Context: an optimization exercise on an open-source flow, tuned for small area. The choices shown serve that exercise and are no tape-out recipe. The RTL was checked by simulation tests, not by an equivalence proof against the original design. Some runs may be left out. An edit can pass the tests and still lose a function that they never use.

==> flow/design.v, too long to show whole: its modules and the start of the top module <==
// module butterfly_unit: 2339 lines
// module bu_fa: 4 lines
// module bu_sel3: 4 lines
// module bu_xnor: 3 lines
// module bu_or: 3 lines
module butterfly_unit #(
    parameter Q_IN    = 15,
    parameter Q_DATA = 15,
    parameter Q_OUT   = 15
)(
    input  wire clk,
    input  wire reset,
    input  wire valid_in,
    input  wire signed [Q_IN:0]    a_real, a_imag,
    input  wire signed [Q_IN:0]    b_real, b_imag,
    input  wire signed [Q_DATA:0] W_real, W_imag,
    output reg valid_out,
    output reg signed [Q_OUT:0]   y0_real, y0_imag,
    output reg signed [Q_OUT:0]   y1_real, y1_imag
);
  // ...
==> flow/flow/run.sh <==
#!/bin/bash
set -o pipefail
export BUFFER_PORTS_ARGS="-buffer_cell sky130_fd_sc_hd__buf_1"
export GPL_KEEP_OVERFLOW=0
bash standard.sh > standard.log 2>&1
==> flow/standard.sh <==
#!/bin/bash
# synth_recipe.tcl (not shown) runs the flow's synth.tcl, then flattens the netlist and writes it again
# the make line also repeats each setting of config.mk as NAME=value (left out here)
make -C /OpenROAD-flow-scripts/flow DESIGN_CONFIG=/design/flow/config.mk WORK_HOME=/design/flow/orfs CLKGATE_MAP_FILE= SYNTH_SCRIPT=/design/flow/synth_recipe.tcl "${@:-finish}"
==> flow/config.mk <==
export PLATFORM = sky130hd
export DESIGN_NAME = butterfly_unit
export DESIGN_NICKNAME = butterfly_unit
export VERILOG_FILES = /design/flow/design.v
export SDC_FILE = /design/flow/constraint.sdc
export NUM_CORES = 4
export LEC_CHECK = 0
export CAP_MARGIN = 20
export CORE_MARGIN = 2
export CORE_UTILIZATION = 40
export CTS_BUF_LIST = sky130_fd_sc_hd__clkbuf_8
export PLACE_DENSITY = 0.6
export SLEW_MARGIN = 20
export SYNTH_HIERARCHICAL = 1
==> flow/constraint.sdc <==
create_clock -name core_clock -period 20.0 [get_ports {clk}]
set_input_delay 4.0000 -clock core_clock [delete_from_list [all_inputs] [get_ports {clk}]]
set_output_delay 4.0000 -clock core_clock [all_outputs]
set_load 0.01 [all_outputs]
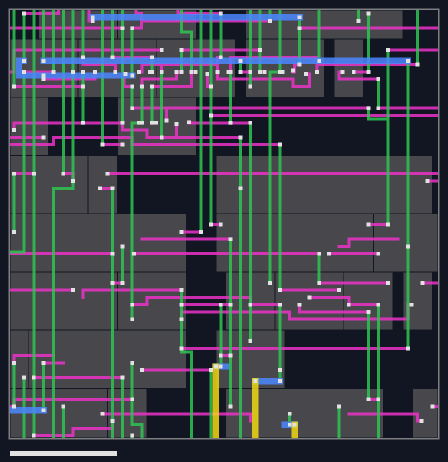
**Above:** run 1 (close-up of the layout).
Scale bar: 5 um. Window x 104 to 124, y 150 to 170 um. Cells in grey, sequential cells in the stronger grey; small squares are vias.
magenta -> met1
green -> met2
yellow -> met4
blue -> met3
cells with their middle in the window = 23
sequential cells in the window = 0
most frequent = fa_1 (5), inv_1 (4), a222oi_1 (4)

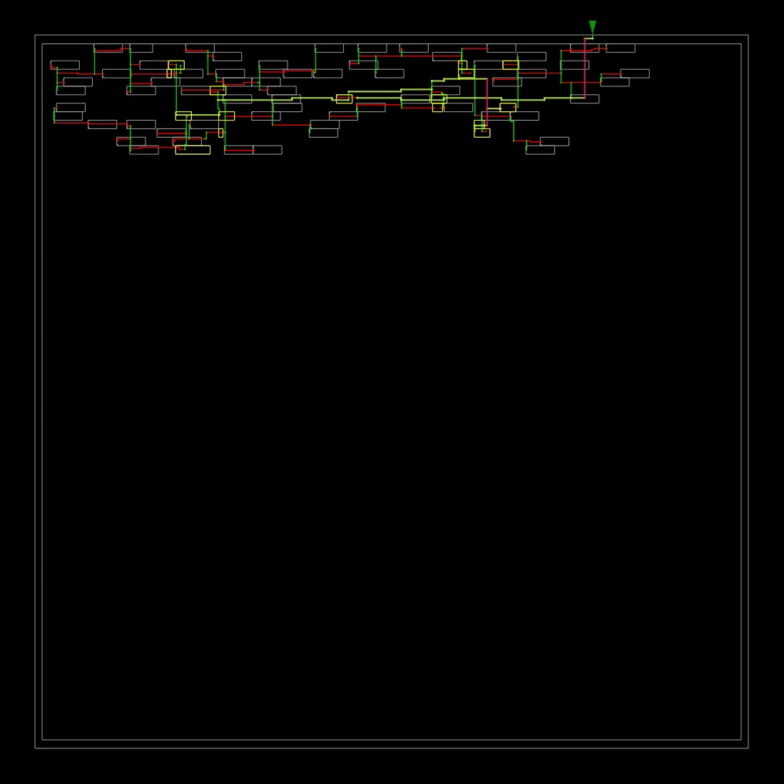
**Above:** run 1 (clock nets).
clock buffers created by TritonCTS: 9
# clk buffers: 10
clock sinks: 63

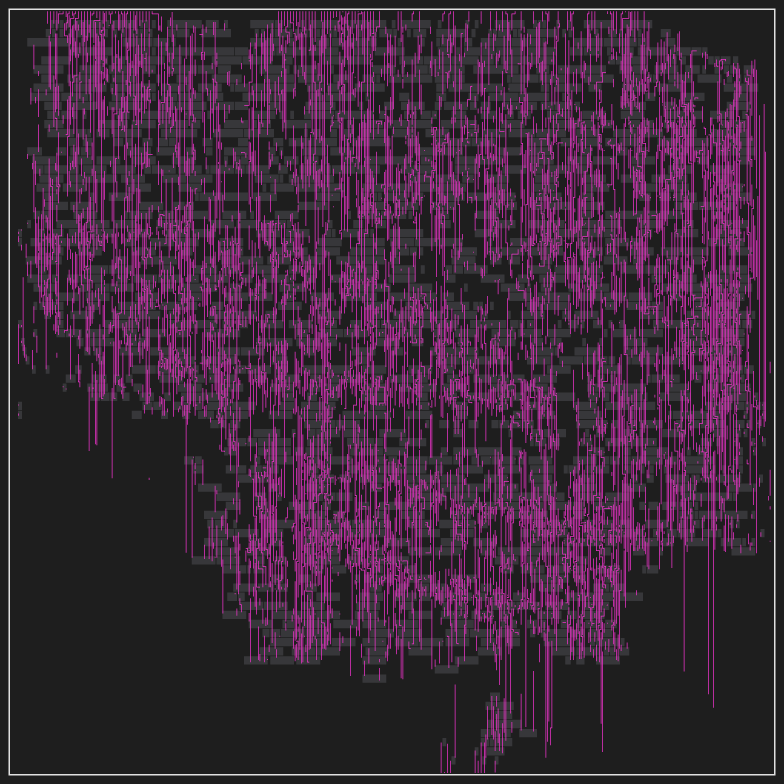
**Above:** run 1 (the metal 2 layer).
Cells faint in the background.
nets with wire on the layer = 2,188
share of all routed wire = 45%
vias: 17,000
met2 track utilization from global routing: 40.9%
Post-Route WL: 68,200 um

==> out/metrics.cfg, run 1 <==
[place]
hpwl_um=56000
dp_slack_ns=-0.963
dpl-instance-area_mm2=0.0219
placed_cells=2390
io_buffers=163
gp_congestion=0.928

[floorplanning]
die-area_mm2=0.0523
die_width_um=229
die_height_um=229
floorplan.initialDensity_pct=40.4
core_outline_area_mm2=0.0500
fp-row-count=82
boundaryPins=164

[final_layout]
final-instance-count-excl-fill=2427
antenna_diode_count=0
post-route-cell-area_mm2=0.0225
nets=2416
area_of_combinational_cells_with_multiple_inputs_mm2=0.0185
layout-drive-gt1-share_pct=12.9
areaGrowthSynthToFinish_pct=11.5
sequential_cell_area_mm2=0.00157
num-fill-cells=4692

[cts]
cts-resized-gates=25
h_tree_depth=3
clock_tree.root_cell=clkbuf_8
clkSlewWorstSetupHoldPaths_ns=0.07
post_cts.repair.setup_buffers=18
clkLatencyLatePin_ns=0.34
cts-root-to-sink-buffers=2
cts_tree=built

[logic_synthesis]
postSynthAreaPerCell_um2=13.0
postSynth.asyncResetShare_pct=98.4
synth-xor-area-share_pct=4.23
mappedNetlistArea_mm2=0.0202
adder_cell_fraction_of_synth_area_pct=55.5
yosys-top-cells-area=fa_1, a222oi_1, dfrtp_1
share_of_synthesized_area_occupied_by_flip_flops_and_latches_pct=7.79
synth_edf_count=0
synth_compound_area_share_pct=22.2
yosys.area_share.simple_pct=4.31
flip_flop_cell_with_the_highest_count_after_synthesis=dfrtp_1
main_combinational_cell_family_by_area_after_synthesis=adder cells
synth_area_leader=fa_1
post_synth_inst_count=1556
synth.area.mux_share_pct=3.45
synth_commonest_cells=fa_1, a222oi_1, inv_1
yosysWarnings=7
synth_top_area_share_pct=53.5
synth.ff_latch_count=63

[critical_path]
crit_path_frequent_cell=fa_2
critical_path.endpoint_type=flop
worstSetupStartpointType=input port
ff2ff_path_depth=1
critical_path.max_fanout=4
timing.critical_path.arrival_ns=19.80
reg2reg_slack_ns=19.20
critPathKind=in -> reg
worstPathRequired_ns=20.21
cpPeakStageDelay_ns=0.60

[global_route]
first_global_vias=17600
grt_use_total_pct=26.9
gr-usage-met3_pct=4.53
antenna_violations_before_repair=2
pin_count_of_the_biggest_net_entering_global_routing=58
grt_overflow=0
gr-max-usage-layer=met2

[sta]
finalMaxSlewViolations=0
layout_min_cycle_time_ns=19.59
min_period_over_period_pct=98.0
totalNegativeSetupSlack_ns=0
timing.fmax_ghz=0.0510
slew-limit-headroom_pct=30.6
finalWorstSetupSlack_ns=0.407
tightestPinTransition_ns=1.04
hold_slack_ns=0.509

[worst_hold_path]
hold-path-cell-count=1
hp-class=reg -> reg

[routing]
route.antenna.remaining_nets=0
iteration_0_drc_count_of_the_detailed_router=4220
drtPass1Iterations=16
wire_per_inst_um=28.1
drc=0

[flow_run]
cap_violations=0

[outcome]
status=no timing/DRC/antenna violations

[run 1: cell usage in the layout (no fill, tap or decap), types with 4 or more instances in the layout]
cell type and count:
buf_16 4, nor2_2 19, dfrtp_1 62, a222oi_1 399, or2_1 29, xor2_1 33
nor2b_1 16, xnor2_1 49, and2_1 15, inv_1 95, nor2b_2 29, mux2_2 60
nand2_1 6, buf_8 4, clkbuf_8 10, a31oi_1 13, nor3_1 32, buf_2 6
a21oi_1 40, buf_1 157, nor2_1 6, xnor2_2 4, maj3_1 5, ha_1 27
buf_4 20, fa_1 489, a211oi_1 13, conb_1 21, fa_2 50
[run 1: critical path, delay by kind of cell]
kind                     cells  cell delay, ns
adder cells (fa/ha/maj)     36           14.75
AO/OA/AOI/OAI                2            0.60
XOR/XNOR                     2            0.29
buffers and inverters        2            0.19
[run 1: cell type report]
type / instances / area share, %
repair buffers: 193 / 4.36
flip-flops and latches: 63 / 6.99
well taps: 672 / 3.74
inverters: 97 / 1.63
clock buffers: 10 / 0.612
multi-input cells: 1386 / 82.4
clock inverters: 6 / 0.278
[run 1: metal layers]
metal / vias up / part of all wire, %
met5: - / 0.035
met4: 4 / 4.0
met3: 132 / 11
met2: 1286 / 45
met1: 8799 / 39
li1: 6792 / -
==> run 2: changes to the inputs <==
--- a/flow/design.v
+++ b/flow/design.v
@@ -204,5 +204,3 @@
   bu_sel3 us110 (.s1(s1_90), .m1(p18), .s2(s2_91), .m2(p18), .s3(s3_92), .m3(s88), .y(sel110));
-  wire sel111;
-  bu_sel3 us111 (.s1(s1_90), .m1(p18), .s2(s2_91), .m2(p18), .s3(s3_92), .m3(m389), .y(sel111));
-  wire n112 = ~sel111;
+  wire n112 = (W_real[0] | W_real[1]) & p18;
   wire s1_113 = W_real[2] & ~W_real[3];
@@ -246,5 +244,3 @@
   bu_sel3 us133 (.s1(s1_113), .m1(p18), .s2(s2_114), .m2(p18), .s3(s3_115), .m3(s88), .y(sel133));
-  wire sel134;
-  bu_sel3 us134 (.s1(s1_113), .m1(p18), .s2(s2_114), .m2(p18), .s3(s3_115), .m3(m389), .y(sel134));
-  wire n135 = ~sel134;
+  wire n135 = (W_real[2] | W_real[3]) & p18;
   wire s1_136 = W_real[4] & ~W_real[5];
@@ -288,5 +284,3 @@
   bu_sel3 us156 (.s1(s1_136), .m1(p18), .s2(s2_137), .m2(p18), .s3(s3_138), .m3(s88), .y(sel156));
-  wire sel157;
-  bu_sel3 us157 (.s1(s1_136), .m1(p18), .s2(s2_137), .m2(p18), .s3(s3_138), .m3(m389), .y(sel157));
-  wire n158 = ~sel157;
+  wire n158 = (W_real[4] | W_real[5]) & p18;
   wire s1_159 = W_real[6] & ~W_real[7];
@@ -330,5 +324,3 @@
   bu_sel3 us179 (.s1(s1_159), .m1(p18), .s2(s2_160), .m2(p18), .s3(s3_161), .m3(s88), .y(sel179));
-  wire sel180;
-  bu_sel3 us180 (.s1(s1_159), .m1(p18), .s2(s2_160), .m2(p18), .s3(s3_161), .m3(m389), .y(sel180));
-  wire n181 = ~sel180;
+  wire n181 = (W_real[6] | W_real[7]) & p18;
   wire s1_182 = W_real[8] & ~W_real[9];
@@ -372,5 +364,3 @@
   bu_sel3 us202 (.s1(s1_182), .m1(p18), .s2(s2_183), .m2(p18), .s3(s3_184), .m3(s88), .y(sel202));
-  wire sel203;
-  bu_sel3 us203 (.s1(s1_182), .m1(p18), .s2(s2_183), .m2(p18), .s3(s3_184), .m3(m389), .y(sel203));
-  wire n204 = ~sel203;
+  wire n204 = (W_real[8] | W_real[9]) & p18;
   wire s1_205 = W_real[10] & ~W_real[11];
@@ -414,5 +404,3 @@
   bu_sel3 us225 (.s1(s1_205), .m1(p18), .s2(s2_206), .m2(p18), .s3(s3_207), .m3(s88), .y(sel225));
-  wire sel226;
-  bu_sel3 us226 (.s1(s1_205), .m1(p18), .s2(s2_206), .m2(p18), .s3(s3_207), .m3(m389), .y(sel226));
-  wire n227 = ~sel226;
+  wire n227 = (W_real[10] | W_real[11]) & p18;
   wire s1_228 = W_real[12] & ~W_real[13];
@@ -456,5 +444,3 @@
   bu_sel3 us248 (.s1(s1_228), .m1(p18), .s2(s2_229), .m2(p18), .s3(s3_230), .m3(s88), .y(sel248));
-  wire sel249;
-  bu_sel3 us249 (.s1(s1_228), .m1(p18), .s2(s2_229), .m2(p18), .s3(s3_230), .m3(m389), .y(sel249));
-  wire n250 = ~sel249;
+  wire n250 = (W_real[12] | W_real[13]) & p18;
   wire two251 = W_real[15] & ~W_real[14];
@@ -856,5 +842,3 @@
   bu_sel3 us471 (.s1(s1_451), .m1(p70), .s2(s2_452), .m2(p70), .s3(s3_453), .m3(s449), .y(sel471));
-  wire sel472;
-  bu_sel3 us472 (.s1(s1_451), .m1(p70), .s2(s2_452), .m2(p70), .s3(s3_453), .m3(m3450), .y(sel472));
-  wire n473 = ~sel472;
+  wire n473 = (b_imag[0] | b_imag[1]) & p70;
   wire s1_474 = b_imag[2] & ~b_imag[3];
@@ -898,5 +882,3 @@
   bu_sel3 us494 (.s1(s1_474), .m1(p70), .s2(s2_475), .m2(p70), .s3(s3_476), .m3(s449), .y(sel494));
-  wire sel495;
-  bu_sel3 us495 (.s1(s1_474), .m1(p70), .s2(s2_475), .m2(p70), .s3(s3_476), .m3(m3450), .y(sel495));
-  wire n496 = ~sel495;
+  wire n496 = (b_imag[2] | b_imag[3]) & p70;
   wire s1_497 = b_imag[4] & ~b_imag[5];
@@ -940,5 +922,3 @@
   bu_sel3 us517 (.s1(s1_497), .m1(p70), .s2(s2_498), .m2(p70), .s3(s3_499), .m3(s449), .y(sel517));
-  wire sel518;
-  bu_sel3 us518 (.s1(s1_497), .m1(p70), .s2(s2_498), .m2(p70), .s3(s3_499), .m3(m3450), .y(sel518));
-  wire n519 = ~sel518;
+  wire n519 = (b_imag[4] | b_imag[5]) & p70;
   wire s1_520 = b_imag[6] & ~b_imag[7];
@@ -982,5 +962,3 @@
   bu_sel3 us540 (.s1(s1_520), .m1(p70), .s2(s2_521), .m2(p70), .s3(s3_522), .m3(s449), .y(sel540));
-  wire sel541;
-  bu_sel3 us541 (.s1(s1_520), .m1(p70), .s2(s2_521), .m2(p70), .s3(s3_522), .m3(m3450), .y(sel541));
-  wire n542 = ~sel541;
+  wire n542 = (b_imag[6] | b_imag[7]) & p70;
   wire s1_543 = b_imag[8] & ~b_imag[9];
@@ -1024,5 +1002,3 @@
   bu_sel3 us563 (.s1(s1_543), .m1(p70), .s2(s2_544), .m2(p70), .s3(s3_545), .m3(s449), .y(sel563));
-  wire sel564;
-  bu_sel3 us564 (.s1(s1_543), .m1(p70), .s2(s2_544), .m2(p70), .s3(s3_545), .m3(m3450), .y(sel564));
-  wire n565 = ~sel564;
+  wire n565 = (b_imag[8] | b_imag[9]) & p70;
   wire s1_566 = b_imag[10] & ~b_imag[11];
@@ -1066,5 +1042,3 @@
   bu_sel3 us586 (.s1(s1_566), .m1(p70), .s2(s2_567), .m2(p70), .s3(s3_568), .m3(s449), .y(sel586));
-  wire sel587;
-  bu_sel3 us587 (.s1(s1_566), .m1(p70), .s2(s2_567), .m2(p70), .s3(s3_568), .m3(m3450), .y(sel587));
-  wire n588 = ~sel587;
+  wire n588 = (b_imag[10] | b_imag[11]) & p70;
   wire s1_589 = b_imag[12] & ~b_imag[13];
@@ -1108,5 +1082,3 @@
   bu_sel3 us609 (.s1(s1_589), .m1(p70), .s2(s2_590), .m2(p70), .s3(s3_591), .m3(s449), .y(sel609));
-  wire sel610;
-  bu_sel3 us610 (.s1(s1_589), .m1(p70), .s2(s2_590), .m2(p70), .s3(s3_591), .m3(m3450), .y(sel610));
-  wire n611 = ~sel610;
+  wire n611 = (b_imag[12] | b_imag[13]) & p70;
   wire two612 = b_imag[15] & ~b_imag[14];
@@ -1610,5 +1582,3 @@
   bu_sel3 us911 (.s1(s1_891), .m1(p52), .s2(s2_892), .m2(p52), .s3(s3_893), .m3(s889), .y(sel911));
-  wire sel912;
-  bu_sel3 us912 (.s1(s1_891), .m1(p52), .s2(s2_892), .m2(p52), .s3(s3_893), .m3(m3890), .y(sel912));
-  wire n913 = ~sel912;
+  wire n913 = (b_real[0] | b_real[1]) & p52;
   wire s1_914 = b_real[2] & ~b_real[3];
@@ -1652,5 +1622,3 @@
   bu_sel3 us934 (.s1(s1_914), .m1(p52), .s2(s2_915), .m2(p52), .s3(s3_916), .m3(s889), .y(sel934));
-  wire sel935;
-  bu_sel3 us935 (.s1(s1_914), .m1(p52), .s2(s2_915), .m2(p52), .s3(s3_916), .m3(m3890), .y(sel935));
-  wire n936 = ~sel935;
+  wire n936 = (b_real[2] | b_real[3]) & p52;
   wire s1_937 = b_real[4] & ~b_real[5];
@@ -1694,5 +1662,3 @@
   bu_sel3 us957 (.s1(s1_937), .m1(p52), .s2(s2_938), .m2(p52), .s3(s3_939), .m3(s889), .y(sel957));
-  wire sel958;
-  bu_sel3 us958 (.s1(s1_937), .m1(p52), .s2(s2_938), .m2(p52), .s3(s3_939), .m3(m3890), .y(sel958));
-  wire n959 = ~sel958;
+  wire n959 = (b_real[4] | b_real[5]) & p52;
   wire s1_960 = b_real[6] & ~b_real[7];
@@ -1736,5 +1702,3 @@
   bu_sel3 us980 (.s1(s1_960), .m1(p52), .s2(s2_961), .m2(p52), .s3(s3_962), .m3(s889), .y(sel980));
-  wire sel981;
-  bu_sel3 us981 (.s1(s1_960), .m1(p52), .s2(s2_961), .m2(p52), .s3(s3_962), .m3(m3890), .y(sel981));
-  wire n982 = ~sel981;
+  wire n982 = (b_real[6] | b_real[7]) & p52;
   wire s1_983 = b_real[8] & ~b_real[9];
@@ -1778,5 +1742,3 @@
   bu_sel3 us1003 (.s1(s1_983), .m1(p52), .s2(s2_984), .m2(p52), .s3(s3_985), .m3(s889), .y(sel1003));
-  wire sel1004;
-  bu_sel3 us1004 (.s1(s1_983), .m1(p52), .s2(s2_984), .m2(p52), .s3(s3_985), .m3(m3890), .y(sel1004));
-  wire n1005 = ~sel1004;
+  wire n1005 = (b_real[8] | b_real[9]) & p52;
   wire s1_1006 = b_real[10] & ~b_real[11];
@@ -1820,5 +1782,3 @@
   bu_sel3 us1026 (.s1(s1_1006), .m1(p52), .s2(s2_1007), .m2(p52), .s3(s3_1008), .m3(s889), .y(sel1026));
-  wire sel1027;
-  bu_sel3 us1027 (.s1(s1_1006), .m1(p52), .s2(s2_1007), .m2(p52), .s3(s3_1008), .m3(m3890), .y(sel1027));
-  wire n1028 = ~sel1027;
+  wire n1028 = (b_real[10] | b_real[11]) & p52;
   wire s1_1029 = b_real[12] & ~b_real[13];
@@ -1862,5 +1822,3 @@
   bu_sel3 us1049 (.s1(s1_1029), .m1(p52), .s2(s2_1030), .m2(p52), .s3(s3_1031), .m3(s889), .y(sel1049));
-  wire sel1050;
-  bu_sel3 us1050 (.s1(s1_1029), .m1(p52), .s2(s2_1030), .m2(p52), .s3(s3_1031), .m3(m3890), .y(sel1050));
-  wire n1051 = ~sel1050;
+  wire n1051 = (b_real[12] | b_real[13]) & p52;
   wire two1052 = b_real[15] & ~b_real[14];
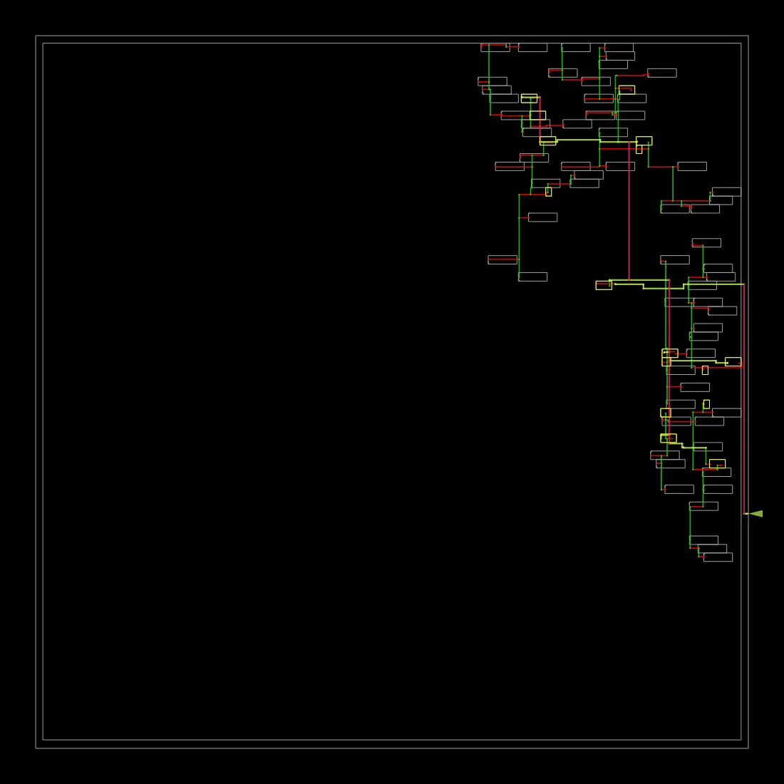
**Above:** run 2 (clock nets).
Clk Latency, worst-skew pair: 0.36 ns
Post-Route Skew: 0 ns
sequential cell count of the final layout: 63

==> out/metrics.cfg, run 2 <==
[logic_synthesis]
yosys-top-cells-area=fa_1, a222oi_1, dfrtp_1  ; unchanged
mappedNetlistArea_mm2=0.0201  ; was 0.0202 mm^2
post_synth_inst_count=1555  ; was 1,556
flip_flop_cell_with_the_highest_count_after_synthesis=dfrtp_1  ; unchanged
synth_area_leader=fa_1  ; unchanged
postSynthAreaPerCell_um2=12.9  ; was 13.0 um^2
synth_top_area_share_pct=53.7  ; was 53.5%
synth_commonest_cells=fa_1, a222oi_1, inv_1  ; unchanged
yosysWarnings=7  ; unchanged
synth.ff_latch_count=63  ; unchanged
synth_most_common_cell=fa_1  ; unchanged
synth_cell_types=45  ; was 43
synth_edf_count=0  ; unchanged
postSynth.asyncResetShare_pct=98.4  ; unchanged
share_of_synthesized_area_occupied_by_flip_flops_and_latches_pct=7.82  ; was 7.79%

[cts]
cts-resized-gates=44  ; was 25
h_tree_depth=3  ; unchanged
clock_tree.root_cell=clkbuf_8  ; unchanged
clock_sink_count=63  ; unchanged
post_cts.repair.setup_buffers=21  ; was 18
clkSlewWorstSetupHoldPaths_ns=0.07  ; about the same
cts-root-to-sink-buffers=2  ; unchanged
post_cts_hold_buffer_count=0  ; unchanged
cts_tree=built  ; unchanged
tritoncts.num_buffers=9  ; unchanged

[global_route]
gr-max-usage-layer=met2  ; unchanged
globalRouteMet1Util_pct=36.9  ; was 39.2%
first_global_vias=17700  ; was 17,600
grt_use_total_pct=27.0  ; was 26.9%
gr-usage-met3_pct=7.20  ; was 4.53%
grt_overflow=0  ; unchanged
antenna_violations_before_repair=5  ; was 2
grt_pass1_wl_um=110000  ; was 109,000 um
met2_usage_pct=42.3  ; was 40.9%
pin_count_of_the_biggest_net_entering_global_routing=45  ; was 58

[floorplanning]
die-area_mm2=0.0521  ; was 0.0523 mm^2
core_outline_area_mm2=0.0499  ; was 0.0500 mm^2
floorplan.initialDensity_pct=40.3  ; was 40.4%
fp-row-count=82  ; unchanged
die_width_um=228  ; was 229 um
die_height_um=228  ; was 229 um

[sta]
tightestPinTransition_ns=1.14  ; was 1.04 ns
hold_slack_ns=0.508  ; was 0.509 ns
layout_min_cycle_time_ns=19.58  ; was 19.59 ns
finalWorstSetupSlack_ns=0.416  ; was 0.407 ns
totalNegativeSetupSlack_ns=0  ; unchanged
slew-limit-headroom_pct=24.3  ; was 30.6%
timing_hold_violations_final=0  ; unchanged
setup-violations-final=0  ; unchanged
min_period_over_period_pct=97.9  ; was 98.0%
timing.fmax_ghz=0.0511  ; was 0.0510 GHz
finalMaxSlewViolations=0  ; unchanged

[routing]
route.antenna.remaining_nets=0  ; unchanged
drtPass1Iterations=14  ; was 16
drc=0  ; unchanged
dr_wl_met2_um=31600  ; was 30,900 um
routed_via_density=6.99  ; was 7.01
iteration_0_drc_count_of_the_detailed_router=4279  ; was 4,220
detailroute.via_count=17100  ; was 17,000
wire_per_inst_um=28.5  ; was 28.1 um
dr.max_layer_used=met5  ; unchanged
routedLengthMet1_um=26800  ; was 26,900 um
postRouteWirelength_um=69700  ; was 68,200 um
wl_met3_um=8950  ; was 7680 um

[critical_path]
cpLargestDelayFamily=adder cells  ; unchanged
crit_path_frequent_cell=fa_2  ; unchanged
timing.critical_path.arrival_ns=19.84  ; was 19.80 ns
critical_path.endpoint_type=flop  ; unchanged
ff2ff_path_depth=1  ; unchanged
worstSetupStartpointType=input port  ; unchanged
critPathKind=in -> reg  ; unchanged
cpPeakStageDelay_ns=0.60  ; about the same
critical_path.max_fanout=6  ; was 4
crit_cells=43  ; was 42
timing.critical_path.buf_inv=4  ; was 2
reg2reg_slack_ns=19.21  ; was 19.20 ns
worstPathRequired_ns=20.25  ; was 20.21 ns
cpMaxStageDelayCell=xnor2_1  ; was fa_2

[final_layout]
layout-drive-gt1-share_pct=14.9  ; was 12.9%
post-route-cell-area_mm2=0.0225  ; about the same
utilization_pct=45.1  ; was 45.0%
final-instance-count-excl-fill=2451  ; was 2,427
mostFrequentLayoutCell=fa_1  ; unchanged
antenna_diode_count=0  ; unchanged
nets=2440  ; was 2,416
layout.cells.most_common_list=fa_1, a222oi_1, buf_1  ; unchanged
areaGrowthSynthToFinish_pct=11.9  ; was 11.5%
num-fill-cells=4607  ; was 4,692

[place]
dp_slack_ns=-1.20  ; was -0.963 ns
hpwl_um=56500  ; was 56,000 um
gp_congestion=0.942  ; was 0.928
placed_cells=2388  ; was 2,390
dpl-instance-area_mm2=0.0217  ; was 0.0219 mm^2

[outcome]
status=no timing/DRC/antenna violations  ; unchanged

[worst_hold_path]
hold-path-cell-count=1  ; unchanged
hp-class=reg -> reg  ; unchanged

[flow_run]
cap_violations=0  ; unchanged

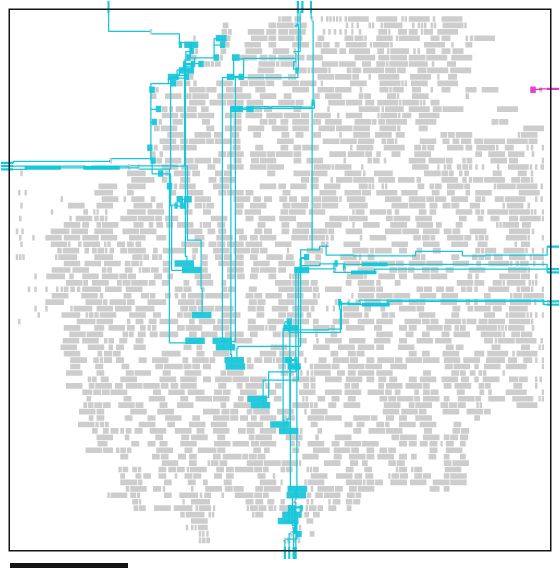
**Above:** run 2 (port wiring).
Scale bar: 50 um.
magenta -> reset  # bits 1, direction input, end cells 1, buffers 1, wire 8.30 um
cyan -> b_imag  # bits 16, direction input, end cells 69, buffers 16, wire 2,610 um
top-level port count: 164
Port-buffer cells: 163

## run 2: area by class of cell
class	count	area (um^2)	share of cell area, %
repair buffers	214	1090	4.84
clock inverters	6	36.3	0.161
well taps	672	841	3.74
flip-flops and latches	63	1570	6.99
inverters	82	322	1.43
clock buffers	10	138	0.612
multi-input cells	1402	18500	82.2
repair inverters	2	8.76	0.0390
## run 2: logic make-up (layout without fill, tap and decap cells)
logic type	after synthesis	in the layout	share of synthesized area (%)
compound gates	512	512	23.1
xor+xnor	60	60	2.92
fa+ha+maj	570	570	55.6
buf+inv	110	314	2.24
flops	63	63	7.82
mux	61	61	3.42
other cells	1	21	0.0187
simple gates	178	178	4.94
==> run 3: changes to the inputs <==
--- a/flow/flow/run.sh
+++ b/flow/flow/run.sh
@@ -4,2 +4,3 @@
 export GPL_KEEP_OVERFLOW=0
+export SETUP_MOVE_SEQUENCE="unbuffer,sizeup,swap"
 bash standard.sh > standard.log 2>&1
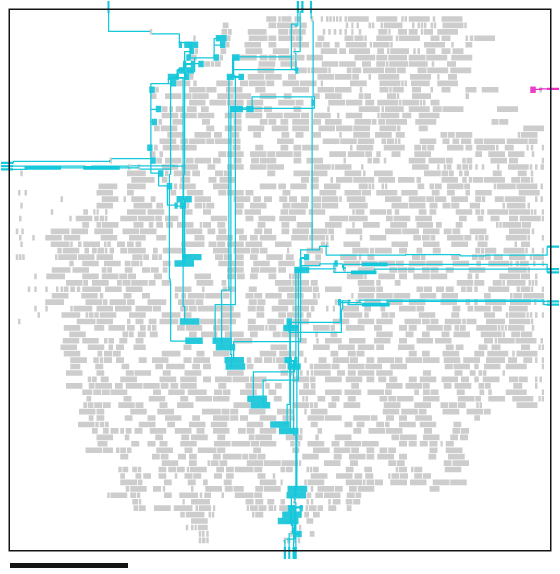
**Above:** run 3 (port wiring).
Scale bar: 50 um.
cyan -> b_imag  # bits 16, direction input, end cells 69, buffers 16, wire 2,600 um
magenta -> reset  # bits 1, direction input, end cells 1, buffers 1, wire 8.30 um

==> out/metrics.cfg, run 3 <==
[logic_synthesis]
synth_edf_count=0  ; unchanged
synth.ff_latch_count=63  ; unchanged
synth_commonest_cells=fa_1, a222oi_1, inv_1  ; unchanged
yosys-top-cells-area=fa_1, a222oi_1, dfrtp_1  ; unchanged
postSynth.asyncResetShare_pct=98.4  ; unchanged
post_synth_inst_count=1555  ; unchanged
synth_cell_types=45  ; unchanged
synth_area_leader=fa_1  ; unchanged
postSynthAreaPerCell_um2=12.9  ; unchanged
share_of_synthesized_area_occupied_by_flip_flops_and_latches_pct=7.82  ; unchanged

[global_route]
gr-max-usage-layer=met2  ; unchanged
gr-usage-met3_pct=6.69  ; was 7.20%
first_global_vias=17600  ; was 17,700
pin_count_of_the_biggest_net_entering_global_routing=45  ; unchanged
globalRouteMet1Util_pct=36.9  ; about the same

[critical_path]
worstPathRequired_ns=20.25  ; about the same
ff2ff_path_depth=1  ; unchanged
cpMaxStageDelayCell=fa_2  ; was xnor2_1
reg2reg_slack_ns=19.21  ; about the same
critPathKind=in -> reg  ; unchanged
timing.critical_path.buf_inv=3  ; was 4
critical_path.endpoint_type=flop  ; unchanged
cpPeakStageDelay_ns=0.61  ; was 0.60 ns
crit_cells=43  ; unchanged

[worst_hold_path]
hold-path-cell-count=1  ; unchanged

[final_layout]
areaGrowthSynthToFinish_pct=10.0  ; was 11.9%
post-route-cell-area_mm2=0.0221  ; was 0.0225 mm^2
utilization_pct=44.4  ; was 45.1%
final-instance-count-excl-fill=2405  ; was 2,451
mostFrequentLayoutCell=fa_1  ; unchanged
layout.cells.most_common_list=fa_1, a222oi_1, buf_1  ; unchanged
antenna_diode_count=0  ; unchanged

[place]
dp_slack_ns=-1.20  ; unchanged
hpwl_um=56500  ; unchanged
dpl-instance-area_mm2=0.0217  ; unchanged
io_buffers=163  ; unchanged

[routing]
drtPass1Iterations=15  ; was 14
route.antenna.remaining_nets=0  ; unchanged
routed_via_density=7.00  ; was 6.99
iteration_0_drc_count_of_the_detailed_router=4461  ; was 4,279
wl_met3_um=8530  ; was 8950 um
drc=0  ; unchanged

[floorplanning]
core_outline_area_mm2=0.0499  ; unchanged
die_width_um=228  ; unchanged
die-area_mm2=0.0521  ; unchanged

[sta]
timing_hold_violations_final=0  ; unchanged
finalWorstSetupSlack_ns=0.467  ; was 0.416 ns
final.setup_skew_ns=0  ; unchanged
min_period_over_period_pct=97.7  ; was 97.9%
layout_min_cycle_time_ns=19.53  ; was 19.58 ns

[cts]
post_cts.repair.setup_buffers=0  ; was 21
cts-root-to-sink-buffers=2  ; unchanged
cts_tree=built  ; unchanged
clkLatencyLatePin_ns=0.36  ; about the same
clock_tree.root_cell=clkbuf_8  ; unchanged
tritoncts.num_buffers=9  ; unchanged

[outcome]
status=no timing/DRC/antenna violations  ; unchanged

[flow_run]
cap_violations=0  ; unchanged

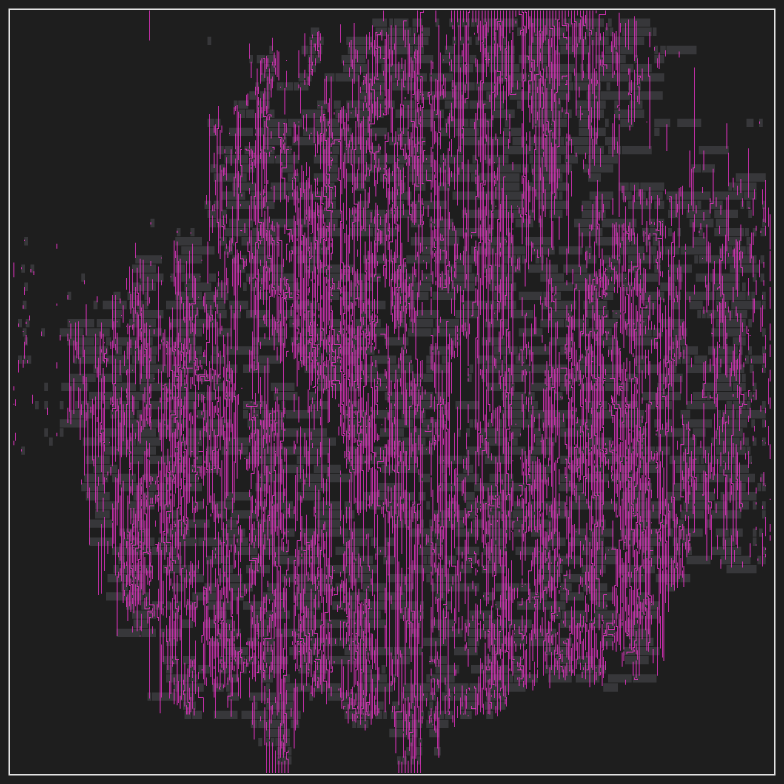
**Above:** run 3 (the metal 2 layer).
Cells faint in the background.
longest straight run = 84.3 um
main direction = vertical
wire length on this layer = 31.6 mm
nets with wire on the layer = 2,169
share of all routed wire = 46%
vias: 16,800
met2 track utilization from global routing: 42.2%
Post-Route WL: 69,100 um

-- run 3: changes by cell type in the layout (fill, tap and decap cells not counted), sizes merged --
cell      change
inv           -1
clkinvlp      -1
clkbuf        -1
buf          -43
-- run 3: final cells by class --
type | instances | area, um^2
clock buffer | 10 | 138
clock inverter | 6 | 36.3
fill | 4612 | 27700
inverter | 82 | 319
multi-input combinational | 1402 | 18500
sequential | 63 | 1570
tap | 672 | 841
timing repair buffer | 170 | 708
-- run 3: repair_timing --
| item | in CTS | in global routing |
|---|---|---|
| pin swaps | 20 | 22 |
| gates resized for setup | 48 | 39 |
| setup endpoints to repair | 6 | 4 |
-- run 3: cells by family (layout without fill, tap and decap cells) --
group / count (synthesis) / after routing / synth area share [%]
adders and majority gates: 570 / 570 / 55.6
other: 1 / 21 / 0.0187
buffers and inverters: 110 / 268 / 2.24
muxes: 61 / 61 / 3.42
xor gates and xnor gates: 60 / 60 / 2.92
DFF: 63 / 63 / 7.82
and+or+nand+nor: 178 / 178 / 4.94
AOI/OAI and AO/OA: 512 / 512 / 23.1
==> run 4: changes to the inputs <==
--- a/flow/config.mk
+++ b/flow/config.mk
@@ -9,5 +9,5 @@
 export CORE_MARGIN = 2
-export CORE_UTILIZATION = 40
+export CORE_UTILIZATION = 55
 export CTS_BUF_LIST = sky130_fd_sc_hd__clkbuf_8
-export PLACE_DENSITY = 0.6
+export PLACE_DENSITY = 0.7
 export SLEW_MARGIN = 20
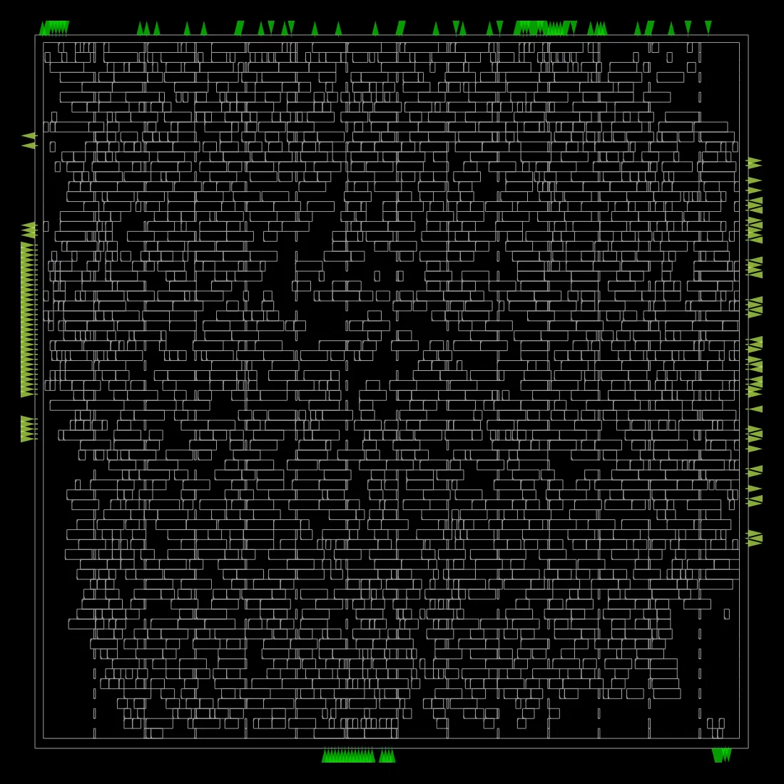
**Above:** run 4 (cell placement).
fill count: 2,975
Seq area share: 7.17%
post-route insts no fill: 2,201
std cell rows: 70

==> out/metrics.cfg, run 4 <==
[global_route]
first_global_vias=18100  ; was 17,600
globalRouteMet1Util_pct=46.6  ; was 36.9%
antenna_violations_before_repair=0  ; was 5
gr-max-usage-layer=met2  ; unchanged

[floorplanning]
core_outline_area_mm2=0.0363  ; was 0.0499 mm^2
die_height_um=195  ; was 228 um
die_width_um=195  ; was 228 um
die-area_mm2=0.0381  ; was 0.0521 mm^2
boundaryPins=164  ; unchanged

[logic_synthesis]
postSynthAreaPerCell_um2=12.9  ; unchanged
yosys-top-cells-area=fa_1, a222oi_1, dfrtp_1  ; unchanged
synth_top_area_share_pct=53.7  ; unchanged
synth_edf_count=0  ; unchanged
mappedNetlistArea_mm2=0.0201  ; unchanged
synth_most_common_cell=fa_1  ; unchanged
post_synth_inst_count=1555  ; unchanged
flip_flop_cell_with_the_highest_count_after_synthesis=dfrtp_1  ; unchanged

[final_layout]
layout.cells.most_common_list=fa_1, a222oi_1, buf_1  ; unchanged
nets=2394  ; unchanged
areaGrowthSynthToFinish_pct=9.01  ; was 10.0%
layout-drive-gt1-share_pct=13.2  ; was 13.1%
mostFrequentLayoutCell=fa_1  ; unchanged
area_of_combinational_cells_with_multiple_inputs_mm2=0.0185  ; unchanged

[sta]
timing.fmax_ghz=0.0509  ; was 0.0512 GHz
final.setup_skew_ns=0  ; unchanged
tightestPinTransition_ns=1.23  ; was 1.15 ns
finalMaxSlewViolations=0  ; unchanged
hold_slack_ns=0.507  ; was 0.508 ns
min_period_over_period_pct=98.1  ; was 97.7%
slew-limit-headroom_pct=17.7  ; was 23.7%
setup-violations-final=0  ; unchanged

[routing]
route.antenna.remaining_nets=0  ; unchanged
routed_via_density=7.77  ; was 7.00
iteration_0_drc_count_of_the_detailed_router=4395  ; was 4,461
detailroute.via_count=17100  ; was 16,800
wire_per_inst_um=30.5  ; was 28.7 um

[place]
hpwl_um=53700  ; was 56,500 um

[critical_path]
cpLargestDelayFamily=adder cells  ; unchanged
critPathKind=in -> reg  ; unchanged
crit_cells=43  ; unchanged
worstSetupStartpointType=input port  ; unchanged
crit_path_frequent_cell=fa_2  ; unchanged
timing.critical_path.buf_inv=3  ; unchanged
cpPeakStageDelay_ns=0.83  ; was 0.61 ns
timing.critical_path.arrival_ns=19.92  ; was 19.78 ns
cpMaxStageDelayCell=fa_2  ; unchanged
ff2ff_path_depth=1  ; unchanged

[cts]
clkSlewWorstSetupHoldPaths_ns=0.09  ; was 0.07 ns
post_cts.repair.setup_buffers=0  ; unchanged
tritoncts.num_buffers=9  ; unchanged
h_tree_depth=3  ; unchanged

[outcome]
status=no timing/DRC/antenna violations  ; unchanged

[worst_hold_path]
hp-class=reg -> reg  ; unchanged

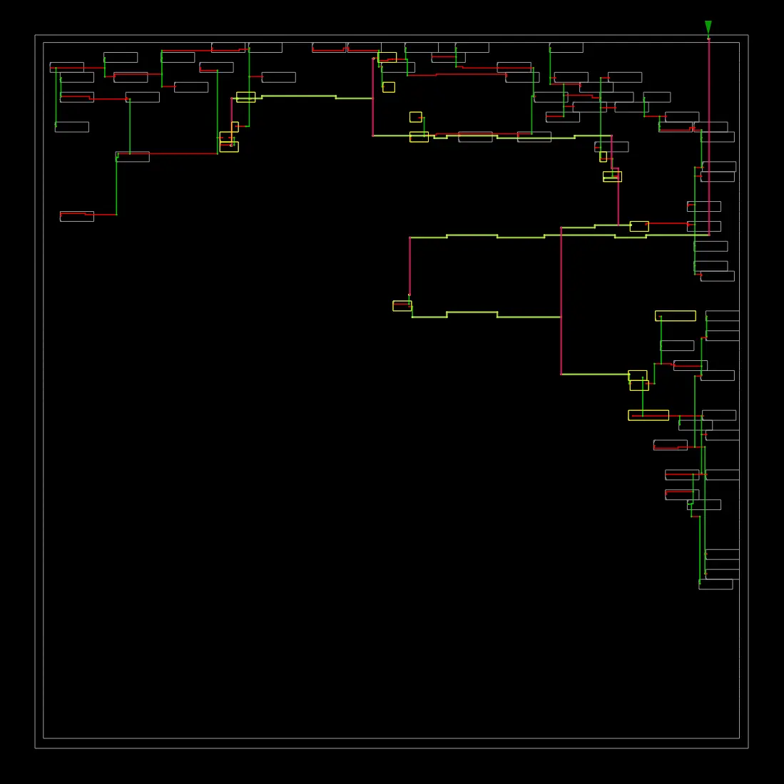
**Above:** run 4 (clock nets).
Clk Latency, worst-skew pair: 0.39 ns
# clk buffers: 9

-- run 4: cell types whose count changed in the layout (fill, tap and decap cells not counted), sizes merged --
cell / before / now
inv: 78 / 79
bufinv: 0 / 2
clkinv: 8 / 7
clkbuf: 12 / 11
clkinvlp: 2 / 1
-- run 4: area by class of cell --
class / count / area share [%]
clock inverter: 7 / 0.440
sequential: 63 / 7.17
timing repair buffer: 170 / 3.25
clock buffer: 9 / 0.565
multi-input combinational: 1402 / 84.4
inverter: 82 / 1.46
tap: 468 / 2.67
-- run 4: layer usage --
layer	share of wire (%)	routed length (um)
met2	47	31600
met4	5.1	3400
met3	13	8590
met1	35	23500
met5	0	0
-- run 4: cell families after synthesis --
group / synth area share (%)
fa+ha+maj: 55.6
compound gates: 23.1
simple gates: 4.94
buf+inv: 2.24
flops: 7.82
mux: 3.42
xor+xnor: 2.92
other cells: 0.0187
-- run 4: metrics by stage --
| step | setup TNS [ns] | instances |
|---|---|---|
| floorplan | 0 | 1575 |
| global placement | -9.20 | 2178 |
| detailed placement | -4.80 | 2185 |
| CTS | 0 | 2201 |
| global route | -0.00898 | 2201 |
| finish | 0 | 2201 |
==> run 5: changes to the inputs <==
--- a/flow/design.v
+++ b/flow/design.v
@@ -2224,57 +2224,125 @@
   bu_fa u1282 (.a(a_real[2]), .b(~hx781), .ci(c1281), .s(s1282), .co(c1282));
-  wire s1283, c1283;
-  bu_fa u1283 (.a(a_real[3]), .b(~hx792), .ci(c1282), .s(s1283), .co(c1283));
-  wire s1284, c1284;
-  bu_fa u1284 (.a(a_real[4]), .b(~s801), .ci(c1283), .s(s1284), .co(c1284));
-  wire s1285, c1285;
-  bu_fa u1285 (.a(a_real[5]), .b(~hx811), .ci(c1284), .s(s1285), .co(c1285));
-  wire s1286, c1286;
-  bu_fa u1286 (.a(a_real[6]), .b(~s819), .ci(c1285), .s(s1286), .co(c1286));
-  wire s1287, c1287;
-  bu_fa u1287 (.a(a_real[7]), .b(~hx828), .ci(c1286), .s(s1287), .co(c1287));
-  wire s1288, c1288;
-  bu_fa u1288 (.a(a_real[8]), .b(~s835), .ci(c1287), .s(s1288), .co(c1288));
-  wire s1289, c1289;
-  bu_fa u1289 (.a(a_real[9]), .b(~hx843), .ci(c1288), .s(s1289), .co(c1289));
-  wire s1290, c1290;
-  bu_fa u1290 (.a(a_real[10]), .b(~s849), .ci(c1289), .s(s1290), .co(c1290));
-  wire s1291, c1291;
-  bu_fa u1291 (.a(a_real[11]), .b(~hx856), .ci(c1290), .s(s1291), .co(c1291));
-  wire s1292, c1292;
-  bu_fa u1292 (.a(a_real[12]), .b(~s861), .ci(c1291), .s(s1292), .co(c1292));
-  wire s1293, c1293;
-  bu_fa u1293 (.a(a_real[13]), .b(~hx867), .ci(c1292), .s(s1293), .co(c1293));
-  wire zr1294 = a_real[14] ^ ~n871 ^ c1293;
-  wire s1295, c1295;
-  bu_fa u1295 (.a(a_imag[0]), .b(~s1169), .ci(~hx1160), .s(s1295), .co(c1295));
-  wire s1296, c1296;
-  bu_fa u1296 (.a(a_imag[1]), .b(~s1178), .ci(c1295), .s(s1296), .co(c1296));
-  wire s1297, c1297;
-  bu_fa u1297 (.a(a_imag[2]), .b(~hx1189), .ci(c1296), .s(s1297), .co(c1297));
-  wire s1298, c1298;
-  bu_fa u1298 (.a(a_imag[3]), .b(~hx1200), .ci(c1297), .s(s1298), .co(c1298));
-  wire s1299, c1299;
-  bu_fa u1299 (.a(a_imag[4]), .b(~s1209), .ci(c1298), .s(s1299), .co(c1299));
-  wire s1300, c1300;
-  bu_fa u1300 (.a(a_imag[5]), .b(~hx1219), .ci(c1299), .s(s1300), .co(c1300));
-  wire s1301, c1301;
-  bu_fa u1301 (.a(a_imag[6]), .b(~s1227), .ci(c1300), .s(s1301), .co(c1301));
-  wire s1302, c1302;
-  bu_fa u1302 (.a(a_imag[7]), .b(~hx1236), .ci(c1301), .s(s1302), .co(c1302));
-  wire s1303, c1303;
-  bu_fa u1303 (.a(a_imag[8]), .b(~s1243), .ci(c1302), .s(s1303), .co(c1303));
-  wire s1304, c1304;
-  bu_fa u1304 (.a(a_imag[9]), .b(~hx1251), .ci(c1303), .s(s1304), .co(c1304));
-  wire s1305, c1305;
-  bu_fa u1305 (.a(a_imag[10]), .b(~s1257), .ci(c1304), .s(s1305), .co(c1305));
-  wire s1306, c1306;
-  bu_fa u1306 (.a(a_imag[11]), .b(~hx1264), .ci(c1305), .s(s1306), .co(c1306));
-  wire s1307, c1307;
-  bu_fa u1307 (.a(a_imag[12]), .b(~s1269), .ci(c1306), .s(s1307), .co(c1307));
-  wire s1308, c1308;
-  bu_fa u1308 (.a(a_imag[13]), .b(~hx1275), .ci(c1307), .s(s1308), .co(c1308));
-  wire zi1309 = a_imag[14] ^ ~n1279 ^ c1308;
+  wire zrp1283 = ~(a_real[3] ^ hx792);
+  wire zr1284 = zrp1283 ^ c1282;
+  wire zrg1285 = a_real[3] & ~hx792;
+  wire cc1286;
+  bu_ao21 ua1286 (.g(zrg1285), .p(zrp1283), .c(c1282), .y(cc1286));
+  wire zrp1287 = ~(a_real[4] ^ s801);
+  wire zr1288 = zrp1287 ^ cc1286;
+  wire zrg1289 = a_real[4] & ~s801;
+  wire cc1290;
+  bu_ao21 ua1290 (.g(zrg1289), .p(zrp1287), .c(cc1286), .y(cc1290));
+  wire zrp1291 = ~(a_real[5] ^ hx811);
+  wire zr1292 = zrp1291 ^ cc1290;
+  wire zrg1293 = a_real[5] & ~hx811;
+  wire cc1294;
+  bu_ao21 ua1294 (.g(zrg1293), .p(zrp1291), .c(cc1290), .y(cc1294));
+  wire zrp1295 = ~(a_real[6] ^ s819);
+  wire zr1296 = zrp1295 ^ cc1294;
+  wire zrg1297 = a_real[6] & ~s819;
+  wire cc1298;
+  bu_ao21 ua1298 (.g(zrg1297), .p(zrp1295), .c(cc1294), .y(cc1298));
+  wire zrp1299 = ~(a_real[7] ^ hx828);
+  wire zr1300 = zrp1299 ^ cc1298;
+  wire zrg1301 = a_real[7] & ~hx828;
+  wire cc1302;
+  bu_ao21 ua1302 (.g(zrg1301), .p(zrp1299), .c(cc1298), .y(cc1302));
+  wire zrp1303 = ~(a_real[8] ^ s835);
+  wire zr1304 = zrp1303 ^ cc1302;
+  wire zrg1305 = a_real[8] & ~s835;
+  wire cc1306;
+  bu_ao21 ua1306 (.g(zrg1305), .p(zrp1303), .c(cc1302), .y(cc1306));
+  wire zrp1307 = ~(a_real[9] ^ hx843);
+  wire zr1308 = zrp1307 ^ cc1306;
+  wire zrg1309 = a_real[9] & ~hx843;
+  wire cc1310;
+  bu_ao21 ua1310 (.g(zrg1309), .p(zrp1307), .c(cc1306), .y(cc1310));
+  wire zrp1311 = ~(a_real[10] ^ s849);
+  wire zr1312 = zrp1311 ^ cc1310;
+  wire zrg1313 = a_real[10] & ~s849;
+  wire cc1314;
+  bu_ao21 ua1314 (.g(zrg1313), .p(zrp1311), .c(cc1310), .y(cc1314));
+  wire zrp1315 = ~(a_real[11] ^ hx856);
+  wire zr1316 = zrp1315 ^ cc1314;
+  wire zrg1317 = a_real[11] & ~hx856;
+  wire cc1318;
+  bu_ao21 ua1318 (.g(zrg1317), .p(zrp1315), .c(cc1314), .y(cc1318));
+  wire zrp1319 = ~(a_real[12] ^ s861);
+  wire zr1320 = zrp1319 ^ cc1318;
+  wire zrg1321 = a_real[12] & ~s861;
+  wire cc1322;
+  bu_ao21 ua1322 (.g(zrg1321), .p(zrp1319), .c(cc1318), .y(cc1322));
+  wire zrp1323 = ~(a_real[13] ^ hx867);
+  wire zr1324 = zrp1323 ^ cc1322;
+  wire zrg1325 = a_real[13] & ~hx867;
+  wire cc1326;
+  bu_ao21 ua1326 (.g(zrg1325), .p(zrp1323), .c(cc1322), .y(cc1326));
+  wire zrp1327 = ~(a_real[14] ^ n871);
+  wire zr1328 = zrp1327 ^ cc1326;
+  wire s1329, c1329;
+  bu_fa u1329 (.a(a_imag[0]), .b(~s1169), .ci(~hx1160), .s(s1329), .co(c1329));
+  wire s1330, c1330;
+  bu_fa u1330 (.a(a_imag[1]), .b(~s1178), .ci(c1329), .s(s1330), .co(c1330));
+  wire s1331, c1331;
+  bu_fa u1331 (.a(a_imag[2]), .b(~hx1189), .ci(c1330), .s(s1331), .co(c1331));
+  wire zip1332 = ~(a_imag[3] ^ hx1200);
+  wire zi1333 = zip1332 ^ c1331;
+  wire zig1334 = a_imag[3] & ~hx1200;
+  wire cc1335;
+  bu_ao21 ua1335 (.g(zig1334), .p(zip1332), .c(c1331), .y(cc1335));
+  wire zip1336 = ~(a_imag[4] ^ s1209);
+  wire zi1337 = zip1336 ^ cc1335;
+  wire zig1338 = a_imag[4] & ~s1209;
+  wire cc1339;
+  bu_ao21 ua1339 (.g(zig1338), .p(zip1336), .c(cc1335), .y(cc1339));
+  wire zip1340 = ~(a_imag[5] ^ hx1219);
+  wire zi1341 = zip1340 ^ cc1339;
+  wire zig1342 = a_imag[5] & ~hx1219;
+  wire cc1343;
+  bu_ao21 ua1343 (.g(zig1342), .p(zip1340), .c(cc1339), .y(cc1343));
+  wire zip1344 = ~(a_imag[6] ^ s1227);
+  wire zi1345 = zip1344 ^ cc1343;
+  wire zig1346 = a_imag[6] & ~s1227;
+  wire cc1347;
+  bu_ao21 ua1347 (.g(zig1346), .p(zip1344), .c(cc1343), .y(cc1347));
+  wire zip1348 = ~(a_imag[7] ^ hx1236);
+  wire zi1349 = zip1348 ^ cc1347;
+  wire zig1350 = a_imag[7] & ~hx1236;
+  wire cc1351;
+  bu_ao21 ua1351 (.g(zig1350), .p(zip1348), .c(cc1347), .y(cc1351));
+  wire zip1352 = ~(a_imag[8] ^ s1243);
+  wire zi1353 = zip1352 ^ cc1351;
+  wire zig1354 = a_imag[8] & ~s1243;
+  wire cc1355;
+  bu_ao21 ua1355 (.g(zig1354), .p(zip1352), .c(cc1351), .y(cc1355));
+  wire zip1356 = ~(a_imag[9] ^ hx1251);
+  wire zi1357 = zip1356 ^ cc1355;
+  wire zig1358 = a_imag[9] & ~hx1251;
+  wire cc1359;
+  bu_ao21 ua1359 (.g(zig1358), .p(zip1356), .c(cc1355), .y(cc1359));
+  wire zip1360 = ~(a_imag[10] ^ s1257);
+  wire zi1361 = zip1360 ^ cc1359;
+  wire zig1362 = a_imag[10] & ~s1257;
+  wire cc1363;
+  bu_ao21 ua1363 (.g(zig1362), .p(zip1360), .c(cc1359), .y(cc1363));
+  wire zip1364 = ~(a_imag[11] ^ hx1264);
+  wire zi1365 = zip1364 ^ cc1363;
+  wire zig1366 = a_imag[11] & ~hx1264;
+  wire cc1367;
+  bu_ao21 ua1367 (.g(zig1366), .p(zip1364), .c(cc1363), .y(cc1367));
+  wire zip1368 = ~(a_imag[12] ^ s1269);
+  wire zi1369 = zip1368 ^ cc1367;
+  wire zig1370 = a_imag[12] & ~s1269;
+  wire cc1371;
+  bu_ao21 ua1371 (.g(zig1370), .p(zip1368), .c(cc1367), .y(cc1371));
+  wire zip1372 = ~(a_imag[13] ^ hx1275);
+  wire zi1373 = zip1372 ^ cc1371;
+  wire zig1374 = a_imag[13] & ~hx1275;
+  wire cc1375;
+  bu_ao21 ua1375 (.g(zig1374), .p(zip1372), .c(cc1371), .y(cc1375));
+  wire zip1376 = ~(a_imag[14] ^ n1279);
+  wire zi1377 = zip1376 ^ cc1375;
   wire [15:0] y0r_n = {n871, hx867, s861, hx856, s849, hx843, s835, hx828, s819, hx811, s801, hx792, hx781, s770, s761, s752};
-  wire [15:0] y0i_n = {zi1309, s1308, s1307, s1306, s1305, s1304, s1303, s1302, s1301, s1300, s1299, s1298, s1297, s1296, s1295, hx1160};
-  wire [15:0] y1r_n = {zr1294, s1293, s1292, s1291, s1290, s1289, s1288, s1287, s1286, s1285, s1284, s1283, s1282, s1281, s1280, s752};
+  wire [15:0] y0i_n = {zi1377, zi1373, zi1369, zi1365, zi1361, zi1357, zi1353, zi1349, zi1345, zi1341, zi1337, zi1333, s1331, s1330, s1329, hx1160};
+  wire [15:0] y1r_n = {zr1328, zr1324, zr1320, zr1316, zr1312, zr1308, zr1304, zr1300, zr1296, zr1292, zr1288, zr1284, s1282, s1281, s1280, s752};
   wire [15:0] y1i_n = {n1279, hx1275, s1269, hx1264, s1257, hx1251, s1243, hx1236, s1227, hx1219, s1209, hx1200, hx1189, s1178, s1169, hx1160};
@@ -2305,2 +2373,5 @@
 endmodule
+module bu_ao21 (input wire g, input wire p, input wire c, output wire y);
+  assign y = g | (p & c);
+endmodule
 module bu_xnor (input wire a, input wire b, output wire y);
--- a/flow/config.mk
+++ b/flow/config.mk
@@ -9,5 +9,5 @@
 export CORE_MARGIN = 2
-export CORE_UTILIZATION = 55
+export CORE_UTILIZATION = 40
 export CTS_BUF_LIST = sky130_fd_sc_hd__clkbuf_8
-export PLACE_DENSITY = 0.7
+export PLACE_DENSITY = 0.6
 export SLEW_MARGIN = 20
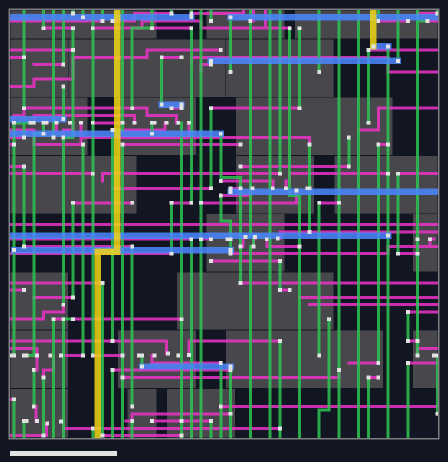
**Above:** run 5 (close-up of the layout).
Scale bar: 5 um. Window x 104 to 124, y 150 to 170 um. Cells in grey, sequential cells in the stronger grey; small squares are vias.
yellow -> met4
blue -> met3
magenta -> met1
green -> met2
cells with their middle in the window = 16
sequential cells in the window = 0
most frequent = a222oi_1 (7), fa_1 (6)

==> out/metrics.cfg, run 5 <==
[routing]
drtPass1Iterations=17  ; unchanged
routedLengthMet1_um=28200  ; was 23,500 um
dr.max_layer_used=met5  ; was met4
wl_met3_um=8200  ; was 8590 um
wire_per_inst_um=29.0  ; was 30.5 um
routed_via_density=7.10  ; was 7.77
detailroute.via_count=17600  ; was 17,100
iteration_0_drc_count_of_the_detailed_router=4495  ; was 4,395
drc=0  ; unchanged
postRouteWirelength_um=71700  ; was 67,100 um
route.antenna.remaining_nets=0  ; unchanged
dr_wl_met2_um=32300  ; was 31,600 um

[place]
placed_cells=2458  ; was 2,185
dpl-instance-area_mm2=0.0219  ; was 0.0215 mm^2
io_buffers=163  ; unchanged
hpwl_um=57600  ; was 53,700 um
gp_congestion=0.991  ; was 1.01

[logic_synthesis]
share_of_synthesized_area_occupied_by_flip_flops_and_latches_pct=7.77  ; was 7.82%
synth.area.mux_share_pct=2.17  ; was 3.42%
postSynthAreaPerCell_um2=12.5  ; was 12.9 um^2
synth.ff_latch_count=63  ; unchanged
synth_cell_types=45  ; unchanged
synth_area_leader=fa_1  ; unchanged
post_synth_inst_count=1623  ; was 1,555
synth_edf_count=0  ; unchanged
synth-xor-area-share_pct=3.85  ; was 2.92%
mappedNetlistArea_mm2=0.0202  ; was 0.0201 mm^2
adder_cell_fraction_of_synth_area_pct=54.4  ; was 55.6%
synth_compound_area_share_pct=24.3  ; was 23.1%
yosys-top-cells-area=fa_1, a222oi_1, dfrtp_1  ; unchanged
synth_commonest_cells=fa_1, a222oi_1, a21oi_1  ; was fa_1, a222oi_1, inv_1
postSynth.asyncResetShare_pct=98.4  ; unchanged
flip_flop_cell_with_the_highest_count_after_synthesis=dfrtp_1  ; unchanged
synth_top_area_share_pct=51.1  ; was 53.7%
yosys.area_share.simple_pct=5.32  ; was 4.94%
synth_most_common_cell=fa_1  ; unchanged
yosysWarnings=7  ; unchanged
main_combinational_cell_family_by_area_after_synthesis=adder cells  ; unchanged

[global_route]
globalRouteMet1Util_pct=39.6  ; was 46.6%
pin_count_of_the_biggest_net_entering_global_routing=45  ; unchanged
gr-usage-met3_pct=5.80  ; was 10.7%
first_global_vias=17900  ; was 18,100
grt_overflow=0  ; unchanged
met2_usage_pct=43.0  ; was 58.3%
grt_pass1_wl_um=113000  ; was 106,000 um
antenna_violations_before_repair=1  ; was 0
gr-max-usage-layer=met2  ; unchanged
grt_use_total_pct=28.1  ; was 36.4%

[worst_hold_path]
hold-path-cell-count=1  ; unchanged
hp-class=reg -> reg  ; unchanged

[floorplanning]
die-area_mm2=0.0524  ; was 0.0381 mm^2
boundaryPins=164  ; unchanged
floorplan.initialDensity_pct=40.4  ; was 55.4%
fp-row-count=82  ; was 70
core_outline_area_mm2=0.0501  ; was 0.0363 mm^2
die_width_um=229  ; was 195 um
die_height_um=229  ; was 195 um

[critical_path]
reg2reg_slack_ns=19.20  ; was 19.06 ns
crit_path_frequent_cell=fa_1  ; was fa_2
critical_path.endpoint_type=flop  ; unchanged
worstPathRequired_ns=20.30  ; was 20.29 ns
crit_cells=42  ; was 43
critPathKind=in -> reg  ; unchanged
timing.critical_path.buf_inv=2  ; was 3
cpLargestDelayFamily=adder cells  ; unchanged
cpPeakStageDelay_ns=0.82  ; was 0.83 ns
cpMaxStageDelayCell=fa_1  ; was fa_2
worstSetupStartpointType=input port  ; unchanged
critical_path.max_fanout=18  ; unchanged
ff2ff_path_depth=1  ; unchanged
timing.critical_path.arrival_ns=19.78  ; was 19.92 ns

[cts]
cts_tree=built  ; unchanged
cts-resized-gates=0  ; was 34
clkLatencyLatePin_ns=0.39  ; about the same
clock_tree.root_cell=clkbuf_8  ; unchanged
h_tree_depth=3  ; unchanged
tritoncts.num_buffers=9  ; unchanged
cts-root-to-sink-buffers=2  ; unchanged
clock_sink_count=63  ; unchanged
post_cts_hold_buffer_count=0  ; unchanged
post_cts.repair.setup_buffers=0  ; unchanged

[sta]
timing.fmax_ghz=0.0513  ; was 0.0509 GHz
timing_hold_violations_final=0  ; unchanged
tightestPinTransition_ns=1.09  ; was 1.23 ns
setup-violations-final=0  ; unchanged
hold_slack_ns=0.512  ; was 0.507 ns
layout_min_cycle_time_ns=19.48  ; was 19.63 ns
final.setup_skew_ns=0  ; unchanged
finalMaxSlewViolations=0  ; unchanged
min_period_over_period_pct=97.4  ; was 98.1%
slew-limit-headroom_pct=26.9  ; was 17.7%

[final_layout]
final-instance-count-excl-fill=2475  ; was 2,201
mostFrequentLayoutCell=fa_1  ; unchanged
layout.cells.most_common_list=fa_1, a222oi_1, buf_1  ; unchanged
layout-drive-gt1-share_pct=8.04  ; was 13.2%
antenna_diode_count=0  ; unchanged
areaGrowthSynthToFinish_pct=9.71  ; was 9.01%
post-route-cell-area_mm2=0.0222  ; was 0.0219 mm^2
nets=2464  ; was 2,394
num-fill-cells=4734  ; was 2,975

[outcome]
status=no timing/DRC/antenna violations  ; unchanged

[flow_run]
cap_violations=0  ; unchanged

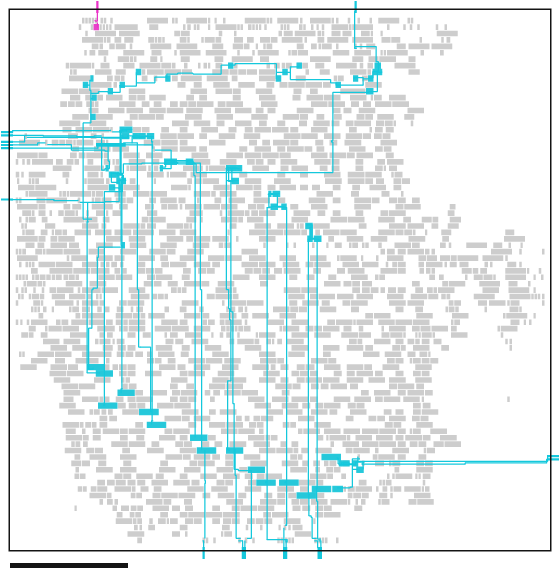
**Above:** run 5 (port wiring).
Scale bar: 50 um.
cyan -> b_imag  # bits 16, direction input, end cells 69, buffers 17, wire 3,040 um
magenta -> reset  # bits 1, direction input, end cells 1, buffers 1, wire 7.80 um

==> run 5: final cells by class <==
type / instances / area (um^2) / area share, %
flip-flops and latches: 63 / 1570 / 7.08
inverters: 82 / 314 / 1.41
clock buffers: 10 / 138 / 0.620
clock inverters: 6 / 67.6 / 0.304
multi-input cells: 1468 / 18500 / 83.3
repair buffers: 174 / 787 / 3.54
well taps: 672 / 841 / 3.79
==> run 5: kinds of logic (layout without fill, tap and decap cells) <==
kind of cell	Yosys count	count (layout)
AOI/OAI and AO/OA	556	556
xor gates and xnor gates	82	82
and+or+nand+nor	200	200
buffers and inverters	112	272
muxes	39	39
adders and majority gates	570	570
DFF	63	63
other	1	21
==> run 5: per-stage QoR <==
stage                     util [%]  setup slack (ns)  setup TNS, ns
after floorplan                  -             0.907              0
after global placement        43.2             -1.05          -3.15
after detailed placement      43.8            -0.222         -0.292
after CTS                     44.2             0.227              0
after global routing          44.3            0.0218              0
final                         44.3             0.519              0

==> screenshots <==
Close-up of the layout.
image #1
Scale bar: 5 um. Window x 88 to 108, y 127 to 147 um. Cells in grey, sequential cells in the stronger grey; small squares are vias.
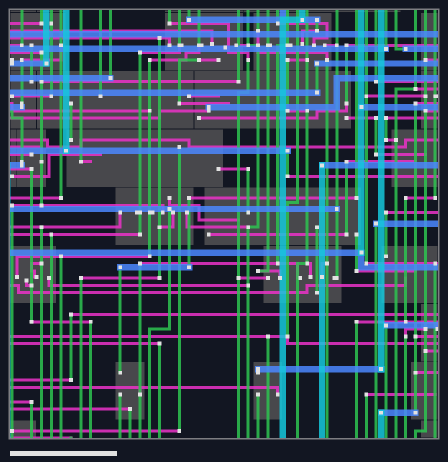
image #2
Scale bar: 5 um. Window x 104 to 124, y 150 to 170 um. Cells in grey, sequential cells in the stronger grey; small squares are vias.
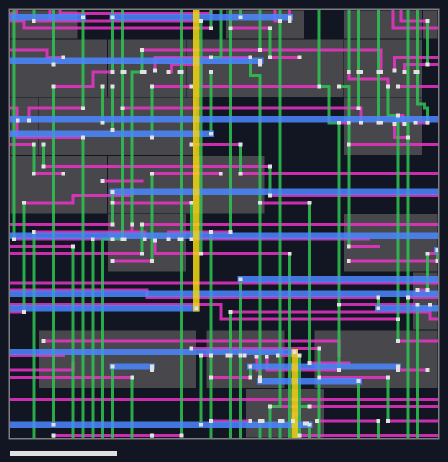
- run 2 = image #2
- run 4 = image #1

Key to image #2:
magenta -> met1
green -> met2
yellow -> met4
blue -> met3
cells with their middle in the window = 14
most frequent = fa_1 (8), a222oi_1 (6)
sequential cells in the window = 0

[static timing again, ports no longer ideal]
How much do the figures lean on ideal ports? The routed layouts below were timed once more, with nothing changed but the port constraints. Step 1 (the two cells are an assumption about what drives the block):
set clk [get_ports {clk}]
set_driving_cell -lib_cell sky130_fd_sc_hd__clkbuf_16 $clk
set_driving_cell -lib_cell sky130_fd_sc_hd__buf_2 [delete_from_list [all_inputs] $clk]
Step 2, shift: input delay + t, output delay - t, t = (earliest + latest rising clock arrival at the registers) / 2. This alone moves slack from input paths to output paths. Slacks: no drivers / after step 1 / after step 2; pairs: no drivers / after step 1.
run	shift t [ns]	setup slack, ns	worst setup path after step 2	slew at the worst register clock pin (ns)	pins driven straight from the clock port
run 1	0.369	0.407 / 0.421 / 0.052	input to register	0.08 / 0.08	1
run 2	0.394	0.416 / 0.434 / 0.040	input to register	0.08 / 0.08	1
run 3	0.397	0.467 / 0.487 / 0.090	input to register	0.08 / 0.08	1
run 4	0.440	0.372 / 0.396 / -0.043	input to register	0.09 / 0.09	1
run 5	0.433	0.519 / 0.529 / 0.095	input to register	0.10 / 0.10	1
With both steps, setup timing fails in run 4, where it was met with ideal ports. The setup slack of run 5, which loses most, moves by +0.010 ns with the drivers and by -0.424 ns with both steps.
